This design comes from an exercise in tuning for small area and a short achievable clock period on the open sky130 flow, not from production work. RTL that was checked went through simulation tests only; none was proved equivalent to the original. Some runs may be left out. An edit can pass the tests and still lose a function that they never use. Function not checked in runs 11 and 12: the RTL went through the layout flow alone.

File: flow/config.mk
export PLATFORM = sky130hd
export DESIGN_NAME = sha256_pipe3
export DESIGN_NICKNAME = sha256_pipe3
export VERILOG_FILES = /design/flow/design.v
export SDC_FILE = /design/flow/constraint.sdc
export NUM_CORES = 4
export LEC_CHECK = 0
export CAP_MARGIN = 20
export CORE_MARGIN = 2
export CORE_UTILIZATION = 40
export SLEW_MARGIN = 20
File: flow/constraint.sdc
create_clock -name core_clock -period 4.2 [get_ports {clk}]
set_input_delay 0.8400 -clock core_clock [delete_from_list [all_inputs] [get_ports {clk}]]
set_output_delay 0.8400 -clock core_clock [all_outputs]
set_load 0.01 [all_outputs]
File: flow/design.v
`timescale 1ns / 1ps
module sha256_pipe2_base ( clk, i_state, i_data, out );
	parameter STAGES = 3;
	input clk;
	input [255:0] i_state;
	input [511:0] i_data;
	output [255:0] out;
	localparam Ks = {
		32'h428a2f98, 32'h71374491, 32'hb5c0fbcf, 32'he9b5dba5,
		32'h3956c25b, 32'h59f111f1, 32'h923f82a4, 32'hab1c5ed5,
		32'hd807aa98, 32'h12835b01, 32'h243185be, 32'h550c7dc3,
		32'h72be5d74, 32'h80deb1fe, 32'h9bdc06a7, 32'hc19bf174,
		32'he49b69c1, 32'hefbe4786, 32'h0fc19dc6, 32'h240ca1cc,
		32'h2de92c6f, 32'h4a7484aa, 32'h5cb0a9dc, 32'h76f988da,
		32'h983e5152, 32'ha831c66d, 32'hb00327c8, 32'hbf597fc7,
		32'hc6e00bf3, 32'hd5a79147, 32'h06ca6351, 32'h14292967,
		32'h27b70a85, 32'h2e1b2138, 32'h4d2c6dfc, 32'h53380d13,
		32'h650a7354, 32'h766a0abb, 32'h81c2c92e, 32'h92722c85,
		32'ha2bfe8a1, 32'ha81a664b, 32'hc24b8b70, 32'hc76c51a3,
		32'hd192e819, 32'hd6990624, 32'hf40e3585, 32'h106aa070,
		32'h19a4c116, 32'h1e376c08, 32'h2748774c, 32'h34b0bcb5,
		32'h391c0cb3, 32'h4ed8aa4a, 32'h5b9cca4f, 32'h682e6ff3,
		32'h748f82ee, 32'h78a5636f, 32'h84c87814, 32'h8cc70208,
		32'h90befffa, 32'ha4506ceb, 32'hbef9a3f7, 32'hc67178f2  
	};
	function [31:0] f_E0;
		input [31:0] x;
		f_E0 = ( {x[1:0],x[31:2]} ^ {x[12:0],x[31:13]} ^ {x[21:0],x[31:22]} );
	endfunction
	function [31:0] f_E1;
		input [31:0] x;
		f_E1 = ( {x[5:0],x[31:6]} ^ {x[10:0],x[31:11]} ^ {x[24:0],x[31:25]} );
	endfunction
	function [31:0] f_S0;
		input [31:0] x;
		f_S0 = ( { x[6:4] ^ x[17:15], {x[3:0], x[31:7]} ^ {x[14:0],x[31:18]} ^ x[31:3] } );
	endfunction
	function [31:0] f_S1;
		input [31:0] x;
		f_S1 = ( { x[16:7] ^ x[18:9], {x[6:0], x[31:17]} ^ {x[8:0],x[31:19]} ^ x[31:10] } );
	endfunction
	genvar i;
	wire [512*(STAGES+1)-1:0] data_all;
	wire [224*(STAGES+1)-1:0] state_all;
	wire [32*(STAGES+1)-1:0] t1_p1_all;
	wire [32*(STAGES+1)-1:0] data15_p2_all;
	generate
    	    for (i = 0; i <= STAGES; i = i + 1) begin : S
		reg [511:0] data;
		reg [223:0] state;
		reg [31:0] t1_p1;
		reg [31:0] data15_p2;
		assign data_all[512*i +: 512] = data;
		assign state_all[224*i +: 224] = state;
		assign t1_p1_all[32*i +: 32] = t1_p1;
		assign data15_p2_all[32*i +: 32] = data15_p2;
		if(i == 0) 
		begin
		    always @ (posedge clk)
		    begin
			data <= i_data;
			state <= i_state[223:0];
			t1_p1 <= i_state[(((7)+1)*(32)-1):((7)*(32))] + i_data[(((0)+1)*(32)-1):((0)*(32))] + Ks[(((63)+1)*(32)-1):((63)*(32))];
		    end
		end else
		begin
		    reg [511:0] data_buf;
		    reg [223:0] state_buf;
		    reg [31:0] data15_p1, data15_p3, t1;
		    wire [511:0] prev_data = data_all[512*(i-1) +: 512];
		    wire [223:0] prev_state = state_all[224*(i-1) +: 224];
		    always @ (posedge clk)
		    begin
			data_buf <= prev_data;
			data[479:0] <= data_buf[511:32];
			data15_p1 <= f_S1( prev_data[(((15)+1)*(32)-1):((15)*(32))] );											 
			data15_p2 <= data15_p1;														 
			data15_p3 <= ( ( i == 1 ) ? f_S1( prev_data[(((14)+1)*(32)-1):((14)*(32))] ) : data15_p2_all[32*(i-1) +: 32] ) + prev_data[(((9)+1)*(32)-1):((9)*(32))] + prev_data[(((0)+1)*(32)-1):((0)*(32))];	 
			data[(((15)+1)*(32)-1):((15)*(32))] <= f_S0( data_buf[(((1)+1)*(32)-1):((1)*(32))] ) + data15_p3;										 
    	    		state_buf <= prev_state;													 
		        t1 <= ( (prev_state[(((6)+1)*(32)-1):((6)*(32))]) ^ ((prev_state[(((4)+1)*(32)-1):((4)*(32))]) & ((prev_state[(((5)+1)*(32)-1):((5)*(32))]) ^ (prev_state[(((6)+1)*(32)-1):((6)*(32))]))) ) + f_E1( prev_state[(((4)+1)*(32)-1):((4)*(32))] ) + t1_p1_all[32*(i-1) +: 32];	 
	                state[(((0)+1)*(32)-1):((0)*(32))] <= ( ((state_buf[(((0)+1)*(32)-1):((0)*(32))]) & (state_buf[(((1)+1)*(32)-1):((1)*(32))])) | ((state_buf[(((2)+1)*(32)-1):((2)*(32))]) & ((state_buf[(((0)+1)*(32)-1):((0)*(32))]) | (state_buf[(((1)+1)*(32)-1):((1)*(32))]))) ) + f_E0( state_buf[(((0)+1)*(32)-1):((0)*(32))] ) + t1;		 
			state[(((1)+1)*(32)-1):((1)*(32))] <= state_buf[(((0)+1)*(32)-1):((0)*(32))];												 
			state[(((2)+1)*(32)-1):((2)*(32))] <= state_buf[(((1)+1)*(32)-1):((1)*(32))];												 
			state[(((3)+1)*(32)-1):((3)*(32))] <= state_buf[(((2)+1)*(32)-1):((2)*(32))];												 
			state[(((4)+1)*(32)-1):((4)*(32))] <= state_buf[(((3)+1)*(32)-1):((3)*(32))] + t1;											 
			state[(((5)+1)*(32)-1):((5)*(32))] <= state_buf[(((4)+1)*(32)-1):((4)*(32))];												 
			state[(((6)+1)*(32)-1):((6)*(32))] <= state_buf[(((5)+1)*(32)-1):((5)*(32))];												 
			t1_p1 <= state_buf[(((6)+1)*(32)-1):((6)*(32))] + data_buf[(((1)+1)*(32)-1):((1)*(32))] + Ks[((((127-i) & 63)+1)*(32)-1):(((127-i) & 63)*(32))];							 
		    end
		end
	    end
	endgenerate
	reg [31:0] state7, state7_buf;
	always @ (posedge clk)
	begin
	    state7_buf <= state_all[224*(STAGES-1) + 192 +: 32];
	    state7 <= state7_buf;
	end
 	assign out[223:0] = state_all[224*STAGES +: 224];
	assign out[255:224] = state7;
endmodule
module sha256_pipe3 ( clk, state, state2, data, hash );
	input clk;
	input [255:0] state, state2;
	input [511:0] data;
	output reg [255:0] hash;
	wire [255:0] out;	
	sha256_pipe2_base #( .STAGES(3) ) P (
	    .clk(clk),
	    .i_state(state),
	    .i_data(data),
	    .out(out)
	);
	always @ (posedge clk)
	begin
		 hash[255:0] <= out[255:0];
	end 
endmodule
File: flow/run.sh
#!/bin/bash
# synth_recipe.tcl (not shown) runs the flow's synth.tcl, then flattens the netlist and writes it again
# the make line also repeats each setting of config.mk as NAME=value (left out here)
make -C /OpenROAD-flow-scripts/flow DESIGN_CONFIG=/design/flow/config.mk WORK_HOME=/design/flow/orfs CLKGATE_MAP_FILE= SYNTH_SCRIPT=/design/flow/synth_recipe.tcl finish
==> impl_metrics.toml, run 1 <==
[run_status]
status = "no timing/DRC/antenna violations"

[setup_path]
reg2reg_slack_ns = 0.09
path_cells = "buf_12 -> xor2_2 -> xnor2_2 -> fa_1 -> inv_1 -> ha_1 -> a21oi_1 -> o21ai_0 -> a211oi_1 -> a211oi_1 -> a21oi_1 -> o211ai_1 -> a221o_1 -> buf_4 -> a211o_1 -> o311ai_0"
rr_startpoint = "P.S[1].state[155]"
end_kind = "register"
reg2reg_depth = 16
critical_path_class = "reg -> reg"
cp-start-kind = "register"
cp_max_fo = 4
arrival_ns = 4.81
critPathBufInv = 3
crit_required_ns = 4.89
cp_top_family = "compound AO/OA/AOI/OAI gates"
critPathMaxStageDelay_ns = 0.48
endpoint = "P.S[2].genblk1.t1[28]"
slowest_stage = "fa_1"
r2r_end = "P.S[2].genblk1.t1[28]"
crit_start = "P.S[1].state[155]"

[grt]
gr-usage-all-layers_pct = 25.92
busiest_layer = "met2"
gr-usage-met1_pct = 36.61
overflow = 0
grt_pass1_vias = 48790
grt_antenna_before_repair = 55
grt_first_pass_wirelength_um = 352200

[place]
place_inst = 9881
place_area_um2 = 88590
place_hpwl_um = 216000
io_buffer_count = 608
pre_cts_ws_ns = -0.4184

[yosys]
synth_compound_area_share_pct = 10.27
synth.area.top_cells = "dfxtp_1, ha_1, xnor2_1, fa_1, inv_1"
synth_common_cells = "dfxtp_1, inv_1, xnor2_1, ha_1, a21oi_1"
synth-warning-count = 2
synth-simple-area-share_pct = 4.234
synth_largest_area_cell = "dfxtp_1"
yosysSeqAreaShare_pct = 58.83
synth_top_area_share_pct = 58.83
async_flop_share_pct = 0
synthXorXnorAreaFrac_pct = 8.388
syn-num-nets = 8095
synthMuxAreaShare_pct = 1.331
synth_most_common_cell = "dfxtp_1"
synth_edf_count = 0
synth_seq_cells = 2240
syn_area_per_cell_um2 = 11.88
syn-instance-count = 6416
synthFlopType = "dfxtp_1"
synth_top_family_by_area = "adder cells"

[clock_tree]
h-tree-depth = 4
clkTransAtPathRegs_ns = 0.06
cts_setup_buffers = 0
tritoncts = "yes"
clock_latency_ns = 0.89
cts_root_buf = "clkbuf_16"
postCtsResizedCells = 13
cts_buffers = 213
cts_buffer_depth = 3

[floorplanning]
initial_core_util_pct = 40.16
die_w_um = 440.5
ioPinCount = 1281
core_area_um2 = 189800

[sta]
fin_setup_tns_ns = 0
finClkSkew_ns = 0.07347
setup_viol = 0
worstMarginPinSlew_ns = 0.9500
fmax_ghz = 0.2432
worst_slack_ns = 0.08872
hold_violations = 0
fin_crit_sh_pct = 97.89
drv_slew = 0

[worst_hold_path]
min-delay-start = "P.S[1].state[42]"
hold_depth = 0
min_to = "P.S[2].genblk1.state_buf[42]"
hold_path_class = "reg -> reg"

[detailed_routing]
ant_nets = 0
route.detailed.drc = 0
post_drt_wl_per_cell_um = 24.86
routed.top_layer = "met5"
wl_met2_um = 110700
wl_met3_um = 16150
first_iter_violations = 3856
wl_met1_um = 120100

[cells_and_area]
drive_above_1_share_pct = 11.47
fillers = 16800
regArea_um2 = 44850
regMostFlops = "P.S.state"
final_area_um2 = 96520
reg_top3 = "P.S.state: 896 flops, P.S.genblk1.state_buf: 640 flops, hash: 256 flops"
multi_input_area_um2 = 28550
area_growth_pct = 26.63

[job]
cap_violations = 0
[run 1: cells in the final DEF (no fill, tap or decap), drive strengths merged, types with 32 or more instances in the layout]
| cell type | Yosys | routed |
|---|---|---|
| buf | 2 | 417 |
| xnor2 | 464 | 464 |
| a21o | 277 | 277 |
| o21bai | 50 | 50 |
| nor2b | 42 | 42 |
| mux2i | 89 | 89 |
| nand4 | 37 | 37 |
| clkinv | 0 | 61 |
| a31oi | 32 | 32 |
| clkdlybuf4s50 | 0 | 608 |
| nor2 | 167 | 167 |
| inv | 761 | 776 |
| a21oi | 337 | 337 |
| a211oi | 35 | 35 |
| fa | 198 | 198 |
| nor3 | 51 | 51 |
| o21a | 46 | 46 |
| nand2 | 159 | 159 |
| and3 | 34 | 34 |
| ha | 456 | 456 |
| nand2b | 35 | 35 |
| o21ai | 243 | 243 |
| xor2 | 266 | 266 |
| nand3 | 64 | 64 |
| dfxtp | 2240 | 2240 |
| clkbuf | 68 | 279 |
[run 1: final cells by class]
cell class,count,area share (%)
antenna,19,0.04926
clock buffer,279,6.183
clock inverter,111,1.654
inverter,761,2.960
multi-input combinational,3345,29.58
sequential,2240,46.47
tap,2511,3.255
timing repair buffer,1025,9.847
Fig. 1: run 1, met3 routing
Scale: 1 px per um.
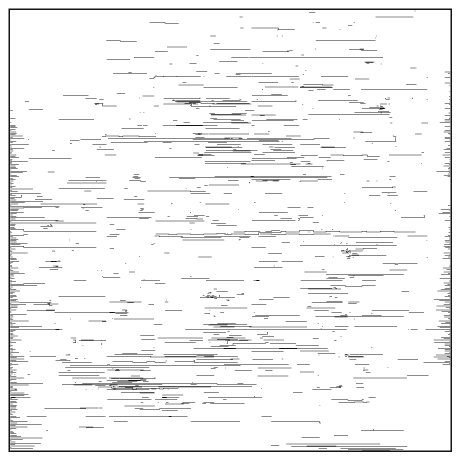
share of all routed wire: 6.3%
longest straight run: 161 um
wire length on this layer: 16,200 um
routing usage on met3: 4.845%
via count: 49,110
WL final: 255,800 um

Fig. 2: run 1, top view of the die
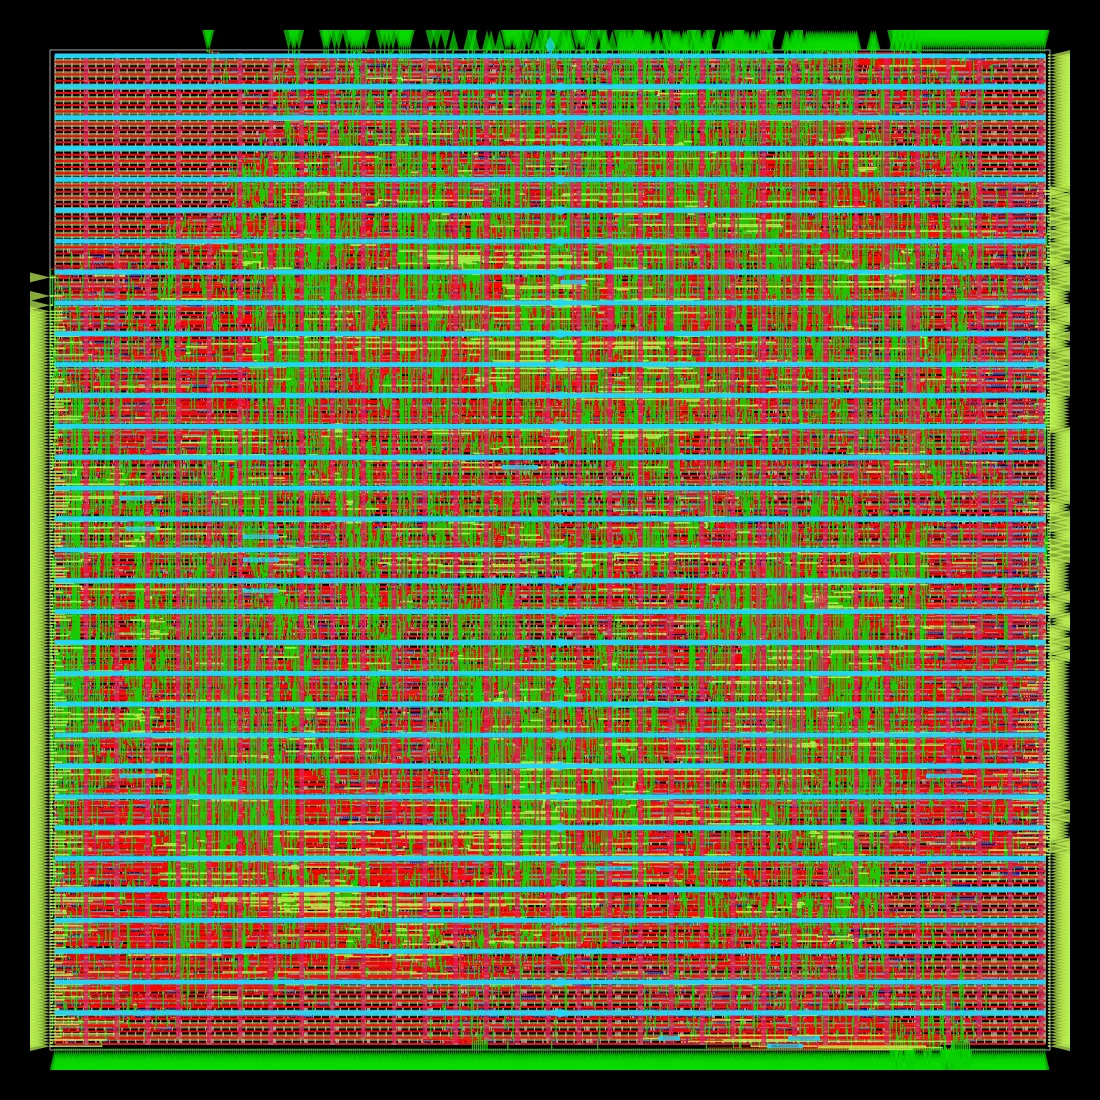
# rows: 160
die area: 194,100 um2
final core utilization: 50.86%
Finished Layout Cells: 10,290

Fig. 3: run 1, register map, names as in the netlist
Scale: 1 px per um.
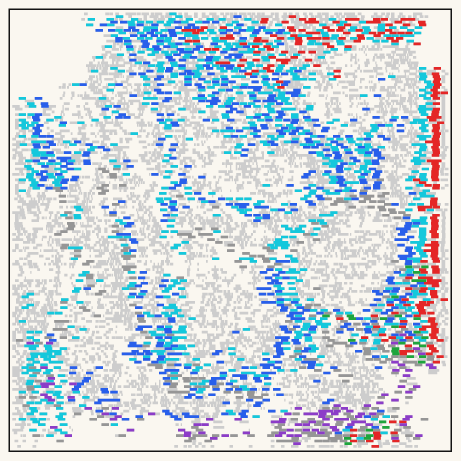
[purple] P.S.genblk1.data_buf | sequential cells: 96 | where: a horizontal strip, bottom
[cyan] P.S.state | sequential cells: 896 | where: spread over the die
[red] hash | sequential cells: 256
[green] P.state7 | sequential cells: 32
[blue] P.S.genblk1.state_buf | sequential cells: 640 | where: spread over the die

Fig. 4: run 1, layout detail
Region (100, 320) to (120, 340) um. Cells in gray, sequential cells in the stronger gray; small squares are vias.
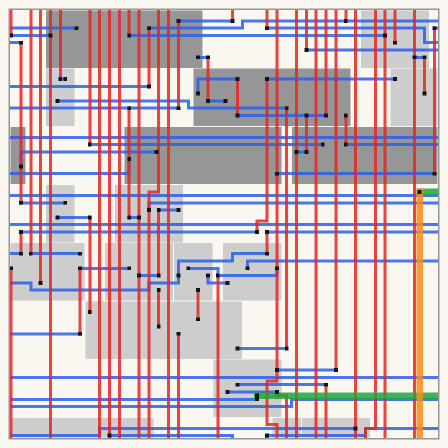
[orange] met4
[blue] met1
[green] met3
[red] met2
sequential cells in the window: 4
netlist names of flops here include: P.S.genblk1.state_buf (3), P.S.state (1)
cells with their middle in the window: 13
most frequent: dfxtp_1 (4), xnor2_1 (3), inv_1 (2)

--- run 2 (changed files replaced; the others as in run 1) ---
==> flow/design.v <==
`timescale 1ns / 1ps
module sha256_pipe3 ( clk, state, state2, data, hash );
	input clk;
	input [255:0] state, state2;
	input [511:0] data;
	output reg [255:0] hash;
	localparam [31:0] K0 = 32'h428a2f98;
	localparam [31:0] K1 = 32'h71374491;
	localparam [31:0] K2 = 32'hb5c0fbcf;
	function [31:0] f_E0;
		input [31:0] x;
		f_E0 = {x[1:0],x[31:2]} ^ {x[12:0],x[31:13]} ^ {x[21:0],x[31:22]};
	endfunction
	function [31:0] f_E1;
		input [31:0] x;
		f_E1 = {x[5:0],x[31:6]} ^ {x[10:0],x[31:11]} ^ {x[24:0],x[31:25]};
	endfunction
	function [31:0] f_ch;
		input [31:0] x, y, z;
		f_ch = z ^ (x & (y ^ z));
	endfunction
	function [31:0] f_maj;
		input [31:0] x, y, z;
		f_maj = (x & y) | (z & (x | y));
	endfunction
	function [63:0] csa;
		input [31:0] x, y, z;
		begin
			csa[31:0]  = x ^ y ^ z;
			csa[63:32] = {((x[30:0] & y[30:0]) | (z[30:0] & (x[30:0] | y[30:0]))), 1'b0};
		end
	endfunction
	wire [31:0] i_a = state[31:0];
	wire [31:0] i_b = state[63:32];
	wire [31:0] i_c = state[95:64];
	wire [31:0] i_d = state[127:96];
	wire [31:0] i_e = state[159:128];
	wire [31:0] i_f = state[191:160];
	wire [31:0] i_g = state[223:192];
	wire [31:0] i_h = state[255:224];
	wire [31:0] w0 = data[31:0];
	wire [31:0] w1 = data[63:32];
	wire [31:0] w2 = data[95:64];
	wire [63:0] r0_p = csa(i_h, w0, K0);
	wire [63:0] r0_q = csa(r0_p[31:0], r0_p[63:32], f_ch(i_e, i_f, i_g));
	wire [63:0] r0_t = csa(r0_q[31:0], r0_q[63:32], f_E1(i_e));        
	wire [63:0] r0_e = csa(r0_t[31:0], r0_t[63:32], i_d);               
	wire [63:0] r0_u = csa(r0_t[31:0], f_E0(i_a), f_maj(i_a, i_b, i_c));
	wire [63:0] r0_a = csa(r0_u[31:0], r0_u[63:32], r0_t[63:32]);      
	reg [31:0] s1_a, s1_b, s1_c, s1_e, s1_f, s1_h1, s1_h2;
	reg [63:0] s1_e1, s1_a1;
	always @(posedge clk) begin
		s1_a  <= i_a;
		s1_b  <= i_b;
		s1_c  <= i_c;
		s1_e  <= i_e;
		s1_f  <= i_f;
		s1_e1 <= r0_e;
		s1_a1 <= r0_a;
		s1_h1 <= i_g + w1 + K1;
		s1_h2 <= i_f + w2 + K2;
	end
	reg [31:0] s2_a, s2_b, s2_c, s2_e, s2_f, s2_e1, s2_a1, s2_h1, s2_h2;
	always @(posedge clk) begin
		s2_a  <= s1_a;
		s2_b  <= s1_b;
		s2_c  <= s1_c;
		s2_e  <= s1_e;
		s2_f  <= s1_f;
		s2_e1 <= s1_e1[31:0] + s1_e1[63:32];
		s2_a1 <= s1_a1[31:0] + s1_a1[63:32];
		s2_h1 <= s1_h1;
		s2_h2 <= s1_h2;
	end
	wire [31:0] r1_ch = f_ch(s2_e1, s2_e, s2_f);
	wire [63:0] r1_p  = csa(s2_h1, s2_c, r1_ch);
	wire [63:0] r1_e  = csa(r1_p[31:0], r1_p[63:32], f_E1(s2_e1));
	wire [63:0] r1_q  = csa(s2_h1, r1_ch, f_maj(s2_a1, s2_a, s2_b));
	wire [63:0] r1_u  = csa(f_E1(s2_e1), f_E0(s2_a1), r1_q[31:0]);
	wire [63:0] r1_a  = csa(r1_u[31:0], r1_u[63:32], r1_q[63:32]);
	reg [31:0] s3_a, s3_b, s3_e, s3_e1, s3_a1, s3_h2;
	reg [63:0] s3_e2, s3_a2;
	always @(posedge clk) begin
		s3_a  <= s2_a;
		s3_b  <= s2_b;
		s3_e  <= s2_e;
		s3_e1 <= s2_e1;
		s3_a1 <= s2_a1;
		s3_h2 <= s2_h2;
		s3_e2 <= r1_e;
		s3_a2 <= r1_a;
	end
	reg [31:0] s4_a, s4_b, s4_e, s4_e1, s4_a1, s4_h2, s4_e2, s4_a2;
	always @(posedge clk) begin
		s4_a  <= s3_a;
		s4_b  <= s3_b;
		s4_e  <= s3_e;
		s4_e1 <= s3_e1;
		s4_a1 <= s3_a1;
		s4_h2 <= s3_h2;
		s4_e2 <= s3_e2[31:0] + s3_e2[63:32];
		s4_a2 <= s3_a2[31:0] + s3_a2[63:32];
	end
	wire [31:0] r2_ch = f_ch(s4_e2, s4_e1, s4_e);
	wire [63:0] r2_p  = csa(s4_h2, s4_b, r2_ch);
	wire [63:0] r2_e  = csa(r2_p[31:0], r2_p[63:32], f_E1(s4_e2));
	wire [63:0] r2_q  = csa(s4_h2, r2_ch, f_maj(s4_a2, s4_a1, s4_a));
	wire [63:0] r2_u  = csa(f_E1(s4_e2), f_E0(s4_a2), r2_q[31:0]);
	wire [63:0] r2_a  = csa(r2_u[31:0], r2_u[63:32], r2_q[63:32]);
	reg [31:0] s5_a, s5_e, s5_e1, s5_a1, s5_e2, s5_a2;
	reg [63:0] s5_e3, s5_a3;
	always @(posedge clk) begin
		s5_a  <= s4_a;
		s5_e  <= s4_e;
		s5_e1 <= s4_e1;
		s5_a1 <= s4_a1;
		s5_e2 <= s4_e2;
		s5_a2 <= s4_a2;
		s5_e3 <= r2_e;
		s5_a3 <= r2_a;
	end
	reg [31:0] s6_a, s6_e, s6_e1, s6_a1, s6_e2, s6_a2, s6_e3, s6_a3;
	always @(posedge clk) begin
		s6_a  <= s5_a;
		s6_e  <= s5_e;
		s6_e1 <= s5_e1;
		s6_a1 <= s5_a1;
		s6_e2 <= s5_e2;
		s6_a2 <= s5_a2;
		s6_e3 <= s5_e3[31:0] + s5_e3[63:32];
		s6_a3 <= s5_a3[31:0] + s5_a3[63:32];
	end
	reg [255:0] s7;
	always @(posedge clk)
		s7 <= {s6_e, s6_e1, s6_e2, s6_e3, s6_a, s6_a1, s6_a2, s6_a3};
	always @(posedge clk)
		hash <= s7;
endmodule
==> flow/config.mk <==
export PLATFORM = sky130hd
export DESIGN_NAME = sha256_pipe3
export DESIGN_NICKNAME = sha256_pipe3
export VERILOG_FILES = /design/flow/design.v
export SDC_FILE = /design/flow/constraint.sdc
export NUM_CORES = 4
export LEC_CHECK = 0
export CAP_MARGIN = 20
export CORE_MARGIN = 2
export CORE_UTILIZATION = 40
export SETUP_SLACK_MARGIN = 1.7
export SLEW_MARGIN = 20
==> impl_metrics.toml, run 2 <==
[place]
place_inst = 9204

[clock_tree]
h-tree-depth = 4
postCtsResizedCells = 1446
cts_buffer_depth = 3
cts_root_buf = "clkbuf_16"

[sta]
worst_slack_ns = 1.451
setup_viol = 0
worstMarginPinSlew_ns = 0.8055
hold_violations = 0
drv_slew = 0

[setup_path]
arrival_ns = 3.54
r2r_end = "s6_a3[28]"
reg2reg_depth = 12
critical_path_class = "in -> reg"
cp_max_fo = 3
rr_startpoint = "s5_a3[2]"
crit_required_ns = 4.99

[cells_and_area]
clock_area_share_pct = 7.605
multi_input_area_share_pct = 31.70
mostFrequentLayoutCells = "dfxtp_1, inv_1, buf_4"
seq_share_pct = 45.25
utilization_pct = 53.94
area_growth_pct = 33.75
n_clock_buffer = 289
non_clock_buffer_area_share_pct = 8.964
regArea_um2 = 46470
fillers = 16050
final_common_cell = "dfxtp_1"
multi_input_area_um2 = 32560

[yosys]
synthXorXnorAreaFrac_pct = 8.327
synthMuxAreaShare_pct = 1.237
synth.area.top_cells = "dfxtp_1, fa_1, xnor2_1, ha_1, inv_1"
synth_top_area_share_pct = 59.84
syn_area_per_cell_um2 = 12.85
synth_top_family_by_area = "adder cells"
synth_seq_cells = 2295
synth-simple-area-share_pct = 3.134
synth-warning-count = 1
syn-num-nets = 7746
synth_compound_area_share_pct = 5.504
yosysSeqAreaShare_pct = 59.84
synth_largest_area_cell = "dfxtp_1"
synth_edf_count = 0

[run_status]
status = "no timing/DRC/antenna violations"

[detailed_routing]
wl_met3_um = 14520
ant_nets = 0
routed.top_layer = "met5"
routed_wl_um = 246200

[grt]
grt_antenna_before_repair = 56
gr-usage-all-layers_pct = 24.68
grt_pass1_vias = 46130

[floorplanning]
core.rowCount = 160
die_area_um2 = 195500
ioPinCount = 1281
initial_core_util_pct = 40.33
core_area_um2 = 190400

[worst_hold_path]
hold_depth = 1

[job]
cap_violations = 0
## run 2: per-layer routing
metal | vias to the layer above | global-route usage, %
met5 | - | 0
met4 | 14 | 11.24
met3 | 408 | 4.565
met2 | 1543 | 37.01
met1 | 21830 | 34.56
li1 | 21580 | -
## run 2: worst max-delay path, cell delays in order
cell and delay (ns):
buf_6 0.07, buf_8 0.11, inv_8 0.03, ha_4 0.24, inv_2 0.04, ha_4 0.16
fa_2 0.37, a21oi_4 0.18, nor2_2 0.06, o31a_1 0.28, o21ai_2 0.14, buf_6 0.14
o211ai_1 0.08, buf_4 0.17, a41oi_4 0.22, buf_4 0.17, buf_6 0.08, xnor2_1 0.12
## run 2: how the worst min path moves through the flow
stage                 to  slack, ns
2_1_floorplan    hash[0]       0.31
4_1_cts          s1_f[9]       0.09
5_1_grt         s1_f[23]        0.1
6_report        s1_f[23]       0.14
3_3_place_gp    s2_b[30]       0.31
3_5_place_dp   hash[150]       0.31
Fig. 5: run 2, met3 routing
Scale: 1 px per um.
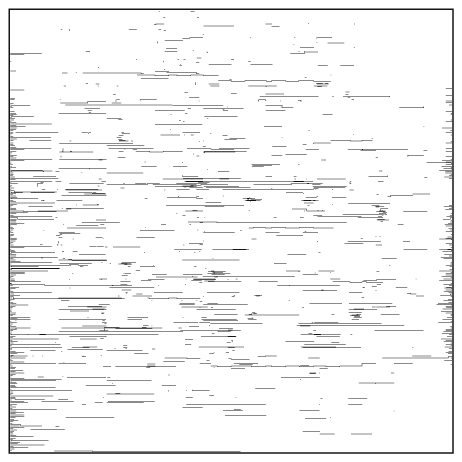
main direction: horizontal
wire length on this layer: 14,500 um
share of all routed wire: 5.9%
nets with wire on the layer: 794
longest straight run: 148 um

Fig. 6: run 2, layout detail
Region (101, 322) to (121, 342) um. Cells in gray, sequential cells in the stronger gray; small squares are vias.
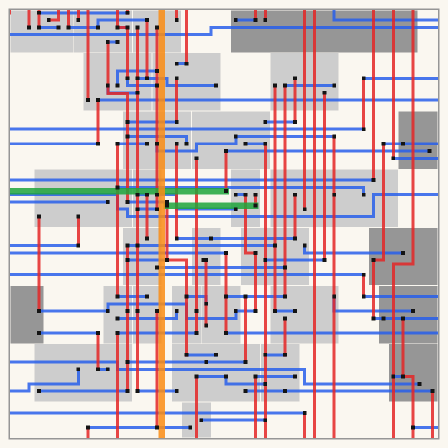
[green] met3
[blue] met1
[red] met2
[orange] met4
netlist names of flops here include: s2_a1 (1)
most frequent: nor2_1 (4)
sequential cells in the window: 1
cells with their middle in the window: 25

Fig. 7: run 2, signal wires by layer
Scale: 1 px per um. Only two layers are drawn.
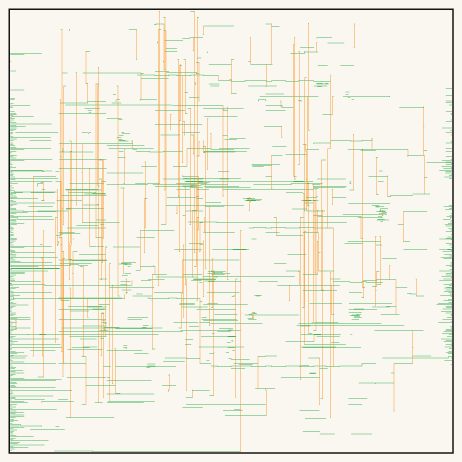
[orange] met4 | wire length: 12,300 um
[green] met3 | wire length: 14,500 um

## Run 3: what changed since run 2
--- a/flow/config.mk
+++ b/flow/config.mk
@@ -8,5 +8,4 @@
 export CAP_MARGIN = 20
 export CORE_MARGIN = 2
 export CORE_UTILIZATION = 40
-export SETUP_SLACK_MARGIN = 1.7
 export SLEW_MARGIN = 20
==> impl_metrics.toml, run 3 <==
[run_status]
status = "no timing/DRC/antenna violations"

[floorplanning]
core.rowCount = 160
die_area_um2 = 195500
core_area_um2 = 190400
initial_core_util_pct = 40.33

[place]
io_buffer_count = 608
place_area_um2 = 87330
place_inst = 9258
place.gp.congestion = 0.9483
place_hpwl_um = 198600
pre_cts_ws_ns = -0.8490

[setup_path]
rr_startpoint = "s1_e1[1]"
reg2reg_depth = 10
cp_max_fo = 3
r2r_end = "s2_e1[29]"
cp.depth = 17
cp_top_family = "compound AO/OA/AOI/OAI gates"
crit_start = "state[161]"
arrival_ns = 4.74
critPathMaxStageDelay_ns = 0.52
path_cells = "clkdlybuf4s50_1 -> inv_1 -> ha_1 -> inv_1 -> ha_1 -> fa_1 -> a21oi_1 -> nor2_1 -> o31a_1 -> o21ai_2 -> buf_4 -> o211ai_1 -> a41oi_1 -> buf_4 -> o21ai_1 -> a21oi_1 -> xnor2_1"
critical_path_class = "in -> reg"
crit_required_ns = 4.99
end_kind = "register"
endpoint = "s1_h2[29]"
cp-start-kind = "input port"
critPathBufInv = 5
reg2reg_slack_ns = 0.93

[grt]
grt_pass1_vias = 44480
overflow = 0
grt_antenna_before_repair = 71
gr-usage-all-layers_pct = 24.03

[sta]
worstMarginPinSlew_ns = 1.025
setup_viol = 0
fin_setup_tns_ns = 0
finClkSkew_ns = 0.04962
fin_crit_sh_pct = 94.03
hold_violations = 0
drv_slew = 0
fmax_ghz = 0.2532

[cells_and_area]
drive_above_1_share_pct = 9.645
mostFrequentLayoutCells = "dfxtp_1, inv_1, clkdlybuf4s50_1"
area_growth_pct = 24.19
final_area_um2 = 95350
fin_cells = 9699
final_common_cell = "dfxtp_1"
utilization_pct = 50.09
reg_top3 = "hash: 256 flops, s7: 256 flops"

[clock_tree]
cts_buffers = 215
clkTransAtPathRegs_ns = 0.06
cts_root_buf = "clkbuf_16"
h-tree-depth = 4
tritoncts = "yes"
clock_latency_ns = 0.89
cts_setup_buffers = 0
cts_buffer_depth = 3

[detailed_routing]
ant_nets = 0
first_iter_violations = 3132
post_drt_wl_per_cell_um = 24.51
route.detailed.drc = 0
routed_wl_um = 237700
dr_total_vias = 43760

[yosys]
synth-warning-count = 1
syn-num-nets = 7746
synth.area.top_cells = "dfxtp_1, fa_1, xnor2_1, ha_1, inv_1"
syn-instance-count = 5977
synth_seq_cells = 2295
synth_largest_area_cell = "dfxtp_1"
yosysSeqAreaShare_pct = 59.84
synth_cell_types = 93
synth_common_cells = "dfxtp_1, inv_1, xnor2_1, fa_1, ha_1"
synth_top_area_share_pct = 59.84
synth_most_common_cell = "dfxtp_1"
async_flop_share_pct = 0
synthFlopType = "dfxtp_1"

[worst_hold_path]
hold_path_class = "reg -> reg"
hold_depth = 0

[job]
cap_violations = 0
## run 3: how the worst min path moves through the flow
stage | to | startpoint
floorplan | hash[0] | s7[0]
global placement | s2_a1[1] | s1_a1[1]
detailed placement | hash[17] | s7[17]
CTS | s2_h2[14] | s1_h2[14]
global route | hash[225] | s7[225]
finish | s2_h2[14] | s1_h2[14]
## run 3: layout make-up
class / instances / area (um2) / share of cell area, %
diodes: 34 / 85.08 / 0.08923
repair buffers: 786 / 7472 / 7.836
inverters: 845 / 3172 / 3.326
flip-flops and latches: 2295 / 45940 / 48.18
multi-input cells: 2821 / 27600 / 28.94
clock inverters: 132 / 1983 / 2.080
well taps: 2511 / 3142 / 3.295
clock buffers: 275 / 5956 / 6.246
## run 3: kinds of logic after synthesis
kind of cell	Yosys count	synth area share, %
buffers and inverters	861	4.224
DFF	2295	59.84
adders and majority gates	868	17.74
and+or+nand+nor	508	3.134
AOI/OAI and AO/OA	630	5.505
muxes	85	1.237
xor gates and xnor gates	730	8.327
## run 3: routing by layer
layer	vias up	share of wire, %	track usage [%]
li1	20960	-	-
met1	20850	48	34.76
met2	1614	42	35.94
met3	322	6.4	4.123
met4	12	3.7	8.842
met5	-	0.034	0
Fig. 8: run 3, layout detail
Region (101, 322) to (121, 342) um. Cells in gray, sequential cells in the stronger gray; small squares are vias.
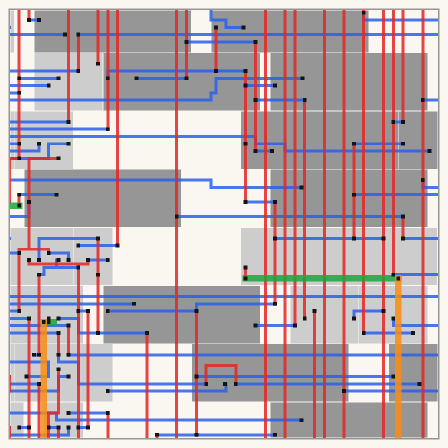
[blue] met1
[green] met3
[red] met2
[orange] met4
netlist names of flops here include: s1_e (3), s2_a1 (2), s2_e1 (2)
cells with their middle in the window: 21
most frequent: dfxtp_1 (10), xnor2_1 (3), a21oi_1 (2)
sequential cells in the window: 10

Fig. 9: run 3, signal wires by layer
Scale: 1 px per um. Only two layers are drawn.
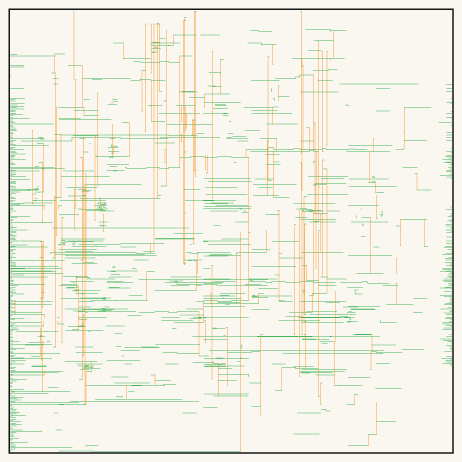
[orange] met4 | wire length: 8,910 um
[green] met3 | wire length: 15,200 um

Fig. 10: run 3, met3 routing
Scale: 1 px per um.
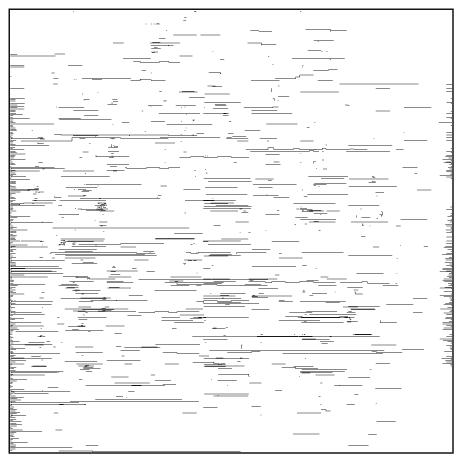
main direction: horizontal
share of all routed wire: 6.4%
wire length on this layer: 15,200 um
longest straight run: 187 um
nets with wire on the layer: 823

## Run 4: what changed since run 3
--- a/flow/config.mk
+++ b/flow/config.mk
@@ -7,5 +7,7 @@
 export LEC_CHECK = 0
 export CAP_MARGIN = 20
 export CORE_MARGIN = 2
-export CORE_UTILIZATION = 40
+export CORE_UTILIZATION = 65
+export PLACE_DENSITY = 0.75
+export SETUP_SLACK_MARGIN = 1.8
 export SLEW_MARGIN = 20
==> impl_metrics.toml, run 4 <==
[yosys]
synth_common_cells = "dfxtp_1, inv_1, xnor2_1, fa_1, ha_1"
synth_seq_cells = 2295
async_flop_share_pct = 0
synth_top_area_share_pct = 59.84
synth_most_common_cell = "dfxtp_1"
synth-warning-count = 1
synth_edf_count = 0
yosysSeqAreaShare_pct = 59.84
syn-instance-count = 5977
synthFlopType = "dfxtp_1"
syn_area_per_cell_um2 = 12.85
synth_largest_area_cell = "dfxtp_1"
syn-num-nets = 7746
synth.area.top_cells = "dfxtp_1, fa_1, xnor2_1, ha_1, inv_1"
synth_area_um2 = 76780
synth_cell_types = 93

[floorplanning]
initial_core_util_pct = 65.29
die_w_um = 347.7
core.rowCount = 126
floorplan.die.height_um = 347.7

[run_status]
status = "stopped before the end"
stop_stage = "I/O pin placement"
firstError = "[ERROR PPL-0024] Number of IO pins (1281) exceeds maximum number of available positions (1256). Increase the die perimeter from 1390.80um to 1742.16um."
[run 4: cell counts after synthesis]
Identical to the previous run, type by type.
[run 4: cells by family after synthesis]
family	Yosys count	share of synthesized area, %
AOI/OAI and AO/OA	630	5.505
buffers and inverters	861	4.224
adders and majority gates	868	17.74
xor gates and xnor gates	730	8.327
DFF	2295	59.84
muxes	85	1.237
and+or+nand+nor	508	3.134
## Run 5: what changed since run 4
--- a/flow/config.mk
+++ b/flow/config.mk
@@ -8,6 +8,9 @@
 export CAP_MARGIN = 20
 export CORE_MARGIN = 2
 export CORE_UTILIZATION = 65
+export CTS_BUF_LIST = sky130_fd_sc_hd__clkbuf_8 sky130_fd_sc_hd__clkbuf_4
+export CTS_CLUSTER_DIAMETER = 60
+export CTS_CLUSTER_SIZE = 30
 export PLACE_DENSITY = 0.75
 export SETUP_SLACK_MARGIN = 1.8
 export SLEW_MARGIN = 20
==> impl_metrics.toml, run 5 <==
[run_status]
status = "stopped before the end"
stop_stage = "I/O pin placement"
firstError = "[ERROR PPL-0024] Number of IO pins (1281) exceeds maximum number of available positions (1256). Increase the die perimeter from 1390.80um to 1742.16um."

[yosys]
synth_edf_count = 0
synth_common_cells = "dfxtp_1, inv_1, xnor2_1, fa_1, ha_1"
synth-warning-count = 1
synthFlopType = "dfxtp_1"
synth_area_um2 = 76780
synth_largest_area_cell = "dfxtp_1"
synth_cell_types = 93
synth.area.top_cells = "dfxtp_1, fa_1, xnor2_1, ha_1, inv_1"
synth_most_common_cell = "dfxtp_1"
yosysSeqAreaShare_pct = 59.84
async_flop_share_pct = 0
syn-instance-count = 5977
syn_area_per_cell_um2 = 12.85
synth_top_area_share_pct = 59.84
syn-num-nets = 7746
synth_seq_cells = 2295

[floorplanning]
floorplan.die.height_um = 347.7
die_w_um = 347.7
core.rowCount = 126
initial_core_util_pct = 65.29
[run 5: cell counts after synthesis]
Identical to the previous run, type by type.
[run 5: cell families after synthesis]
logic type                 synth area share [%]
AOI/OAI and AO/OA                         5.505
xor gates and xnor gates                  8.327
adders and majority gates                 17.74
buffers and inverters                     4.224
DFF                                       59.84
muxes                                     1.237
and+or+nand+nor                           3.134
## Run 6: what changed since run 5
==> flow/flow/run.sh (new file) <==
#!/bin/bash
# Standard ORFS flow (standard.sh) with two changes:
#  - synthesis maps the logic with a delay-driven ABC script (flow/map.abc) and does not
#    pre-map adders to full/half-adder cells; registers and names are as in the standard synthesis
#  - port buffers are sky130_fd_sc_hd__buf_2
set -euo pipefail
W=$(pwd)
{
  echo 'proc abc {args} {'
  echo '  set i [lsearch $args -script]'
  echo '  if {$i >= 0} { set args [lreplace $args $i [expr {$i+1}]] }'
  echo "  yosys abc {*}\$args -script $W/flow/map.abc"
  echo '}'
  cat synth_recipe.tcl
} > my_synth.tcl
sed -e "s#SYNTH_SCRIPT=[^ ]*#SYNTH_SCRIPT=$W/my_synth.tcl ADDER_MAP_FILE=#" standard.sh > my_standard.sh
export BUFFER_PORTS_ARGS="-buffer_cell sky130_fd_sc_hd__buf_2"
bash my_standard.sh > flow_make.log 2>&1
==> flow/flow/map.abc (new file) <==
strash
dch
map -D 1200
buffer -p
upsize -D 1200
dnsize -D 1200
==> flow/standard.sh (new file) <==
#!/bin/bash
# synth_recipe.tcl (not shown) runs the flow's synth.tcl, then flattens the netlist and writes it again
# the make line also repeats each setting of config.mk as NAME=value (left out here)
make -C /OpenROAD-flow-scripts/flow DESIGN_CONFIG=/design/flow/config.mk WORK_HOME=/design/flow/orfs CLKGATE_MAP_FILE= SYNTH_SCRIPT=/design/flow/synth_recipe.tcl "${@:-finish}"
==> flow/config.mk (replaced) <==
export PLATFORM = sky130hd
export DESIGN_NAME = sha256_pipe3
export DESIGN_NICKNAME = sha256_pipe3
export VERILOG_FILES = /design/flow/design.v
export SDC_FILE = /design/flow/constraint.sdc
export NUM_CORES = 4
export LEC_CHECK = 0
export CAP_MARGIN = 20
export CORE_MARGIN = 2
export CORE_UTILIZATION = 40
export CTS_BUF_LIST = sky130_fd_sc_hd__clkbuf_8
export CTS_CLUSTER_DIAMETER = 45
export CTS_CLUSTER_SIZE = 20
export SETUP_SLACK_MARGIN = 1.8
export SLEW_MARGIN = 20
removed: flow/run.sh
==> impl_metrics.toml, run 6 <==
[grt]
grt_antenna_before_repair = 130
grt_pass1_vias = 64510
grt_use_met2_pct = 53.51
gr-usage-all-layers_pct = 33.51
busiest_layer = "met2"
grt_max_degree = 21
gr-usage-met1_pct = 41.17
grt_first_pass_wirelength_um = 499600
overflow = 0

[setup_path]
cp_max_fo = 4
path_cells = "dlygate4sd3_1 -> buf_2 -> inv_1 -> xor2_2 -> nand3b_1 -> o2bb2ai_1 -> nand2_1 -> nand3_1 -> a21oi_1"
critical_path_class = "in -> reg"
cp-start-kind = "input port"
critPathMaxStageDelay_ns = 0.51
crit_required_ns = 5.10
arrival_ns = 3.37
cp_top_family = "buffers and inverters"
slowest_stage = "dlygate4sd3_1"
end_kind = "register"
critPathBufInv = 3

[run_status]
status = "no timing/DRC/antenna violations"

[detailed_routing]
route.detailed.drc = 0
routed.top_layer = "met5"
dr_total_vias = 69020
wl_met2_um = 167500
ant_nets = 0
first_iter_violations = 6062
wl_met3_um = 23390
viasPerCell = 4.979
dr.pass1.iters = 6
post_drt_wl_per_cell_um = 26.98
wl_met1_um = 154600

[cells_and_area]
multi_input_area_um2 = 37170
drive_above_1_share_pct = 15.86
final_common_cell = "dfxtp_1"
regArea_um2 = 46210
nNetsFinal = 11830
area_growth_pct = 18.07
fillers = 20400
mostFrequentLayoutCells = "dfxtp_1, nand2_1, nor2_1"
reg_top3 = "hash: 256 flops, s7: 256 flops"

[worst_hold_path]
hold_path_class = "in -> reg"

[yosys]
syn-instance-count = 9834
synth_most_common_cell = "dfxtp_1"
yosysSeqAreaShare_pct = 53.67
synth_cell_types = 76
synth_seq_cells = 2295
synth_largest_area_cell = "dfxtp_1"
synth_edf_count = 0
syn-num-nets = 10860
synth.area.top_cells = "dfxtp_1, nand2_1, nor2_1, xor2_1, inv_1"
synth_area_um2 = 85600
synthFlopType = "dfxtp_1"
synth-warning-count = 1
synth_common_cells = "dfxtp_1, nand2_1, nor2_1, inv_1, a21oi_1"
synth_top_area_share_pct = 53.67
syn_area_per_cell_um2 = 8.704
async_flop_share_pct = 0

[place]
place_inst = 13290
io_buffer_count = 608
place.gp.congestion = 1.089
pre_cts_ws_ns = 0.7361
place_hpwl_um = 320900
place_area_um2 = 92370

[clock_tree]
cts_root_buf = "clkbuf_8"
cts_buffers = 205
cts_setup_buffers = 15
postCtsResizedCells = 406
clock_latency_ns = 1.08
clock_sinks = 2295
tritoncts = "yes"
cts_buffer_depth = 3
clkTransAtPathRegs_ns = 0.11
h-tree-depth = 4
cts_hold_buf = 105

[sta]
fmax_ghz = 0.4043
fin_crit_ns = 2.474
rsz0062_at_grt = "true"
holdWs_ns = 0.09674
slew_headroom_pct = 27.16
worstMarginPinSlew_ns = 1.079
worst_slack_ns = 1.726
drv_slew = 0
fin_setup_tns_ns = 0
finClkSkew_ns = 0.07500
hold_violations = 0
setup_viol = 0
fin_crit_sh_pct = 58.90

[floorplanning]
ioPinCount = 1281
core_area_um2 = 212500
die_w_um = 466.6
initial_core_util_pct = 40.28
die_area_um2 = 217700

[job]
cap_violations = 0
==> run 6: layout make-up <==
cell class | count | area share [%]
Sequential cell | 2295 | 45.72
Multi-Input combinational cell | 6586 | 36.78
Timing Repair Buffer | 772 | 5.417
Inverter | 943 | 3.525
Tap cell | 2821 | 3.492
Clock buffer | 213 | 2.901
Clock inverter | 149 | 1.962
Antenna cell | 83 | 0.2055
==> run 6: cell families (layout without fill, tap and decap cells) <==
family | count (synthesis) | in the layout | synth area share (%)
AO/OA/AOI/OAI | 1401 | 1401 | 10.19
XOR/XNOR | 943 | 943 | 10.65
adder cells (fa/ha/maj) | 24 | 24 | 0.2821
buffers and inverters | 953 | 2077 | 4.221
flip-flops | 2295 | 2295 | 53.67
multiplexers | 4 | 4 | 0.04678
other | 0 | 83 | 0
AND/OR/NAND/NOR | 4214 | 4214 | 20.94
==> run 6: path summary, 6_finish.rpt <==
path                            cells after the start  slack (ns)       start   endpoint
worst min register to register                      0        0.30   s6_a3[11]     s7[11]
worst min-delay path                                1         0.1  state[142]   s1_e[14]
worst max register to register                      7        1.78    s2_a1[0]  s3_a2[43]
worst max-delay path                                9        1.73    state[0]  s1_a1[52]
Fig. 11: run 6, met3 routing
Scale: 1 px per um.
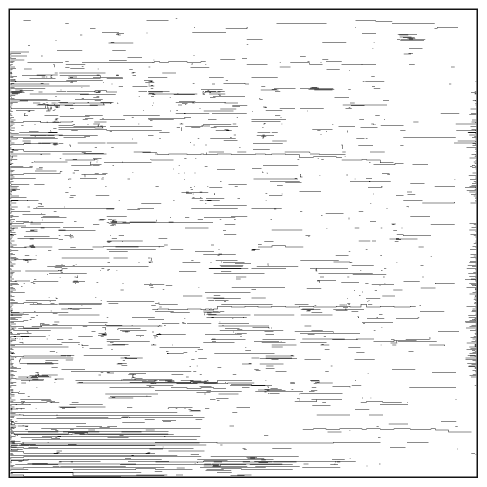
share of all routed wire: 6.3%
main direction: horizontal
nets with wire on the layer: 1,281
WL final: 374,000 um
routing usage on met3: 6.185%

Fig. 12: run 6, layout detail
Region (107, 340) to (127, 360) um. Cells in gray, sequential cells in the stronger gray; small squares are vias.
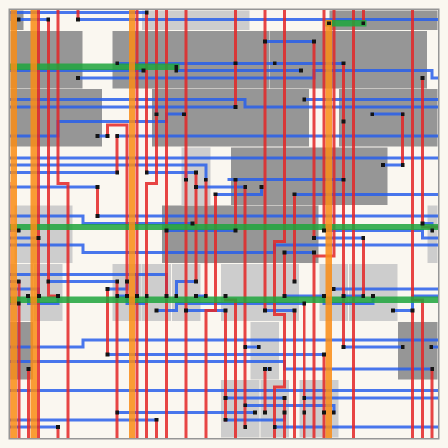
[green] met3
[orange] met4
[red] met2
[blue] met1
most frequent: dfxtp_1 (7), nor2_1 (5), nand2_1 (3)
netlist names of flops here include: s1_e1 (4)
sequential cells in the window: 7
cells with their middle in the window: 21

Fig. 13: run 6, top view of the die
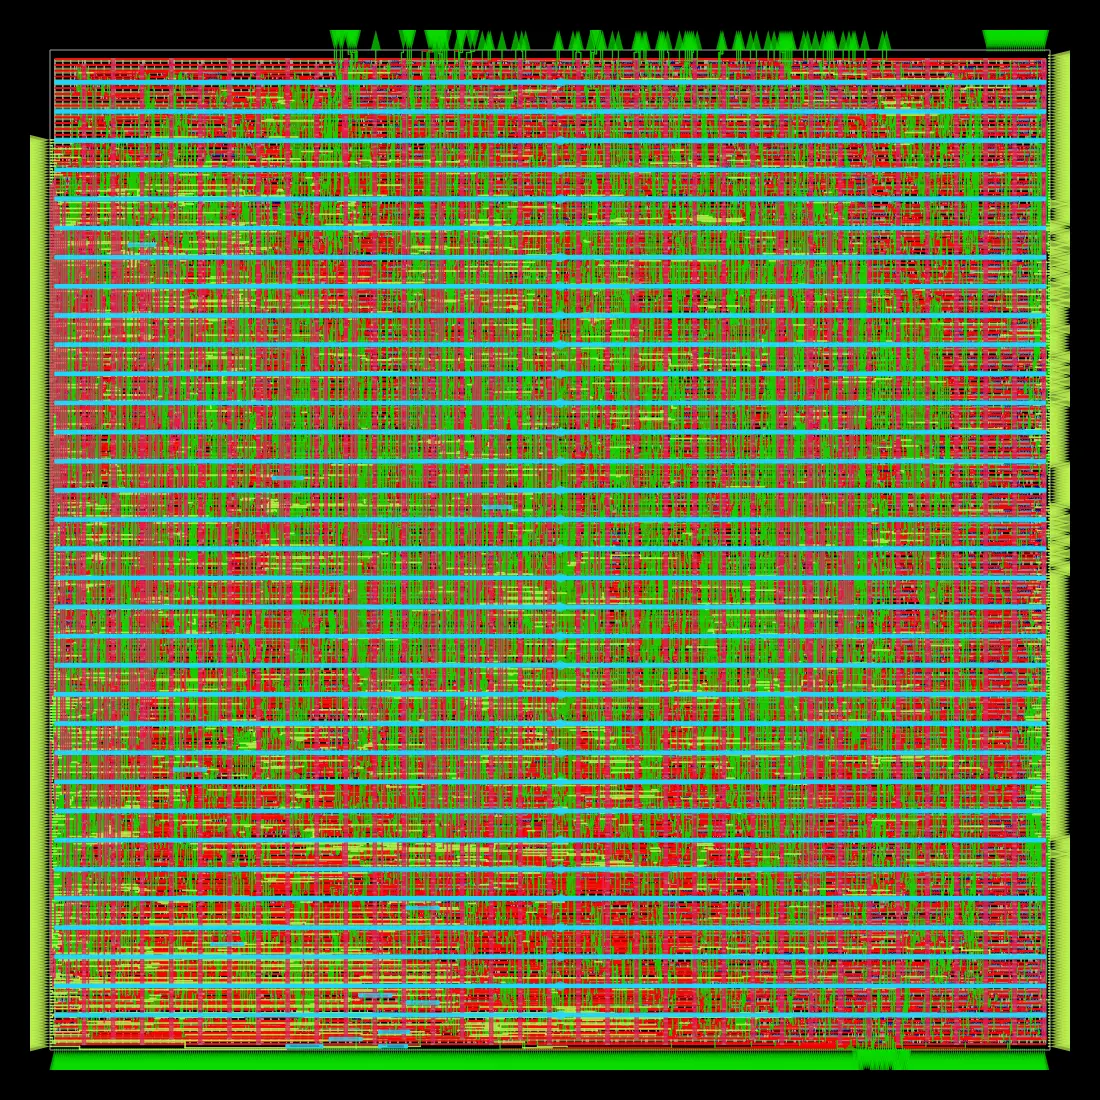
# rows: 169
die height: 466.6 um
Finished Layout Cells: 13,860
final core utilization: 47.56%
post-route cell area: 101,100 um2

## Run 7: what changed since run 6
==> flow/flow/map.abc (replaced) <==
strash
dch
map -D 1500
buffer -p
upsize -D 1500
dnsize -D 1500
==> impl_metrics.toml, run 7 <==
[sta]
fin_crit_sh_pct = 61.03
setup_viol = 0
fin_setup_tns_ns = 0
worstMarginPinSlew_ns = 1.103
finClkSkew_ns = 0.06766
fmax_ghz = 0.3901
drv_slew = 0
hold_violations = 0

[detailed_routing]
dr.pass1.iters = 5
first_iter_violations = 4162
post_drt_wl_per_cell_um = 23.16
viasPerCell = 4.648

[job]
cap_violations = 0

[cells_and_area]
fillers = 18580
final_area_um2 = 99460
final_common_cell = "dfxtp_1"
mostFrequentLayoutCells = "dfxtp_1, nand2_1, nor2_1"

[floorplanning]
initial_core_util_pct = 40.27
die_area_um2 = 204600

[grt]
grt_pass1_vias = 57280
overflow = 0
grt_first_pass_wirelength_um = 406500
grt_antenna_before_repair = 112
grt_use_met2_pct = 46.35
gr-usage-met1_pct = 36.87
grt_max_degree = 21

[setup_path]
arrival_ns = 3.51
endpoint = "s4_a2[28]"
slowest_stage = "o311a_4"
rr_startpoint = "s3_a2[36]"
end_kind = "register"
r2r_end = "s4_a2[28]"
crit_required_ns = 5.15
critical_path_class = "reg -> reg"

[yosys]
yosysSeqAreaShare_pct = 57.15
synth-warning-count = 1
synth_most_common_cell = "dfxtp_1"
synthMuxAreaShare_pct = 0.9260
synth_adder_area_share_pct = 0.8466
synth_edf_count = 0
synth_compound_area_share_pct = 7.106
syn-num-nets = 9869
syn-instance-count = 8844
synthXorXnorAreaFrac_pct = 12.12

[place]
place_hpwl_um = 250200
place.gp.congestion = 0.9842
place_inst = 12170

[run_status]
status = "no timing/DRC/antenna violations"

[clock_tree]
cts_buffer_depth = 3
postCtsResizedCells = 492
tritoncts = "yes"
## run 7: stage by stage
| step | worst slack, ns | hold WS [ns] |
|---|---|---|
| floorplan | 1.636 | 0.3096 |
| global placement | 0.4754 | 0.3100 |
| detailed placement | 0.4910 | 0.3121 |
| CTS | 1.639 | 0.002119 |
| global route | 1.500 | 0.02648 |
| finish | 1.637 | 0.09661 |
## run 7: final cells by class
class / instances / area [um2] / area share, %
tap: 2656 / 3323 / 3.341
multi-input combinational: 5647 / 33730 / 33.92
clock inverter: 167 / 2245 / 2.257
sequential: 2295 / 46310 / 46.57
antenna: 73 / 182.7 / 0.1837
timing repair buffer: 967 / 7167 / 7.206
clock buffer: 224 / 3083 / 3.100
inverter: 901 / 3407 / 3.426
## run 7: how the worst min path moves through the flow
stage | from | to | slack (ns) | cells past startpoint
6_report | state[11] | s1_a[11] | 0.1 | 1
5_1_grt | state[8] | s1_a[8] | 0.03 | 1
4_1_cts | state[7] | s1_a[7] | 0.002 | 1
3_5_place_dp | s7[121] | hash[121] | 0.31 | 0
3_3_place_gp | s7[255] | hash[255] | 0.31 | 0
2_1_floorplan | s7[0] | hash[0] | 0.31 | 0
Fig. 14: run 7, met3 routing
Scale: 1 px per um.
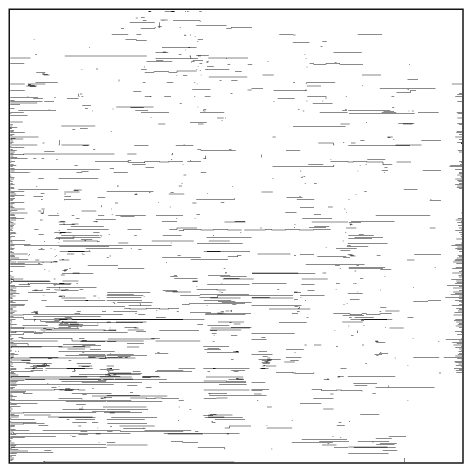
longest straight run: 190 um
share of all routed wire: 5.8%
main direction: horizontal
routing usage on met3: 4.418%
WL final: 299,400 um
via count: 60,100

Fig. 15: run 7, layout detail
Region (103, 329) to (123, 349) um. Cells in gray, sequential cells in the stronger gray; small squares are vias.
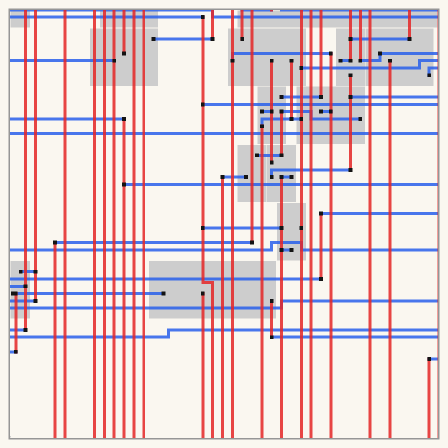
[red] met2
[blue] met1
most frequent: nand2_1 (3), inv_1 (2)
cells with their middle in the window: 11
sequential cells in the window: 0

Fig. 16: run 7, top view of the die
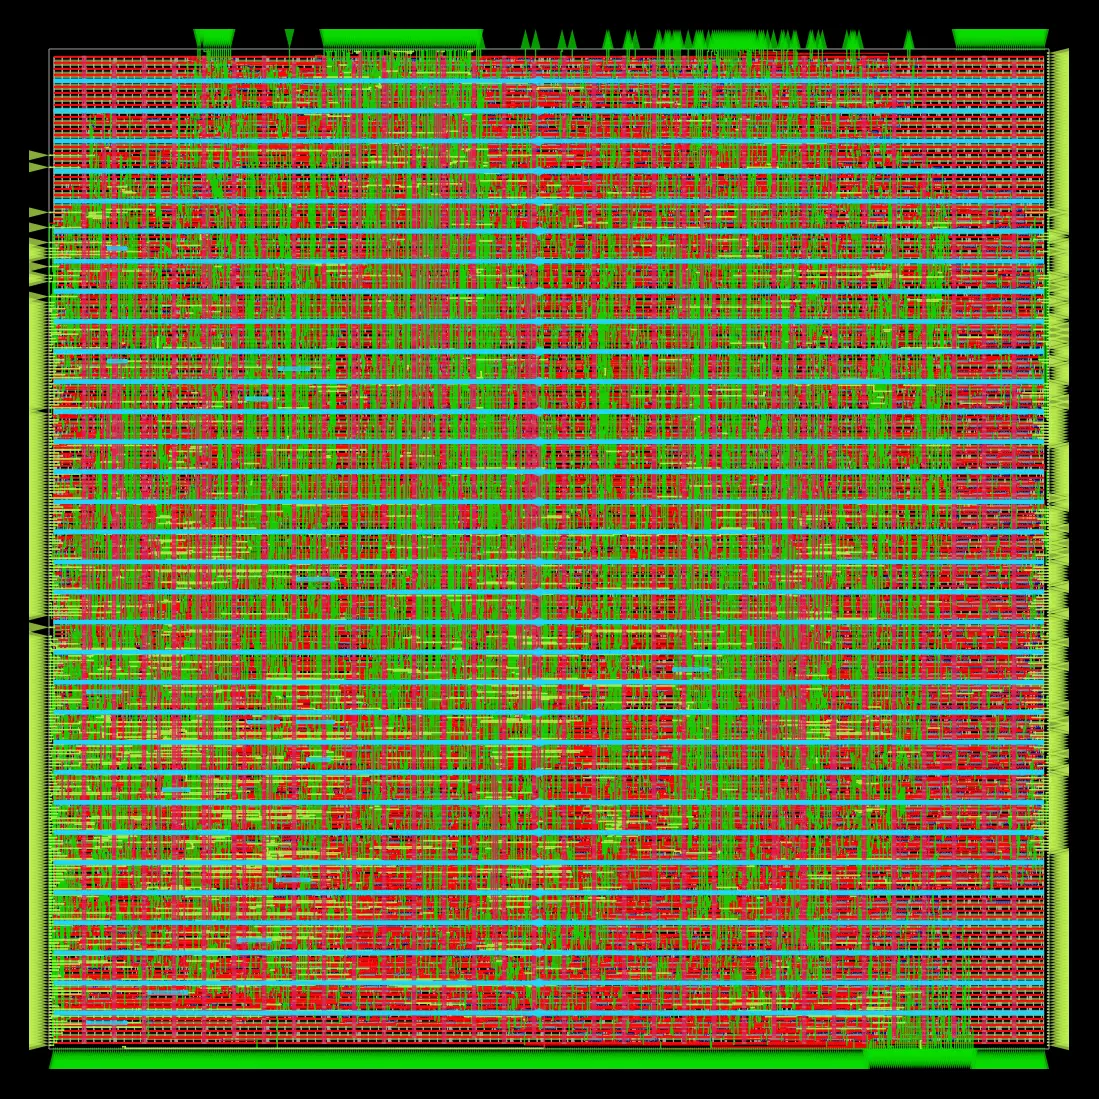
IO Count: 1,281
final core utilization: 49.81%

## Run 8: what changed since run 7
--- a/flow/config.mk
+++ b/flow/config.mk
@@ -8,8 +8,8 @@
 export CAP_MARGIN = 20
 export CORE_MARGIN = 2
 export CORE_UTILIZATION = 40
-export CTS_BUF_LIST = sky130_fd_sc_hd__clkbuf_8
-export CTS_CLUSTER_DIAMETER = 45
-export CTS_CLUSTER_SIZE = 20
-export SETUP_SLACK_MARGIN = 1.8
+export CTS_BUF_LIST = sky130_fd_sc_hd__clkbuf_16
+export CTS_CLUSTER_DIAMETER = 50
+export CTS_CLUSTER_SIZE = 30
+export SETUP_SLACK_MARGIN = 2.0
 export SLEW_MARGIN = 20
==> impl_metrics.toml, run 8 <==
[place]
place.gp.congestion = 0.9888
io_buffer_count = 608

[yosys]
synth_edf_count = 0
async_flop_share_pct = 0
syn_area_per_cell_um2 = 9.091
synthXorXnorAreaFrac_pct = 12.12
synth-simple-area-share_pct = 17.65
yosysSeqAreaShare_pct = 57.15

[cells_and_area]
area_growth_pct = 29.03
fin_cells = 12930
drive_above_1_share_pct = 26.50
reg_top3 = "hash: 256 flops, s7: 256 flops"
mostFrequentLayoutCells = "dfxtp_1, nand2_1, inv_1"
nNetsFinal = 11040

[grt]
grt_first_pass_wirelength_um = 404600
grt_pass1_vias = 56730
overflow = 0

[sta]
fin_crit_sh_pct = 61.30
finClkSkew_ns = 0.05027
worstMarginPinSlew_ns = 0.9408
rsz0062_at_grt = "true"

[clock_tree]
cts_setup_buffers = 181
cts_root_buf = "clkbuf_16"
cts_hold_buf = 0
clock_sinks = 2295

[floorplanning]
die_area_um2 = 204600
floorplan.die.height_um = 452.3
core_area_um2 = 199700

[detailed_routing]
ant_nets = 0
dr.pass1.iters = 5

[run_status]
status = "no timing/DRC/antenna violations"

[worst_hold_path]
min-delay-start = "state[36]"

[setup_path]
cp_max_fo = 2
critical_path_class = "reg -> reg"

[job]
cap_violations = 0
[run 8: metal layers]
layer	track usage, %	wire [um]
met5	0	433
met1	36.39	127900
met2	45.45	134800
met3	4.761	18190
met4	15.13	18770
[run 8: metrics by stage]
step | util [%] | instance area (um2) | setup slack, ns | hold slack (ns)
floorplan | - | 81210 | 1.636 | 0.3096
global placement | 44.10 | 88050 | 0.4691 | 0.3097
detailed placement | 44.10 | 88050 | 0.5054 | 0.3121
CTS | 49.90 | 99630 | 1.708 | 0.02494
global route | 51.91 | 103600 | 1.549 | 0.04546
finish | 51.96 | 103700 | 1.625 | 0.09005
[run 8: worst paths after layout]
kind / end
hold / removal: s1_b[4]
setup / recovery: s4_a2[4]
setup reg to reg: s4_a2[4]
hold reg to reg: s2_a[31]
[run 8: layout make-up]
type,count,area [um2]
Fill cell,17910,95920
Sequential cell,2295,46400
Multi-Input combinational cell,5647,36400
Timing Repair Buffer,1001,7308
Clock buffer,175,4379
Inverter,901,3431
Tap cell,2656,3323
Clock inverter,147,2231
Antenna cell,103,257.7
Fig. 17: run 8, signal wires by layer
Scale: 1 px per um. Only two layers are drawn.
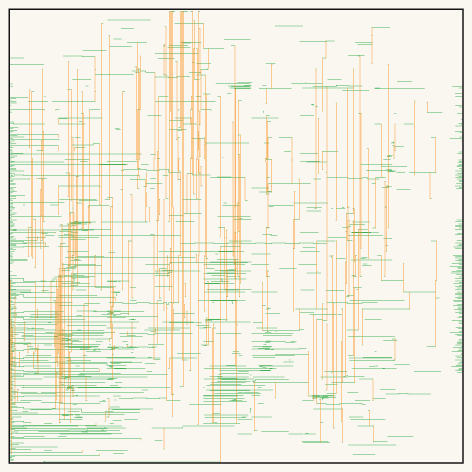
[orange] met4 | wire length: 18,800 um
[green] met3 | wire length: 18,200 um
via count: 60,400
WL final: 300,000 um
GRT Overall Usage: 28.31%
drt wl/cell: 23.21 um

Fig. 18: run 8, met3 routing
Scale: 1 px per um.
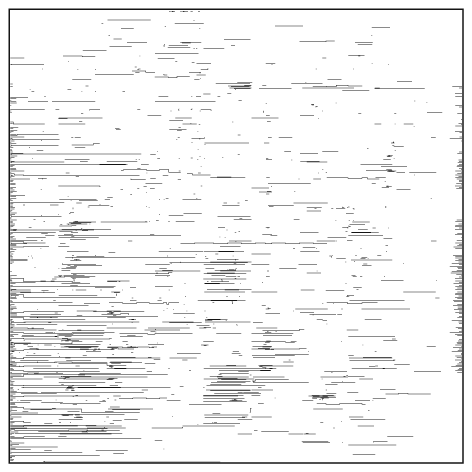
share of all routed wire: 6.1%
main direction: horizontal
routing usage on met3: 4.761%

Fig. 19: run 8, top view of the die
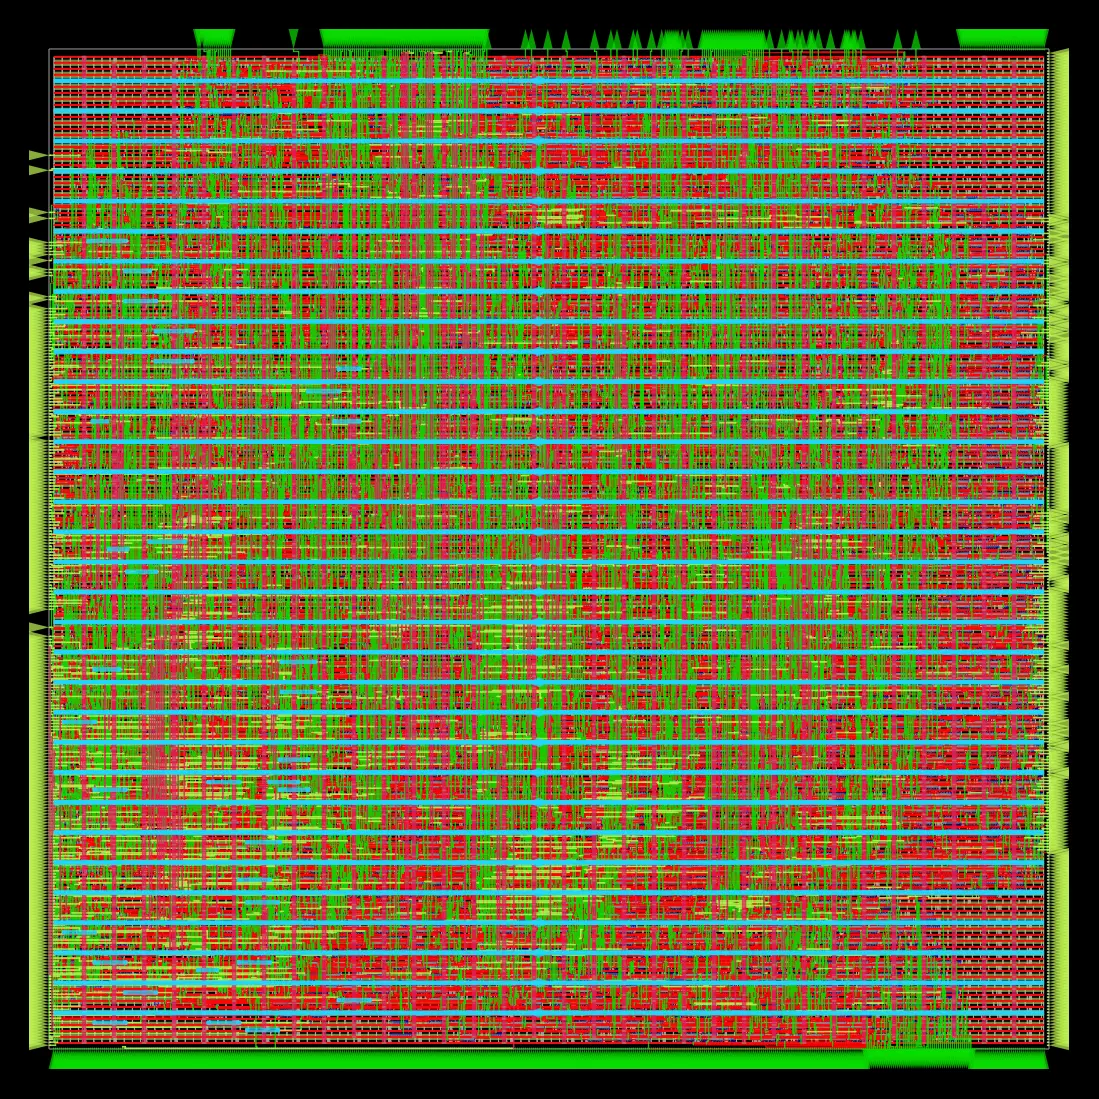
# rows: 164
post-route cell area: 103,700 um2

## Run 9: what changed since run 8
--- a/flow/flow/run.sh
+++ b/flow/flow/run.sh
@@ -13,6 +13,6 @@
   echo '}'
   cat synth_recipe.tcl
 } > my_synth.tcl
-sed -e "s#SYNTH_SCRIPT=[^ ]*#SYNTH_SCRIPT=$W/my_synth.tcl ADDER_MAP_FILE=#" standard.sh > my_standard.sh
+sed -e "s#SYNTH_SCRIPT=[^ ]*#SYNTH_SCRIPT=$W/my_synth.tcl ADDER_MAP_FILE= MATCH_CELL_FOOTPRINT=0#" standard.sh > my_standard.sh
 export BUFFER_PORTS_ARGS="-buffer_cell sky130_fd_sc_hd__buf_2"
 bash my_standard.sh > flow_make.log 2>&1
--- a/flow/config.mk
+++ b/flow/config.mk
@@ -8,8 +8,8 @@
 export CAP_MARGIN = 20
 export CORE_MARGIN = 2
 export CORE_UTILIZATION = 40
-export CTS_BUF_LIST = sky130_fd_sc_hd__clkbuf_16
-export CTS_CLUSTER_DIAMETER = 50
-export CTS_CLUSTER_SIZE = 30
-export SETUP_SLACK_MARGIN = 2.0
+export CTS_BUF_LIST = sky130_fd_sc_hd__clkbuf_8
+export CTS_CLUSTER_DIAMETER = 45
+export CTS_CLUSTER_SIZE = 20
+export SETUP_SLACK_MARGIN = 1.9
 export SLEW_MARGIN = 20
==> impl_metrics.toml, run 9 <==
[sta]
fmax_ghz = 0.3991
rsz0062_at_grt = "true"
fin_crit_ns = 2.506
setup_viol = 0
drv_slew = 0
hold_violations = 0
fin_crit_sh_pct = 59.66
worstMarginPinSlew_ns = 0.9958
slew_headroom_pct = 33.13
worst_slack_ns = 1.694
holdWs_ns = 0.09382

[floorplanning]
die_w_um = 452.3
floorplan.die.height_um = 452.3
core_area_um2 = 199700
initial_core_util_pct = 40.27
core.rowCount = 164
die_area_um2 = 204600

[grt]
gr-usage-all-layers_pct = 28.00
grt_use_met2_pct = 45.45
grt_pass1_vias = 56900
grt_first_pass_wirelength_um = 401800
grt_antenna_before_repair = 129
gr-usage-met1_pct = 36.76
grt_max_degree = 21

[setup_path]
crit_start = "s5_a3[35]"
critical_path_class = "reg -> reg"
endpoint = "s6_a3[29]"
cp_max_fo = 3
cp-start-kind = "register"
rr_startpoint = "s5_a3[35]"
reg2reg_depth = 13
crit_required_ns = 5.09
reg2reg_slack_ns = 1.69
r2r_end = "s6_a3[29]"

[cells_and_area]
fin_cells = 12970
nNetsFinal = 11100
fillers = 18450
reg_top3 = "hash: 256 flops, s7: 256 flops"

[yosys]
synth_adder_area_share_pct = 0.8466
synth.area.top_cells = "dfxtp_1, nand2_1, xor2_1, xnor2_1, nor2_1"
synth_common_cells = "dfxtp_1, nand2_1, nor2_1, inv_1, xor2_1"
synthMuxAreaShare_pct = 0.9260
synth_compound_area_share_pct = 7.106
synth_top_family_by_area = "simple AND/OR/NAND/NOR gates"
synth-warning-count = 1
synth-simple-area-share_pct = 17.65
async_flop_share_pct = 0
syn_area_per_cell_um2 = 9.091
synth_seq_cells = 2295
yosysSeqAreaShare_pct = 57.15
synthXorXnorAreaFrac_pct = 12.12
synthFlopType = "dfxtp_1"
synth_area_um2 = 80400
syn-num-nets = 9869
syn-instance-count = 8844
synth_largest_area_cell = "dfxtp_1"

[place]
place_hpwl_um = 246000
pre_cts_ws_ns = 0.5781
place.gp.congestion = 0.9698
io_buffer_count = 608

[job]
cap_violations = 0

[detailed_routing]
viasPerCell = 4.656
routed.top_layer = "met5"
first_iter_violations = 4439
wl_met2_um = 132700
ant_nets = 0

[clock_tree]
clkTransAtPathRegs_ns = 0.11
cts_buffer_depth = 3
cts_buffers = 220
clock_sinks = 2295
cts_root_buf = "clkbuf_8"
tritoncts = "yes"

[worst_hold_path]
hold_path_class = "in -> reg"
hold_depth = 1

[run_status]
status = "no timing/DRC/antenna violations"
run 9: cell counts after synthesis:
No cell type changed its count.
run 9: area by class of cell:
cell class                      count  area [um2]  share of cell area (%)
Inverter                          901        3440                   3.416
Tap cell                         2656        3323                   3.300
Clock inverter                    173        2071                   2.056
Timing Repair Buffer             1010        7555                   7.502
Antenna cell                       53       132.6                  0.1317
Multi-Input combinational cell   5647       34650                   34.41
Sequential cell                  2295       46360                   46.04
Clock buffer                      230        3166                   3.144
run 9: repair_timing:
| action | in CTS | in global routing |
|---|---|---|
| resized for setup | 657 | 433 |
| hold buffers | 154 | 0 |
| pin swaps | 130 | 149 |
| hold endpoints to repair | 177 | 0 |
| setup endpoints to repair | 471 | 446 |
| setup buffers | 110 | 88 |
run 9: critical path: stages, from the launching register on:
cell	delay, ns
dfxtp_2	0.36
nand2_2	0.10
inv_2	0.05
nor3_2	0.15
nand2_1	0.07
o211ai_1	0.16
a21oi_2	0.15
o31ai_2	0.29
nand2_1	0.10
o211ai_1	0.21
nand2_2	0.21
a21oi_4	0.24
a31oi_1	0.11
xnor2_1	0.16
Fig. 20: run 9, top view of the die
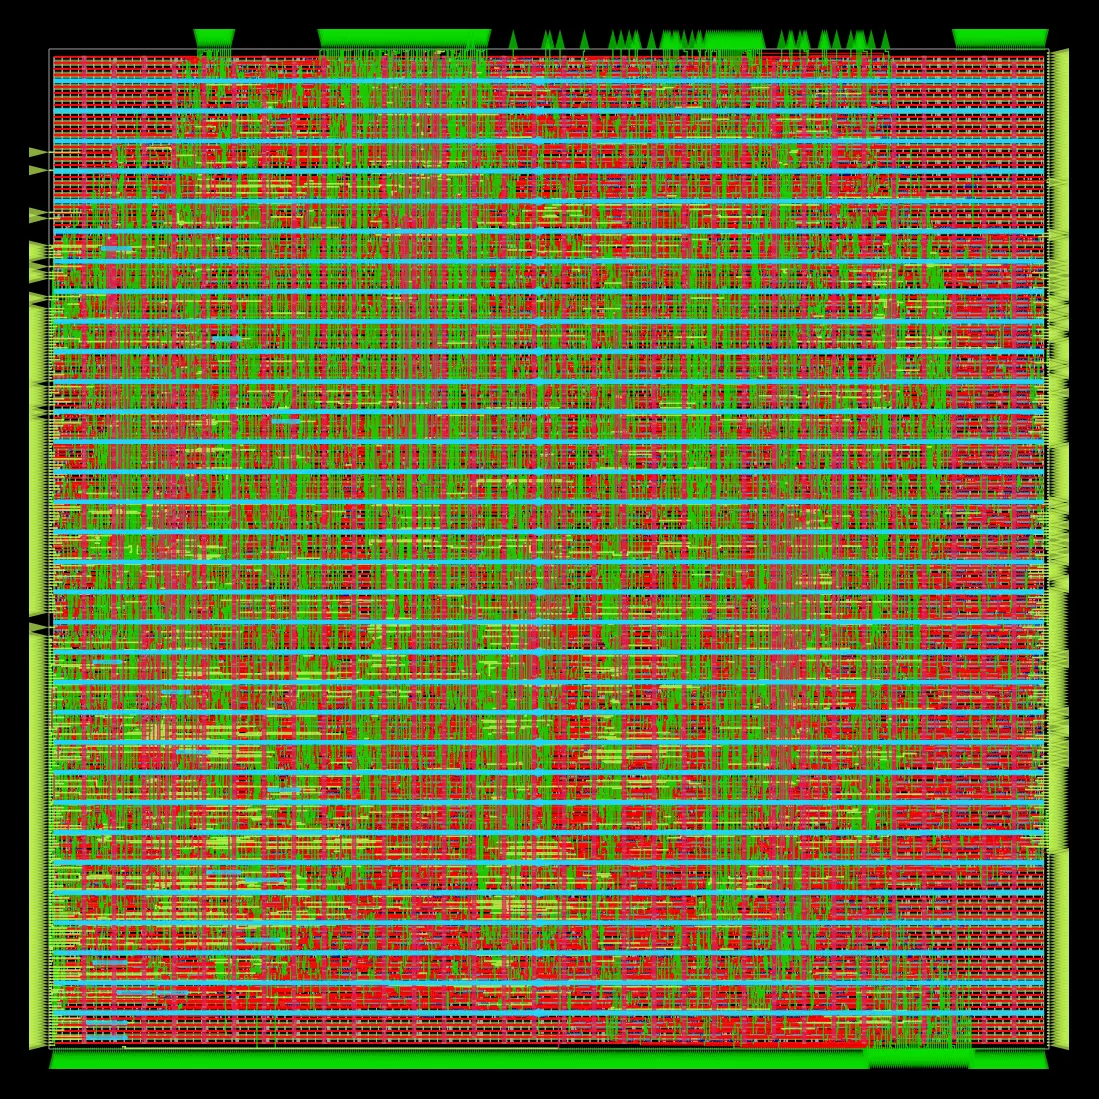
WL final: 295,000 um
final core utilization: 50.44%
post-route cell area: 100,700 um2

Fig. 21: run 9, met3 routing
Scale: 1 px per um.
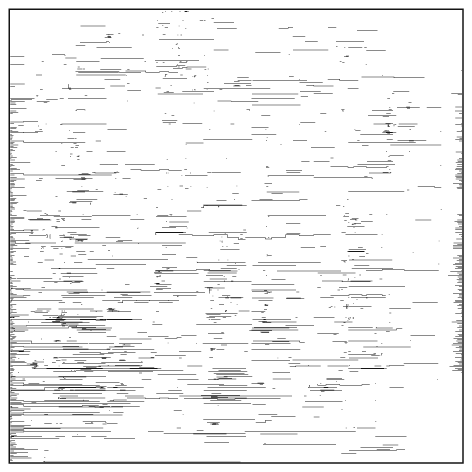
share of all routed wire: 6.2%
wire length on this layer: 18,200 um
nets with wire on the layer: 1,014
longest straight run: 196 um
main direction: horizontal
routing usage on met3: 4.362%
via count: 60,370

Fig. 22: run 9, signal wires by layer
Scale: 1 px per um. Only two layers are drawn.
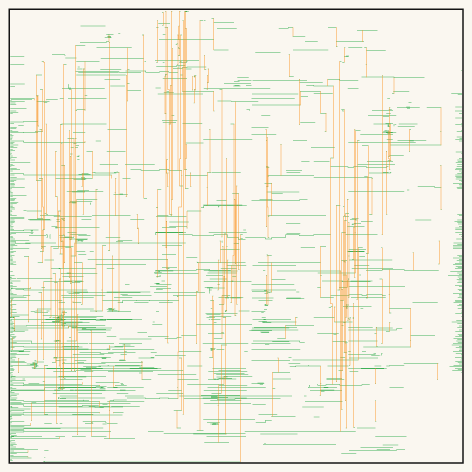
[orange] met4 | wire length: 15,000 um
[green] met3 | wire length: 18,200 um

## Run 10: what changed since run 9
==> flow/flow/map.abc (replaced) <==
strash
dch
map -D 1200
buffer -p
upsize -D 1200
dnsize -D 1200
==> impl_metrics.toml, run 10 <==
[clock_tree]
cts_setup_buffers = 28
postCtsResizedCells = 401
clkTransAtPathRegs_ns = 0.09
clock_sinks = 2295
cts_buffers = 220
cts_root_buf = "clkbuf_8"
tritoncts = "yes"
cts_buffer_depth = 3
h-tree-depth = 4
clock_latency_ns = 1.07

[setup_path]
critPathBufInv = 1
arrival_ns = 3.47
reg2reg_slack_ns = 1.88
path_cells = "buf_2 -> nor2_1 -> or2_2 -> nand2_1 -> nand2_1 -> nand2_1 -> o21bai_1 -> a21oi_1 -> nor2_1 -> nor2_1 -> nand2_1 -> o21ai_0 -> nand2_1"
critical_path_class = "in -> reg"
reg2reg_depth = 8
crit_start = "state[179]"
crit_required_ns = 5.11
endpoint = "s1_h2[29]"
critPathMaxStageDelay_ns = 0.52
end_kind = "register"
cp_max_fo = 4
cp.depth = 13
slowest_stage = "a21oi_1"
cp_top_family = "simple AND/OR/NAND/NOR gates"
cp-start-kind = "input port"
cp_common_cell = "nand2_1"
r2r_end = "s3_a2[26]"

[yosys]
synth_common_cells = "dfxtp_1, nand2_1, nor2_1, inv_1, a21oi_1"
synth_most_common_cell = "dfxtp_1"
synth-warning-count = 1
syn-num-nets = 10860
synth_seq_cells = 2295
synth_cell_types = 76
synth_edf_count = 0
yosysSeqAreaShare_pct = 53.67
async_flop_share_pct = 0
syn-instance-count = 9834
synth_top_area_share_pct = 53.67
synth.area.top_cells = "dfxtp_1, nand2_1, nor2_1, xor2_1, inv_1"
synth_largest_area_cell = "dfxtp_1"
synthFlopType = "dfxtp_1"
synth_area_um2 = 85600
syn_area_per_cell_um2 = 8.704

[grt]
grt_antenna_before_repair = 142
grt_pass1_vias = 64960
overflow = 0
grt_first_pass_wirelength_um = 497400

[sta]
drv_slew = 0
setup_viol = 0
fmax_ghz = 0.3904
finClkSkew_ns = 0.06716
fin_crit_ns = 2.562
holdWs_ns = 0.1141
fin_crit_sh_pct = 60.99
fin_setup_tns_ns = 0
slew_headroom_pct = 31.23
worst_slack_ns = 1.638
rsz0062_at_grt = "true"
hold_violations = 0
worstMarginPinSlew_ns = 1.024

[detailed_routing]
dr.pass1.iters = 6
route.detailed.drc = 0
viasPerCell = 4.959
first_iter_violations = 5604
ant_nets = 0

[floorplanning]
die_w_um = 466.6
die_area_um2 = 217700
core_area_um2 = 212500
core.rowCount = 169
floorplan.die.height_um = 466.6
ioPinCount = 1281
initial_core_util_pct = 40.28

[place]
place_inst = 13290
place.gp.congestion = 1.071
io_buffer_count = 608
place_area_um2 = 92520
place_hpwl_um = 317400
pre_cts_ws_ns = 0.6997

[cells_and_area]
final_common_cell = "dfxtp_1"
reg_top3 = "hash: 256 flops, s7: 256 flops"
area_growth_pct = 19.75
utilization_pct = 48.23
final_area_um2 = 102500
fin_cells = 13960
mostFrequentLayoutCells = "dfxtp_1, nand2_1, nor2_1"
nNetsFinal = 11890
drive_above_1_share_pct = 17.36

[run_status]
status = "no timing/DRC/antenna violations"

[worst_hold_path]
min-delay-start = "state[135]"
hold_path_class = "in -> reg"

[job]
cap_violations = 0
## run 10: kinds of logic after synthesis
kind of cell,after synthesis,synth area share [%]
xor gates and xnor gates,943,10.65
muxes,4,0.04678
buffers and inverters,953,4.221
and+or+nand+nor,4214,20.94
adders and majority gates,24,0.2821
AOI/OAI and AO/OA,1401,10.19
DFF,2295,53.67
## run 10: routing by layer
metal / global-route usage (%) / vias to the layer above / part of all wire [%]
li1: - / 33740 / -
met1: 40.40 / 32130 / 41
met2: 52.58 / 2621 / 44
met3: 5.747 / 719 / 6.1
met4: 25.62 / 38 / 8.8
met5: 0.1757 / - / 0.064
## run 10: final cells by class
cell class	instances	area, um2
fillers	20390	110000
flip-flops and latches	2295	46230
multi-input cells	6586	37680
repair buffers	823	6051
inverters	943	3558
well taps	2821	3530
clock buffers	227	3124
clock inverters	174	2092
diodes	95	237.7
## run 10: how the worst min path moves through the flow
stage | endpoint | slack [ns] | depth (start not counted)
4_1_cts | s1_e[7] | 0.007 | 1
6_report | s1_e[7] | 0.11 | 1
3_5_place_dp | hash[140] | 0.31 | 0
5_1_grt | s1_c[2] | 0.04 | 1
2_1_floorplan | hash[0] | 0.31 | 0
3_3_place_gp | s2_f[30] | 0.31 | 0
Fig. 23: run 10, layout detail
Region (107, 340) to (127, 360) um. Cells in gray, sequential cells in the stronger gray; small squares are vias.
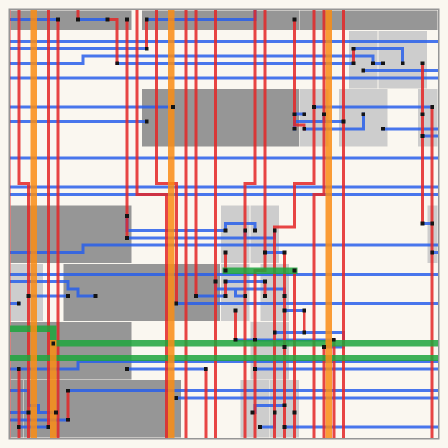
[red] met2
[blue] met1
[orange] met4
[green] met3
sequential cells in the window: 5
netlist names of flops here include: s1_e1 (4), s1_b (1)
most frequent: nor2_1 (6), dfxtp_1 (5)
cells with their middle in the window: 17

Fig. 24: run 10, met3 routing
Scale: 1 px per um.
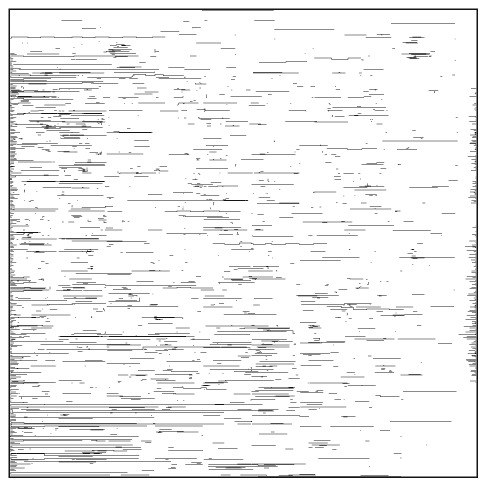
main direction: horizontal
longest straight run: 246 um
share of all routed wire: 6.1%
nets with wire on the layer: 1,250
wire length on this layer: 22.7 mm

Fig. 25: run 10, signal wires by layer
Scale: 1 px per um. Only two layers are drawn.
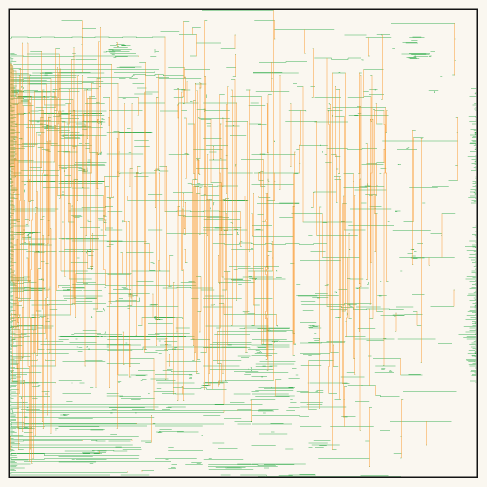
[orange] met4 | wire length: 32.8 mm
[green] met3 | wire length: 22.7 mm
GRT Overall Usage: 33.30%
WL final: 371,600 um
via count: 69,250
drt wl/cell: 26.61 um

## Run 11: what changed since run 10
--- a/flow/design.v
+++ b/flow/design.v
@@ -41,14 +41,18 @@
 	wire [31:0] w0 = data[31:0];
 	wire [31:0] w1 = data[63:32];
 	wire [31:0] w2 = data[95:64];
-	wire [63:0] r0_p = csa(i_h, w0, K0);
-	wire [63:0] r0_q = csa(r0_p[31:0], r0_p[63:32], f_ch(i_e, i_f, i_g));
-	wire [63:0] r0_t = csa(r0_q[31:0], r0_q[63:32], f_E1(i_e));        
-	wire [63:0] r0_e = csa(r0_t[31:0], r0_t[63:32], i_d);               
-	wire [63:0] r0_u = csa(r0_t[31:0], f_E0(i_a), f_maj(i_a, i_b, i_c));
-	wire [63:0] r0_a = csa(r0_u[31:0], r0_u[63:32], r0_t[63:32]);      
-	reg [31:0] s1_a, s1_b, s1_c, s1_e, s1_f, s1_h1, s1_h2;
-	reg [63:0] s1_e1, s1_a1;
+	wire [31:0] r0_ch = f_ch(i_e, i_f, i_g);
+	wire [31:0] r0_s1 = f_E1(i_e);
+	wire [63:0] r0_p  = csa(i_h, w0, K0);                          
+	wire [63:0] r0_pd = csa(r0_p[31:0], r0_p[63:32], i_d);
+	wire [63:0] r0_q  = csa(r0_pd[31:0], r0_pd[63:32], r0_ch);
+	wire [63:0] r0_e  = csa(r0_q[31:0], r0_q[63:32], r0_s1);      
+	wire [63:0] r0_v  = csa(r0_p[31:0], r0_p[63:32], r0_ch);
+	wire [63:0] r0_w  = csa(f_maj(i_a, i_b, i_c), r0_s1, f_E0(i_a));
+	wire [63:0] r0_x  = csa(r0_v[31:0], r0_v[63:32], r0_w[31:0]);
+	wire [63:0] r0_a  = csa(r0_x[31:0], r0_x[63:32], r0_w[63:32]);  
+	reg [31:0] s1_a, s1_b, s1_c, s1_e, s1_f;
+	reg [63:0] s1_e1, s1_a1, s1_h1, s1_h2;
 	always @(posedge clk) begin
 		s1_a  <= i_a;
 		s1_b  <= i_b;
@@ -57,8 +61,8 @@
 		s1_f  <= i_f;
 		s1_e1 <= r0_e;
 		s1_a1 <= r0_a;
-		s1_h1 <= i_g + w1 + K1;
-		s1_h2 <= i_f + w2 + K2;
+		s1_h1 <= csa(i_g, w1, K1);
+		s1_h2 <= csa(i_f, w2, K2);
 	end
 	reg [31:0] s2_a, s2_b, s2_c, s2_e, s2_f, s2_e1, s2_a1, s2_h1, s2_h2;
 	always @(posedge clk) begin
@@ -69,8 +73,8 @@
 		s2_f  <= s1_f;
 		s2_e1 <= s1_e1[31:0] + s1_e1[63:32];
 		s2_a1 <= s1_a1[31:0] + s1_a1[63:32];
-		s2_h1 <= s1_h1;
-		s2_h2 <= s1_h2;
+		s2_h1 <= s1_h1[31:0] + s1_h1[63:32];
+		s2_h2 <= s1_h2[31:0] + s1_h2[63:32];
 	end
 	wire [31:0] r1_ch = f_ch(s2_e1, s2_e, s2_f);
 	wire [63:0] r1_p  = csa(s2_h1, s2_c, r1_ch);
==> flow/run.sh (new file) <==
#!/bin/bash
# synth_recipe.tcl (not shown) runs the flow's synth.tcl, then flattens the netlist and writes it again
# the make line also repeats each setting of config.mk as NAME=value (left out here)
make -C /OpenROAD-flow-scripts/flow DESIGN_CONFIG=/design/flow/config.mk WORK_HOME=/design/flow/orfs CLKGATE_MAP_FILE= SYNTH_SCRIPT=/design/flow/synth_recipe.tcl finish
--- a/flow/config.mk
+++ b/flow/config.mk
@@ -8,8 +8,5 @@
 export CAP_MARGIN = 20
 export CORE_MARGIN = 2
 export CORE_UTILIZATION = 40
-export CTS_BUF_LIST = sky130_fd_sc_hd__clkbuf_8
-export CTS_CLUSTER_DIAMETER = 45
-export CTS_CLUSTER_SIZE = 20
-export SETUP_SLACK_MARGIN = 1.9
+export SETUP_SLACK_MARGIN = 1.7
 export SLEW_MARGIN = 20
removed: flow/flow/run.sh
removed: flow/flow/map.abc
removed: flow/standard.sh
==> impl_metrics.toml, run 11 <==
[setup_path]
cp.depth = 12
cp_top_family = "compound AO/OA/AOI/OAI gates"
cp_max_fo = 4
endpoint = "s2_h1[27]"
slowest_stage = "fa_2"
crit_required_ns = 4.92
end_kind = "register"
path_cells = "ha_4 -> fa_2 -> a21oi_2 -> o21ai_2 -> a31o_1 -> a31o_4 -> a221oi_4 -> buf_6 -> o311ai_4 -> a31oi_4 -> o21bai_1 -> xor2_1"
reg2reg_depth = 12
arrival_ns = 3.58
r2r_end = "s2_h1[27]"
critPathBufInv = 1
rr_startpoint = "s1_h1[33]"
critPathMaxStageDelay_ns = 0.37
cp-start-kind = "register"
crit_start = "s1_h1[33]"
critical_path_class = "reg -> reg"

[sta]
slew_headroom_pct = 39.66
fmax_ghz = 0.3489
worst_slack_ns = 1.334
drv_slew = 0
finClkSkew_ns = 0.08866
hold_violations = 0
rsz0062_at_grt = "true"
setup_viol = 0
fin_crit_sh_pct = 68.24
worstMarginPinSlew_ns = 0.8823

[grt]
grt_max_degree = 20
gr-usage-all-layers_pct = 24.99
grt_first_pass_wirelength_um = 356200
grt_antenna_before_repair = 85
grt_pass1_vias = 48230

[floorplanning]
core.rowCount = 164
ioPinCount = 1281
initial_core_util_pct = 40.28
die_area_um2 = 205100
core_area_um2 = 200100

[yosys]
synth_common_cells = "dfxtp_1, inv_1, fa_1, xnor2_1, ha_1"
synth_edf_count = 0
synth_top_area_share_pct = 58.55
synthFlopType = "dfxtp_1"
async_flop_share_pct = 0
synth.area.top_cells = "dfxtp_1, fa_1, xnor2_1, ha_1, inv_1"
synth_largest_area_cell = "dfxtp_1"
syn-instance-count = 6442
syn_area_per_cell_um2 = 12.51
yosysSeqAreaShare_pct = 58.55
synth_area_um2 = 80580
syn-num-nets = 8329
synth_seq_cells = 2357
synth_most_common_cell = "dfxtp_1"
synth_cell_types = 84

[worst_hold_path]
min-delay-start = "state[50]"
min_to = "s1_b[18]"
hold_path_class = "in -> reg"
hold_depth = 1

[cells_and_area]
reg_top3 = "hash: 256 flops, s7: 256 flops"
area_growth_pct = 31.27
utilization_pct = 52.88
fin_cells = 10430
drive_above_1_share_pct = 20.83
mostFrequentLayoutCells = "dfxtp_1, inv_1, fa_1"

[detailed_routing]
route.detailed.drc = 0
dr.pass1.iters = 5
viasPerCell = 4.534
post_drt_wl_per_cell_um = 24.94
first_iter_violations = 3322

[job]
cap_violations = 0

[clock_tree]
clock_sinks = 2357
cts_hold_buf = 0
h-tree-depth = 4
tritoncts = "yes"
clock_latency_ns = 0.91

[place]
place_hpwl_um = 212600
place_inst = 9729
place.gp.congestion = 0.9216
io_buffer_count = 608

[run_status]
status = "no timing/DRC/antenna violations"
## run 11: cell type report
type,instances,area [um2]
diodes,24,60.06
clock buffers,303,6407
clock inverters,131,1744
fillers,17140,94280
inverters,1090,4242
multi-input cells,2876,33200
flip-flops and latches,2357,47510
well taps,2656,3323
repair buffers,990,9295
## run 11: kinds of logic after synthesis
kind of cell / after synthesis / synth area share [%]
buf+inv: 1209 / 5.633
fa+ha+maj: 868 / 18.35
xor+xnor: 620 / 6.739
compound gates: 827 / 6.819
mux: 85 / 1.059
simple gates: 476 / 2.848
flops: 2357 / 58.55
## run 11: per-layer routing
metal / share of wire, % / GRT usage [%] / vias to the layer above
li1: - / - / 22390
met1: 47 / 35.86 / 22860
met2: 43 / 38.02 / 1605
met3: 5.7 / 4.030 / 396
met4: 4.0 / 9.047 / 28
met5: 0.069 / 0 / -
## run 11: repair_timing
| item | in CTS | in global routing |
|---|---|---|
| resized for setup | 1058 | 351 |
| pin swaps | 241 | 233 |
| setup endpoints to repair | 566 | 193 |
| buffers inserted | 154 | 86 |
## run 11: per-stage QoR
stage,TNS [ns],area [um2]
after floorplan,0,82660
after global placement,-0.1568,92340
after detailed placement,-0.1620,92340
after CTS,0,103900
after global routing,0,105700
final,0,105800
Fig. 26: run 11, top view of the die
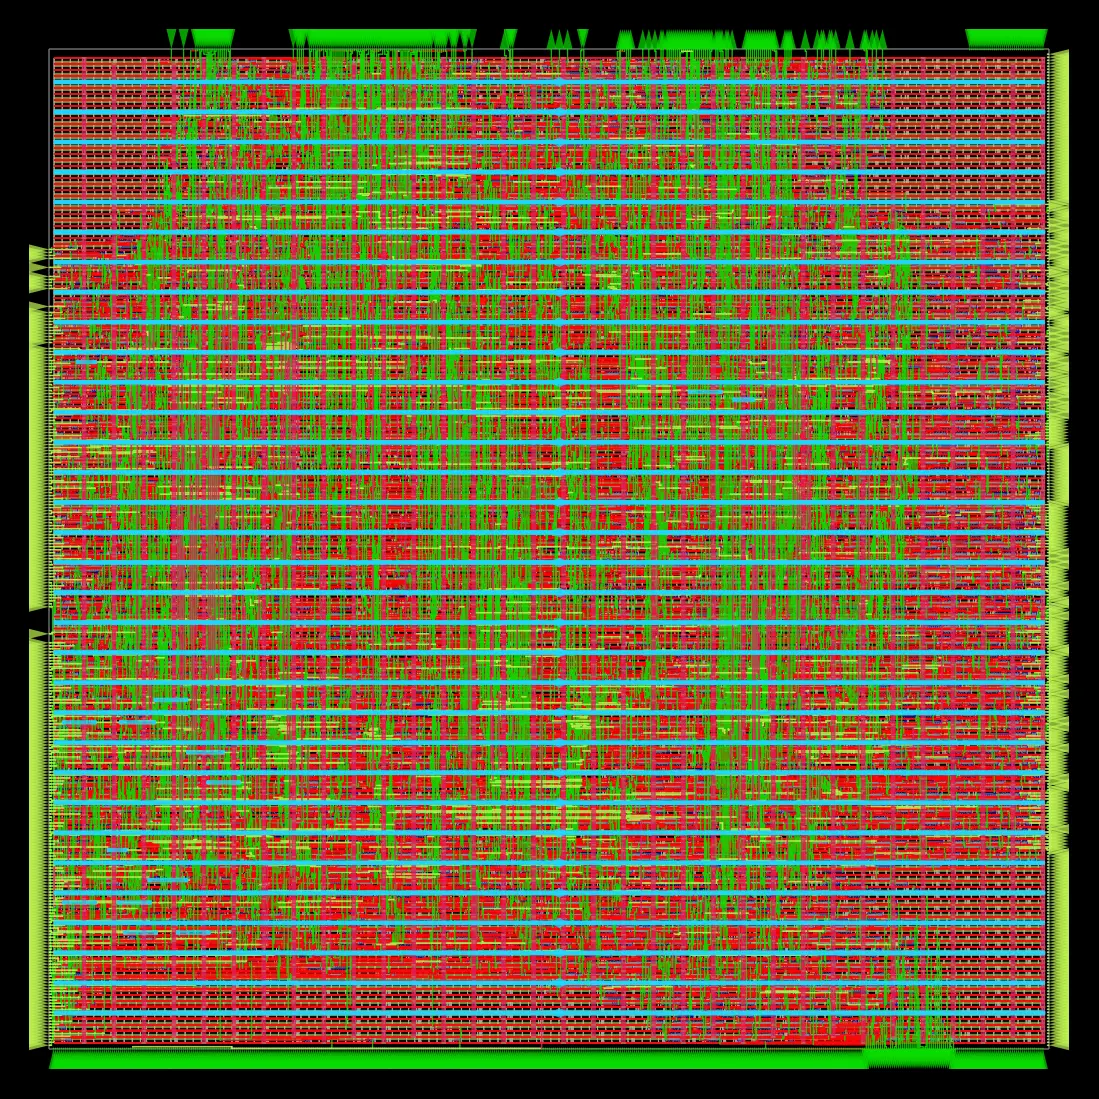
Die Wd: 452.8 um
die height: 452.8 um

Fig. 27: run 11, met3 routing
Scale: 1 px per um.
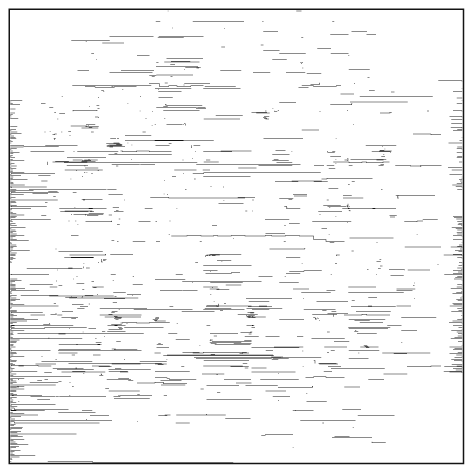
nets with wire on the layer: 807
longest straight run: 140 um
routing usage on met3: 4.030%
WL final: 260,100 um
via count: 47,280

Fig. 28: run 11, layout detail
Region (103, 330) to (123, 350) um. Cells in gray, sequential cells in the stronger gray; small squares are vias.
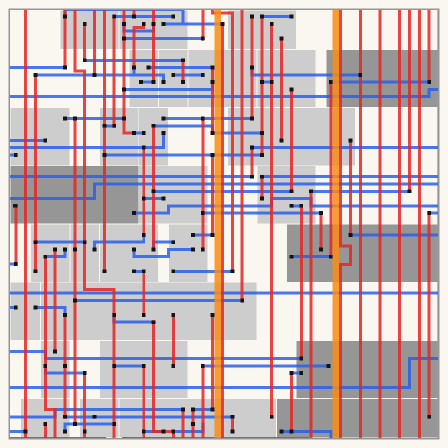
[orange] met4
[red] met2
[blue] met1
most frequent: a21oi_1 (3), buf_4 (3)
cells with their middle in the window: 28
sequential cells in the window: 5
netlist names of flops here include: s2_a1 (3)

## Run 12: what changed since run 11
--- a/flow/config.mk
+++ b/flow/config.mk
@@ -8,5 +8,8 @@
 export CAP_MARGIN = 20
 export CORE_MARGIN = 2
 export CORE_UTILIZATION = 40
+export CTS_BUF_LIST = sky130_fd_sc_hd__clkbuf_8
+export CTS_CLUSTER_DIAMETER = 45
+export CTS_CLUSTER_SIZE = 20
 export SETUP_SLACK_MARGIN = 1.7
 export SLEW_MARGIN = 20
==> impl_metrics.toml, run 12 <==
[run_status]
status = "no timing/DRC/antenna violations"

[cells_and_area]
mostFrequentLayoutCells = "dfxtp_1, inv_1, fa_1"
nNonClkBuffers = 964
num-multi-input-gates = 2876
final_common_cell = "dfxtp_1"
diodes = 25
reg_top3 = "hash: 256 flops, s7: 256 flops"
non_clock_buffer_area_share_pct = 8.089
fillers = 17460
area_growth_pct = 27.53
inverters = 1090
seq_share_pct = 46.40
clock_area_share_pct = 5.923
sequential_cell_total = 2357
largest_class = "flip-flops and latches"
fin_cells = 10410
regArea_um2 = 47680
nNetsFinal = 9415

[yosys]
synth_top_area_share_pct = 58.55
synth_largest_area_cell = "dfxtp_1"
synth_cell_types = 84
yosysSeqAreaShare_pct = 58.55
async_flop_share_pct = 0
syn-instance-count = 6442
synthFlopType = "dfxtp_1"
synth.area.top_cells = "dfxtp_1, fa_1, xnor2_1, ha_1, inv_1"
synth_seq_cells = 2357
synth_edf_count = 0
synth_common_cells = "dfxtp_1, inv_1, fa_1, xnor2_1, ha_1"

[setup_path]
critPathBufInv = 1
cp_max_fo = 4
path_cells = "ha_4 -> fa_2 -> a21oi_2 -> o21ai_2 -> a31o_1 -> a31o_4 -> a221oi_4 -> buf_6 -> o311ai_4 -> a31oi_4 -> o21bai_1 -> xor2_1"
cp_top_family = "compound AO/OA/AOI/OAI gates"
slowest_stage = "fa_2"
critPathMaxStageDelay_ns = 0.37
end_kind = "register"

[floorplanning]
core.rowCount = 164
initial_core_util_pct = 40.28
ioPinCount = 1281
core_area_um2 = 200100
taps = 2656

[grt]
grt_max_degree = 21
grt_antenna_before_repair = 75
grt_pass1_vias = 47790

[place]
place_hpwl_um = 212600
place_area_um2 = 92340
pre_cts_ws_ns = -0.1013
io_buffer_count = 608

[clock_tree]
postCtsResizedCells = 1730
cts_setup_buffers = 110
clock_latency_ns = 1.07
clock_sinks = 2357
tritoncts = "yes"
cts_root_buf = "clkbuf_8"

[sta]
finClkSkew_ns = 0.06236
fmax_ghz = 0.3479
setup_viol = 0
fin_crit_ns = 2.874
rsz0062_at_grt = "true"
worstMarginPinSlew_ns = 0.9398
holdWs_ns = 0.04564

[detailed_routing]
dr_total_vias = 46950
post_drt_wl_per_cell_um = 24.75

[worst_hold_path]
hold_path_class = "in -> reg"
-- run 12: cell counts after synthesis --
No cell type changed its count.
-- run 12: metal layers --
layer	part of all wire (%)	GRT usage (%)	vias up
met5	0.055	0	-
met4	4.0	8.807	24
met3	5.6	4.166	384
met2	43	37.62	1483
met1	47	35.63	22680
li1	-	-	22380
-- run 12: kinds of logic (layout without fill, tap and decap cells) --
group | Yosys count | after routing | share of synthesized area, %
flops | 2357 | 2357 | 58.55
buf+inv | 1209 | 2497 | 5.633
fa+ha+maj | 868 | 868 | 18.35
compound gates | 827 | 827 | 6.819
xor+xnor | 620 | 620 | 6.739
simple gates | 476 | 476 | 2.848
mux | 85 | 85 | 1.059
other cells | 0 | 25 | 0
-- run 12: final timing paths --
kind | from | endpoint | cells past startpoint
worst max-delay path | s1_h1[33] | s2_h1[27] | 12
worst min-delay path | state[20] | s1_a[20] | 1
worst min register to register | s1_a[31] | s2_a[31] | 0
worst max register to register | s1_h1[33] | s2_h1[27] | 12
Fig. 29: run 12, layout detail
Region (103, 330) to (123, 350) um. Cells in gray, sequential cells in the stronger gray; small squares are vias.
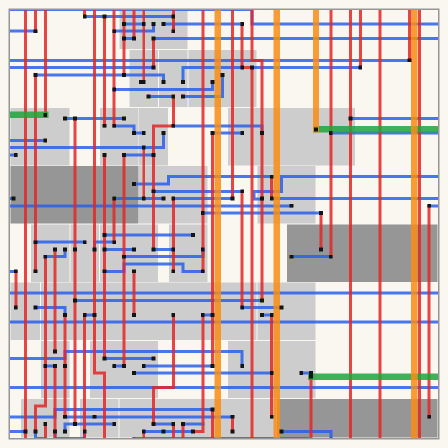
[blue] met1
[red] met2
[green] met3
[orange] met4
cells with their middle in the window: 25
sequential cells in the window: 3
most frequent: a21oi_1 (3)

Fig. 30: run 12, top view of the die
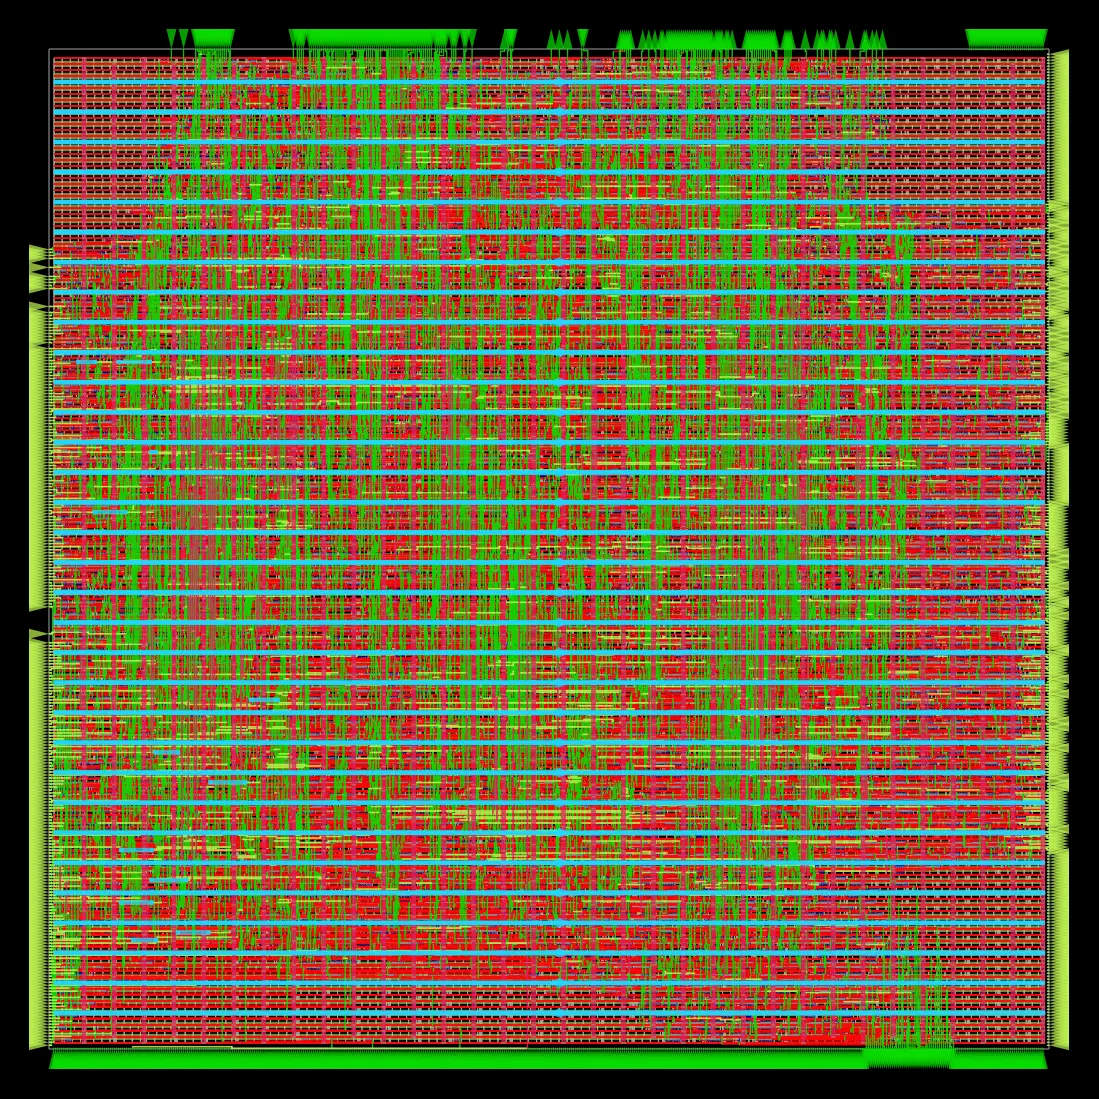
post-route cell area: 102,800 um2
final core utilization: 51.37%
WL final: 257,700 um

Fig. 31: run 12, met3 routing
Scale: 1 px per um.
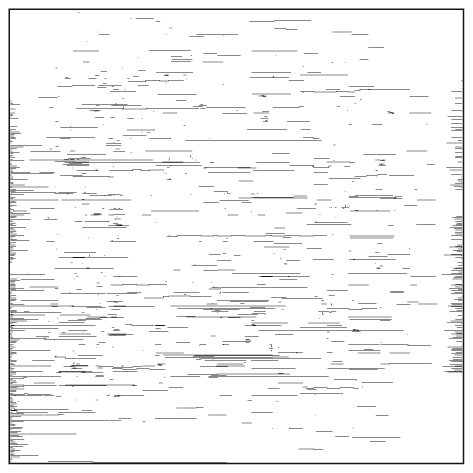
share of all routed wire: 5.6%
longest straight run: 145 um
main direction: horizontal
nets with wire on the layer: 755
wire length on this layer: 14,400 um

==> run 13: a larger rewrite; changed files in full <==
removed: flow/run.sh
==> flow/design.v <==
`timescale 1ns / 1ps
module sha256_pipe3 ( clk, state, state2, data, hash );
	input clk;
	input [255:0] state, state2;
	input [511:0] data;
	output reg [255:0] hash;
	localparam [31:0] K0 = 32'h428a2f98;
	localparam [31:0] K1 = 32'h71374491;
	localparam [31:0] K2 = 32'hb5c0fbcf;
	function [31:0] f_E0;
		input [31:0] x;
		f_E0 = {x[1:0],x[31:2]} ^ {x[12:0],x[31:13]} ^ {x[21:0],x[31:22]};
	endfunction
	function [31:0] f_E1;
		input [31:0] x;
		f_E1 = {x[5:0],x[31:6]} ^ {x[10:0],x[31:11]} ^ {x[24:0],x[31:25]};
	endfunction
	function [31:0] f_ch;
		input [31:0] x, y, z;
		f_ch = z ^ (x & (y ^ z));
	endfunction
	function [31:0] f_maj;
		input [31:0] x, y, z;
		f_maj = (x & y) | (z & (x | y));
	endfunction
	function [63:0] csa;
		input [31:0] x, y, z;
		begin
			csa[31:0]  = x ^ y ^ z;
			csa[63:32] = {((x[30:0] & y[30:0]) | (z[30:0] & (x[30:0] | y[30:0]))), 1'b0};
		end
	endfunction
	function [63:0] to_pg;
		input [63:0] cs;
		to_pg = {cs[31:0] & cs[63:32], cs[31:0] ^ cs[63:32]};
	endfunction
	function [31:0] add_pg;
		input [63:0] pg;
		reg [31:0] G, P;
		integer i, l;
		begin
			P = pg[31:0];
			G = pg[63:32];
			for (l = 1; l < 32; l = l * 2)
				for (i = 31; i >= l; i = i - 1) begin
					G[i] = G[i] | (P[i] & G[i-l]);
					P[i] = P[i] & P[i-l];
				end
			add_pg = pg[31:0] ^ {G[30:0], 1'b0};
		end
	endfunction
	wire [31:0] i_a = state[31:0];
	wire [31:0] i_b = state[63:32];
	wire [31:0] i_c = state[95:64];
	wire [31:0] i_d = state[127:96];
	wire [31:0] i_e = state[159:128];
	wire [31:0] i_f = state[191:160];
	wire [31:0] i_g = state[223:192];
	wire [31:0] i_h = state[255:224];
	wire [31:0] w0 = data[31:0];
	wire [31:0] w1 = data[63:32];
	wire [31:0] w2 = data[95:64];
	wire [31:0] r0_ch = f_ch(i_e, i_f, i_g);
	wire [31:0] r0_s1 = f_E1(i_e);
	wire [63:0] r0_p  = csa(i_h, w0, K0);                           
	wire [63:0] r0_pd = csa(r0_p[31:0], r0_p[63:32], i_d);
	wire [63:0] r0_q  = csa(r0_pd[31:0], r0_pd[63:32], r0_ch);
	wire [63:0] r0_e  = csa(r0_q[31:0], r0_q[63:32], r0_s1);       
	wire [63:0] r0_v  = csa(r0_p[31:0], r0_p[63:32], r0_ch);
	wire [63:0] r0_w  = csa(f_maj(i_a, i_b, i_c), r0_s1, f_E0(i_a));
	wire [63:0] r0_x  = csa(r0_v[31:0], r0_v[63:32], r0_w[31:0]);
	wire [63:0] r0_a  = csa(r0_x[31:0], r0_x[63:32], r0_w[63:32]);  
	reg [31:0] s1_a, s1_b, s1_c, s1_e, s1_f, s1_h1, s1_h2;
	reg [63:0] s1_e1, s1_a1;
	always @(posedge clk) begin
		s1_a  <= i_a;
		s1_b  <= i_b;
		s1_c  <= i_c;
		s1_e  <= i_e;
		s1_f  <= i_f;
		s1_e1 <= to_pg(r0_e);
		s1_a1 <= r0_a;
		s1_h1 <= i_g + w1 + K1;
		s1_h2 <= i_f + w2 + K2;
	end
	reg [31:0] s2_a, s2_b, s2_c, s2_e, s2_f, s2_e1, s2_a1, s2_h1, s2_h2;
	always @(posedge clk) begin
		s2_a  <= s1_a;
		s2_b  <= s1_b;
		s2_c  <= s1_c;
		s2_e  <= s1_e;
		s2_f  <= s1_f;
		s2_e1 <= add_pg(s1_e1);
		s2_a1 <= s1_a1[31:0] + s1_a1[63:32];
		s2_h1 <= s1_h1;
		s2_h2 <= s1_h2;
	end
	wire [31:0] r1_ch = f_ch(s2_e1, s2_e, s2_f);
	wire [63:0] r1_p  = csa(s2_h1, s2_c, r1_ch);
	wire [63:0] r1_e  = csa(r1_p[31:0], r1_p[63:32], f_E1(s2_e1));
	wire [63:0] r1_q  = csa(s2_h1, r1_ch, f_maj(s2_a1, s2_a, s2_b));
	wire [63:0] r1_u  = csa(f_E1(s2_e1), f_E0(s2_a1), r1_q[31:0]);
	wire [63:0] r1_a  = csa(r1_u[31:0], r1_u[63:32], r1_q[63:32]);
	reg [31:0] s3_a, s3_b, s3_e, s3_e1, s3_a1, s3_h2;
	reg [63:0] s3_e2, s3_a2;
	always @(posedge clk) begin
		s3_a  <= s2_a;
		s3_b  <= s2_b;
		s3_e  <= s2_e;
		s3_e1 <= s2_e1;
		s3_a1 <= s2_a1;
		s3_h2 <= s2_h2;
		s3_e2 <= to_pg(r1_e);
		s3_a2 <= r1_a;
	end
	reg [31:0] s4_a, s4_b, s4_e, s4_e1, s4_a1, s4_h2, s4_e2, s4_a2;
	always @(posedge clk) begin
		s4_a  <= s3_a;
		s4_b  <= s3_b;
		s4_e  <= s3_e;
		s4_e1 <= s3_e1;
		s4_a1 <= s3_a1;
		s4_h2 <= s3_h2;
		s4_e2 <= add_pg(s3_e2);
		s4_a2 <= s3_a2[31:0] + s3_a2[63:32];
	end
	wire [31:0] r2_ch = f_ch(s4_e2, s4_e1, s4_e);
	wire [63:0] r2_p  = csa(s4_h2, s4_b, r2_ch);
	wire [63:0] r2_e  = csa(r2_p[31:0], r2_p[63:32], f_E1(s4_e2));
	wire [63:0] r2_q  = csa(s4_h2, r2_ch, f_maj(s4_a2, s4_a1, s4_a));
	wire [63:0] r2_u  = csa(f_E1(s4_e2), f_E0(s4_a2), r2_q[31:0]);
	wire [63:0] r2_a  = csa(r2_u[31:0], r2_u[63:32], r2_q[63:32]);
	reg [31:0] s5_a, s5_e, s5_e1, s5_a1, s5_e2, s5_a2;
	reg [63:0] s5_e3, s5_a3;
	always @(posedge clk) begin
		s5_a  <= s4_a;
		s5_e  <= s4_e;
		s5_e1 <= s4_e1;
		s5_a1 <= s4_a1;
		s5_e2 <= s4_e2;
		s5_a2 <= s4_a2;
		s5_e3 <= r2_e;
		s5_a3 <= r2_a;
	end
	wire [16:0] r2_elo = s5_e3[15:0] + s5_e3[47:32];
	wire [16:0] r2_alo = s5_a3[15:0] + s5_a3[47:32];
	reg [31:0] s6_a, s6_e, s6_e1, s6_a1, s6_e2, s6_a2;
	reg [16:0] s6_e3lo, s6_a3lo;
	reg [31:0] s6_e3hi, s6_a3hi;
	always @(posedge clk) begin
		s6_a  <= s5_a;
		s6_e  <= s5_e;
		s6_e1 <= s5_e1;
		s6_a1 <= s5_a1;
		s6_e2 <= s5_e2;
		s6_a2 <= s5_a2;
		s6_e3lo <= r2_elo;
		s6_a3lo <= r2_alo;
		s6_e3hi <= {s5_e3[63:48], s5_e3[31:16]};
		s6_a3hi <= {s5_a3[63:48], s5_a3[31:16]};
	end
	wire [15:0] r2_ehi = s6_e3hi[15:0] + s6_e3hi[31:16] + s6_e3lo[16];
	wire [15:0] r2_ahi = s6_a3hi[15:0] + s6_a3hi[31:16] + s6_a3lo[16];
	reg [255:0] s7;
	always @(posedge clk)
		s7 <= {s6_e, s6_e1, s6_e2, r2_ehi, s6_e3lo[15:0], s6_a, s6_a1, s6_a2, r2_ahi, s6_a3lo[15:0]};
	always @(posedge clk)
		hash <= s7;
endmodule
==> flow/flow/run.sh <==
#!/bin/bash
# Standard ORFS flow (standard.sh) with two changes:
#  - synthesis maps the logic with a delay-driven ABC script (flow/map.abc) and does not
#    pre-map adders to full/half-adder cells; registers and names are as in the standard synthesis
#  - port buffers are sky130_fd_sc_hd__buf_2
set -euo pipefail
W=$(pwd)
{
  echo 'proc abc {args} {'
  echo '  set i [lsearch $args -script]'
  echo '  if {$i >= 0} { set args [lreplace $args $i [expr {$i+1}]] }'
  echo "  yosys abc {*}\$args -script $W/flow/map.abc"
  echo '}'
  cat synth_recipe.tcl
} > my_synth.tcl
sed -e "s#SYNTH_SCRIPT=[^ ]*#SYNTH_SCRIPT=$W/my_synth.tcl ADDER_MAP_FILE= MATCH_CELL_FOOTPRINT=0#" standard.sh > my_standard.sh
export BUFFER_PORTS_ARGS="-buffer_cell sky130_fd_sc_hd__buf_2"
bash my_standard.sh > flow_make.log 2>&1
==> flow/flow/map.abc <==
strash
dch
map -D 1500
buffer -p
upsize -D 1500
dnsize -D 1500
==> flow/standard.sh <==
#!/bin/bash
# synth_recipe.tcl (not shown) runs the flow's synth.tcl, then flattens the netlist and writes it again
# the make line also repeats each setting of config.mk as NAME=value (left out here)
make -C /OpenROAD-flow-scripts/flow DESIGN_CONFIG=/design/flow/config.mk WORK_HOME=/design/flow/orfs CLKGATE_MAP_FILE= SYNTH_SCRIPT=/design/flow/synth_recipe.tcl "${@:-finish}"
==> flow/config.mk <==
export PLATFORM = sky130hd
export DESIGN_NAME = sha256_pipe3
export DESIGN_NICKNAME = sha256_pipe3
export VERILOG_FILES = /design/flow/design.v
export SDC_FILE = /design/flow/constraint.sdc
export NUM_CORES = 4
export LEC_CHECK = 0
export CAP_MARGIN = 20
export CORE_MARGIN = 2
export CORE_UTILIZATION = 40
export CTS_BUF_LIST = sky130_fd_sc_hd__clkbuf_8
export CTS_CLUSTER_DIAMETER = 45
export CTS_CLUSTER_SIZE = 20
export SETUP_SLACK_MARGIN = 1.9
export SLEW_MARGIN = 20
==> impl_metrics.toml, run 13 <==
[run_status]
status = "no timing/DRC/antenna violations"

[setup_path]
cp_top_family = "flip-flops"
crit_start = "hash[192]"
reg2reg_depth = 6
endpoint = "hash[192]"
critPathBufInv = 1
cp-start-kind = "register"
crit_required_ns = 3.36
path_cells = "buf_6"
cp_max_fo = 1
critical_path_class = "reg -> out"

[yosys]
synthFlopType = "dfxtp_1"
synth_compound_area_share_pct = 6.796
synth_area_um2 = 81850
synth_common_cells = "dfxtp_1, nand2_1, nor2_1, xor2_1, inv_1"
synthMuxAreaShare_pct = 0.7765
synth_largest_area_cell = "dfxtp_1"
synth_edf_count = 0
synth_top_area_share_pct = 56.91
async_flop_share_pct = 0
synth-simple-area-share_pct = 16.41
synth_cell_types = 71
syn-instance-count = 8714
synth_adder_area_share_pct = 0.8744
synth_seq_cells = 2327
synth_most_common_cell = "dfxtp_1"

[grt]
grt_antenna_before_repair = 112
overflow = 0
use_met3_pct = 4.266
grt_use_met2_pct = 45.63
gr-usage-all-layers_pct = 27.91
grt_pass1_vias = 56170
grt_first_pass_wirelength_um = 406400
busiest_layer = "met2"

[sta]
rsz0062_at_grt = "true"
fin_crit_ns = 2.399
fmax_ghz = 0.4168
fin_crit_sh_pct = 57.13
worst_slack_ns = 1.801
worstMarginPinSlew_ns = 0.9184
fin_setup_tns_ns = 0
drv_slew = 0
holdWs_ns = 0.08963
hold_violations = 0
slew_headroom_pct = 38.34
setup_viol = 0
finClkSkew_ns = 0.05848

[detailed_routing]
wl_met3_um = 16980
wl_met2_um = 136300
ant_nets = 0
route.detailed.drc = 0
routed.top_layer = "met5"
first_iter_violations = 4019
viasPerCell = 4.639
dr.pass1.iters = 8
post_drt_wl_per_cell_um = 23.45

[floorplanning]
die_area_um2 = 208300
core_area_um2 = 204000
ioPinCount = 1281

[worst_hold_path]
min_to = "s1_f[24]"
hold_depth = 1
min-delay-start = "state[184]"

[cells_and_area]
mostFrequentLayoutCells = "dfxtp_1, nand2_1, nor2_1"
area_growth_pct = 22.54
reg_top3 = "hash: 256 flops, s7: 256 flops, s5_e3: 63 flops"
drive_above_1_share_pct = 21.76
utilization_pct = 49.18
final_common_cell = "dfxtp_1"
final_area_um2 = 100300
regArea_um2 = 47010
fillers = 18890
multi_input_area_um2 = 35310

[clock_tree]
cts_buffers = 227
cts_root_buf = "clkbuf_8"
cts_buffer_depth = 3
clock_latency_ns = 1.04

[place]
place.gp.congestion = 0.9796
place_area_um2 = 89340
place_inst = 12070
io_buffer_count = 608
[run 13: changes by cell type after synthesis, moves of 61 or more]
| cell | delta |
|---|---|
| o21ai_0 | +74 |
| fa_1 | -525 |
| or2_2 | +155 |
| a21oi_1 | +254 |
| ha_1 | -337 |
| maj3_1 | +61 |
| a21o_1 | -202 |
| clkbuf_1 | -118 |
| nor2_1 | +772 |
| nand3_1 | +102 |
| nand2_1 | +1632 |
| inv_1 | -403 |
| xor2_1 | +681 |
[run 13: area by class of cell]
type,count,area share (%)
flip-flops and latches,2327,46.86
multi-input cells,5692,35.20
repair buffers,874,6.317
well taps,2688,3.353
clock buffers,235,3.225
inverters,692,2.605
clock inverters,181,2.280
diodes,63,0.1572
[run 13: what timing repair did]
item                       CTS  global route
gates resized for setup    472           408
pin swaps                   45            81
setup endpoints to repair  468           452
buffers inserted            36            60
gates cloned                 0             0
hold endpoints to repair   102             0
hold buffers               103             0
Fig. 32: run 13, layout detail
Region (104, 332) to (124, 352) um. Cells in gray, sequential cells in the stronger gray; small squares are vias.
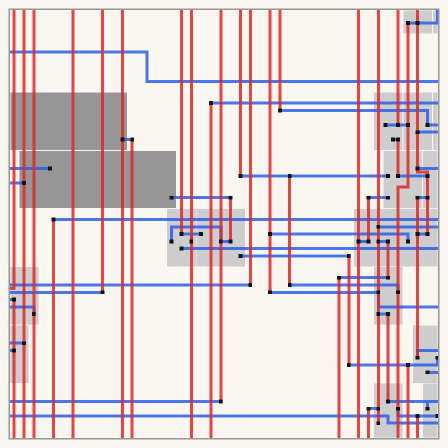
[red] met2
[blue] met1
netlist names of flops here include: s1_a1 (2)
sequential cells in the window: 2
cells with their middle in the window: 13
most frequent: nor2_1 (6), dfxtp_1 (2)

Fig. 33: run 13, signal wires by layer
Scale: 1 px per um. Only two layers are drawn.
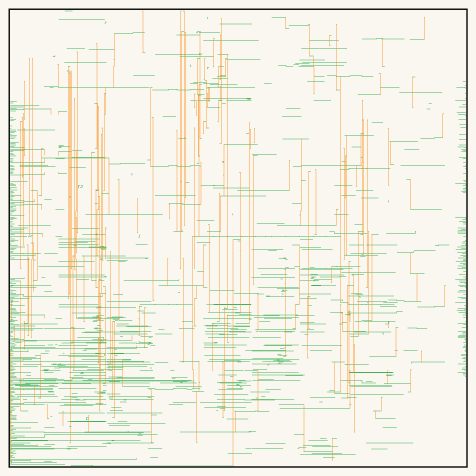
[green] met3 | wire length: 17,000 um
[orange] met4 | wire length: 13,100 um
via count: 59,160
WL final: 299,100 um

Fig. 34: run 13, top view of the die
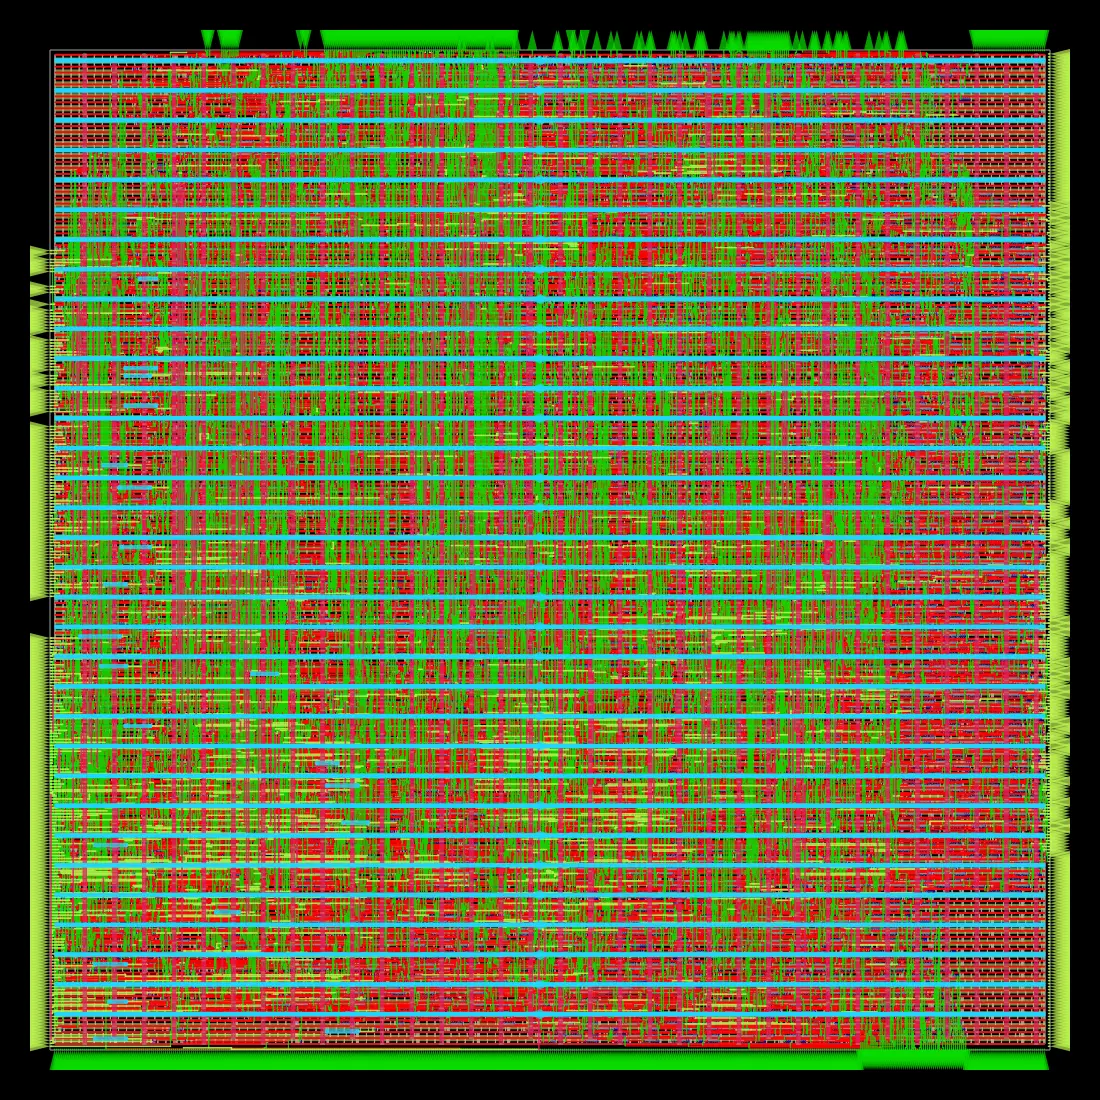
Die Wd: 456.4 um
# rows: 166

-- re-timing with driven ports --
The results above use ideal ports. As a check the final layouts listed here were re-extracted and re-timed, cells and wires unchanged.
Step 1 (the two cells are an assumption about what drives the block):
set clk [get_ports {clk}]
set_driving_cell -lib_cell sky130_fd_sc_hd__clkbuf_16 $clk
set_driving_cell -lib_cell sky130_fd_sc_hd__buf_2 [delete_from_list [all_inputs] $clk]
Step 2 times the ports against the registers' clock, not the clock port: input delays grow and output delays shrink by t, the midpoint of the rising clock arrivals with the driver on.
Slacks: no drivers / after step 1 / after step 2; pairs: no drivers / after step 1.
| run | t (ns) | setup slack, ns | hold slack, ns | latest minus earliest clock arrival (ns) | worst register clock-pin slew, ns |
|---|---|---|---|---|---|
| run 1 | 0.950 | 0.089 / 0.089 / -0.373 | 0.256 / 0.256 / 0.256 | 0.076 / 0.076 | 0.07 / 0.07 |
| run 2 | 0.948 | 1.451 / 1.459 / 0.530 | 0.137 / 0.098 / 0.279 | 0.064 / 0.064 | 0.07 / 0.07 |
| run 3 | 0.940 | 0.251 / 0.303 / -0.637 | 0.298 / 0.298 / 0.298 | 0.054 / 0.054 | 0.07 / 0.07 |
| run 6 | 1.128 | 1.726 / 1.663 / 0.535 | 0.097 / 0.024 / 0.297 | 0.082 / 0.083 | 0.11 / 0.11 |
| run 7 | 1.107 | 1.637 / 1.637 / 0.620 | 0.097 / 0.051 / 0.283 | 0.070 / 0.070 | 0.12 / 0.12 |
| run 8 | 0.930 | 1.625 / 1.625 / 1.011 | 0.090 / 0.035 / 0.291 | 0.059 / 0.059 | 0.10 / 0.10 |
| run 9 | 1.085 | 1.694 / 1.694 / 0.831 | 0.094 / 0.048 / 0.276 | 0.071 / 0.070 | 0.11 / 0.11 |
| run 10 | 1.126 | 1.638 / 1.697 / 0.584 | 0.114 / 0.049 / 0.300 | 0.067 / 0.067 | 0.12 / 0.12 |
| run 11 | 0.946 | 1.334 / 1.334 / 0.666 | 0.158 / 0.142 / 0.252 | 0.090 / 0.090 | 0.07 / 0.07 |
| run 12 | 1.103 | 1.326 / 1.326 / 0.622 | 0.046 / 0.018 / 0.299 | 0.074 / 0.075 | 0.11 / 0.11 |
| run 13 | 1.106 | 1.801 / 1.713 / 0.803 | 0.090 / 0.030 / 0.318 | 0.070 / 0.070 | 0.11 / 0.11 |
Met with ideal ports but missed after step 2: setup timing in run 1 and run 3. For run 6, which loses most, drivers alone change the setup slack by -0.063 ns; drivers and shift together by -1.191 ns.
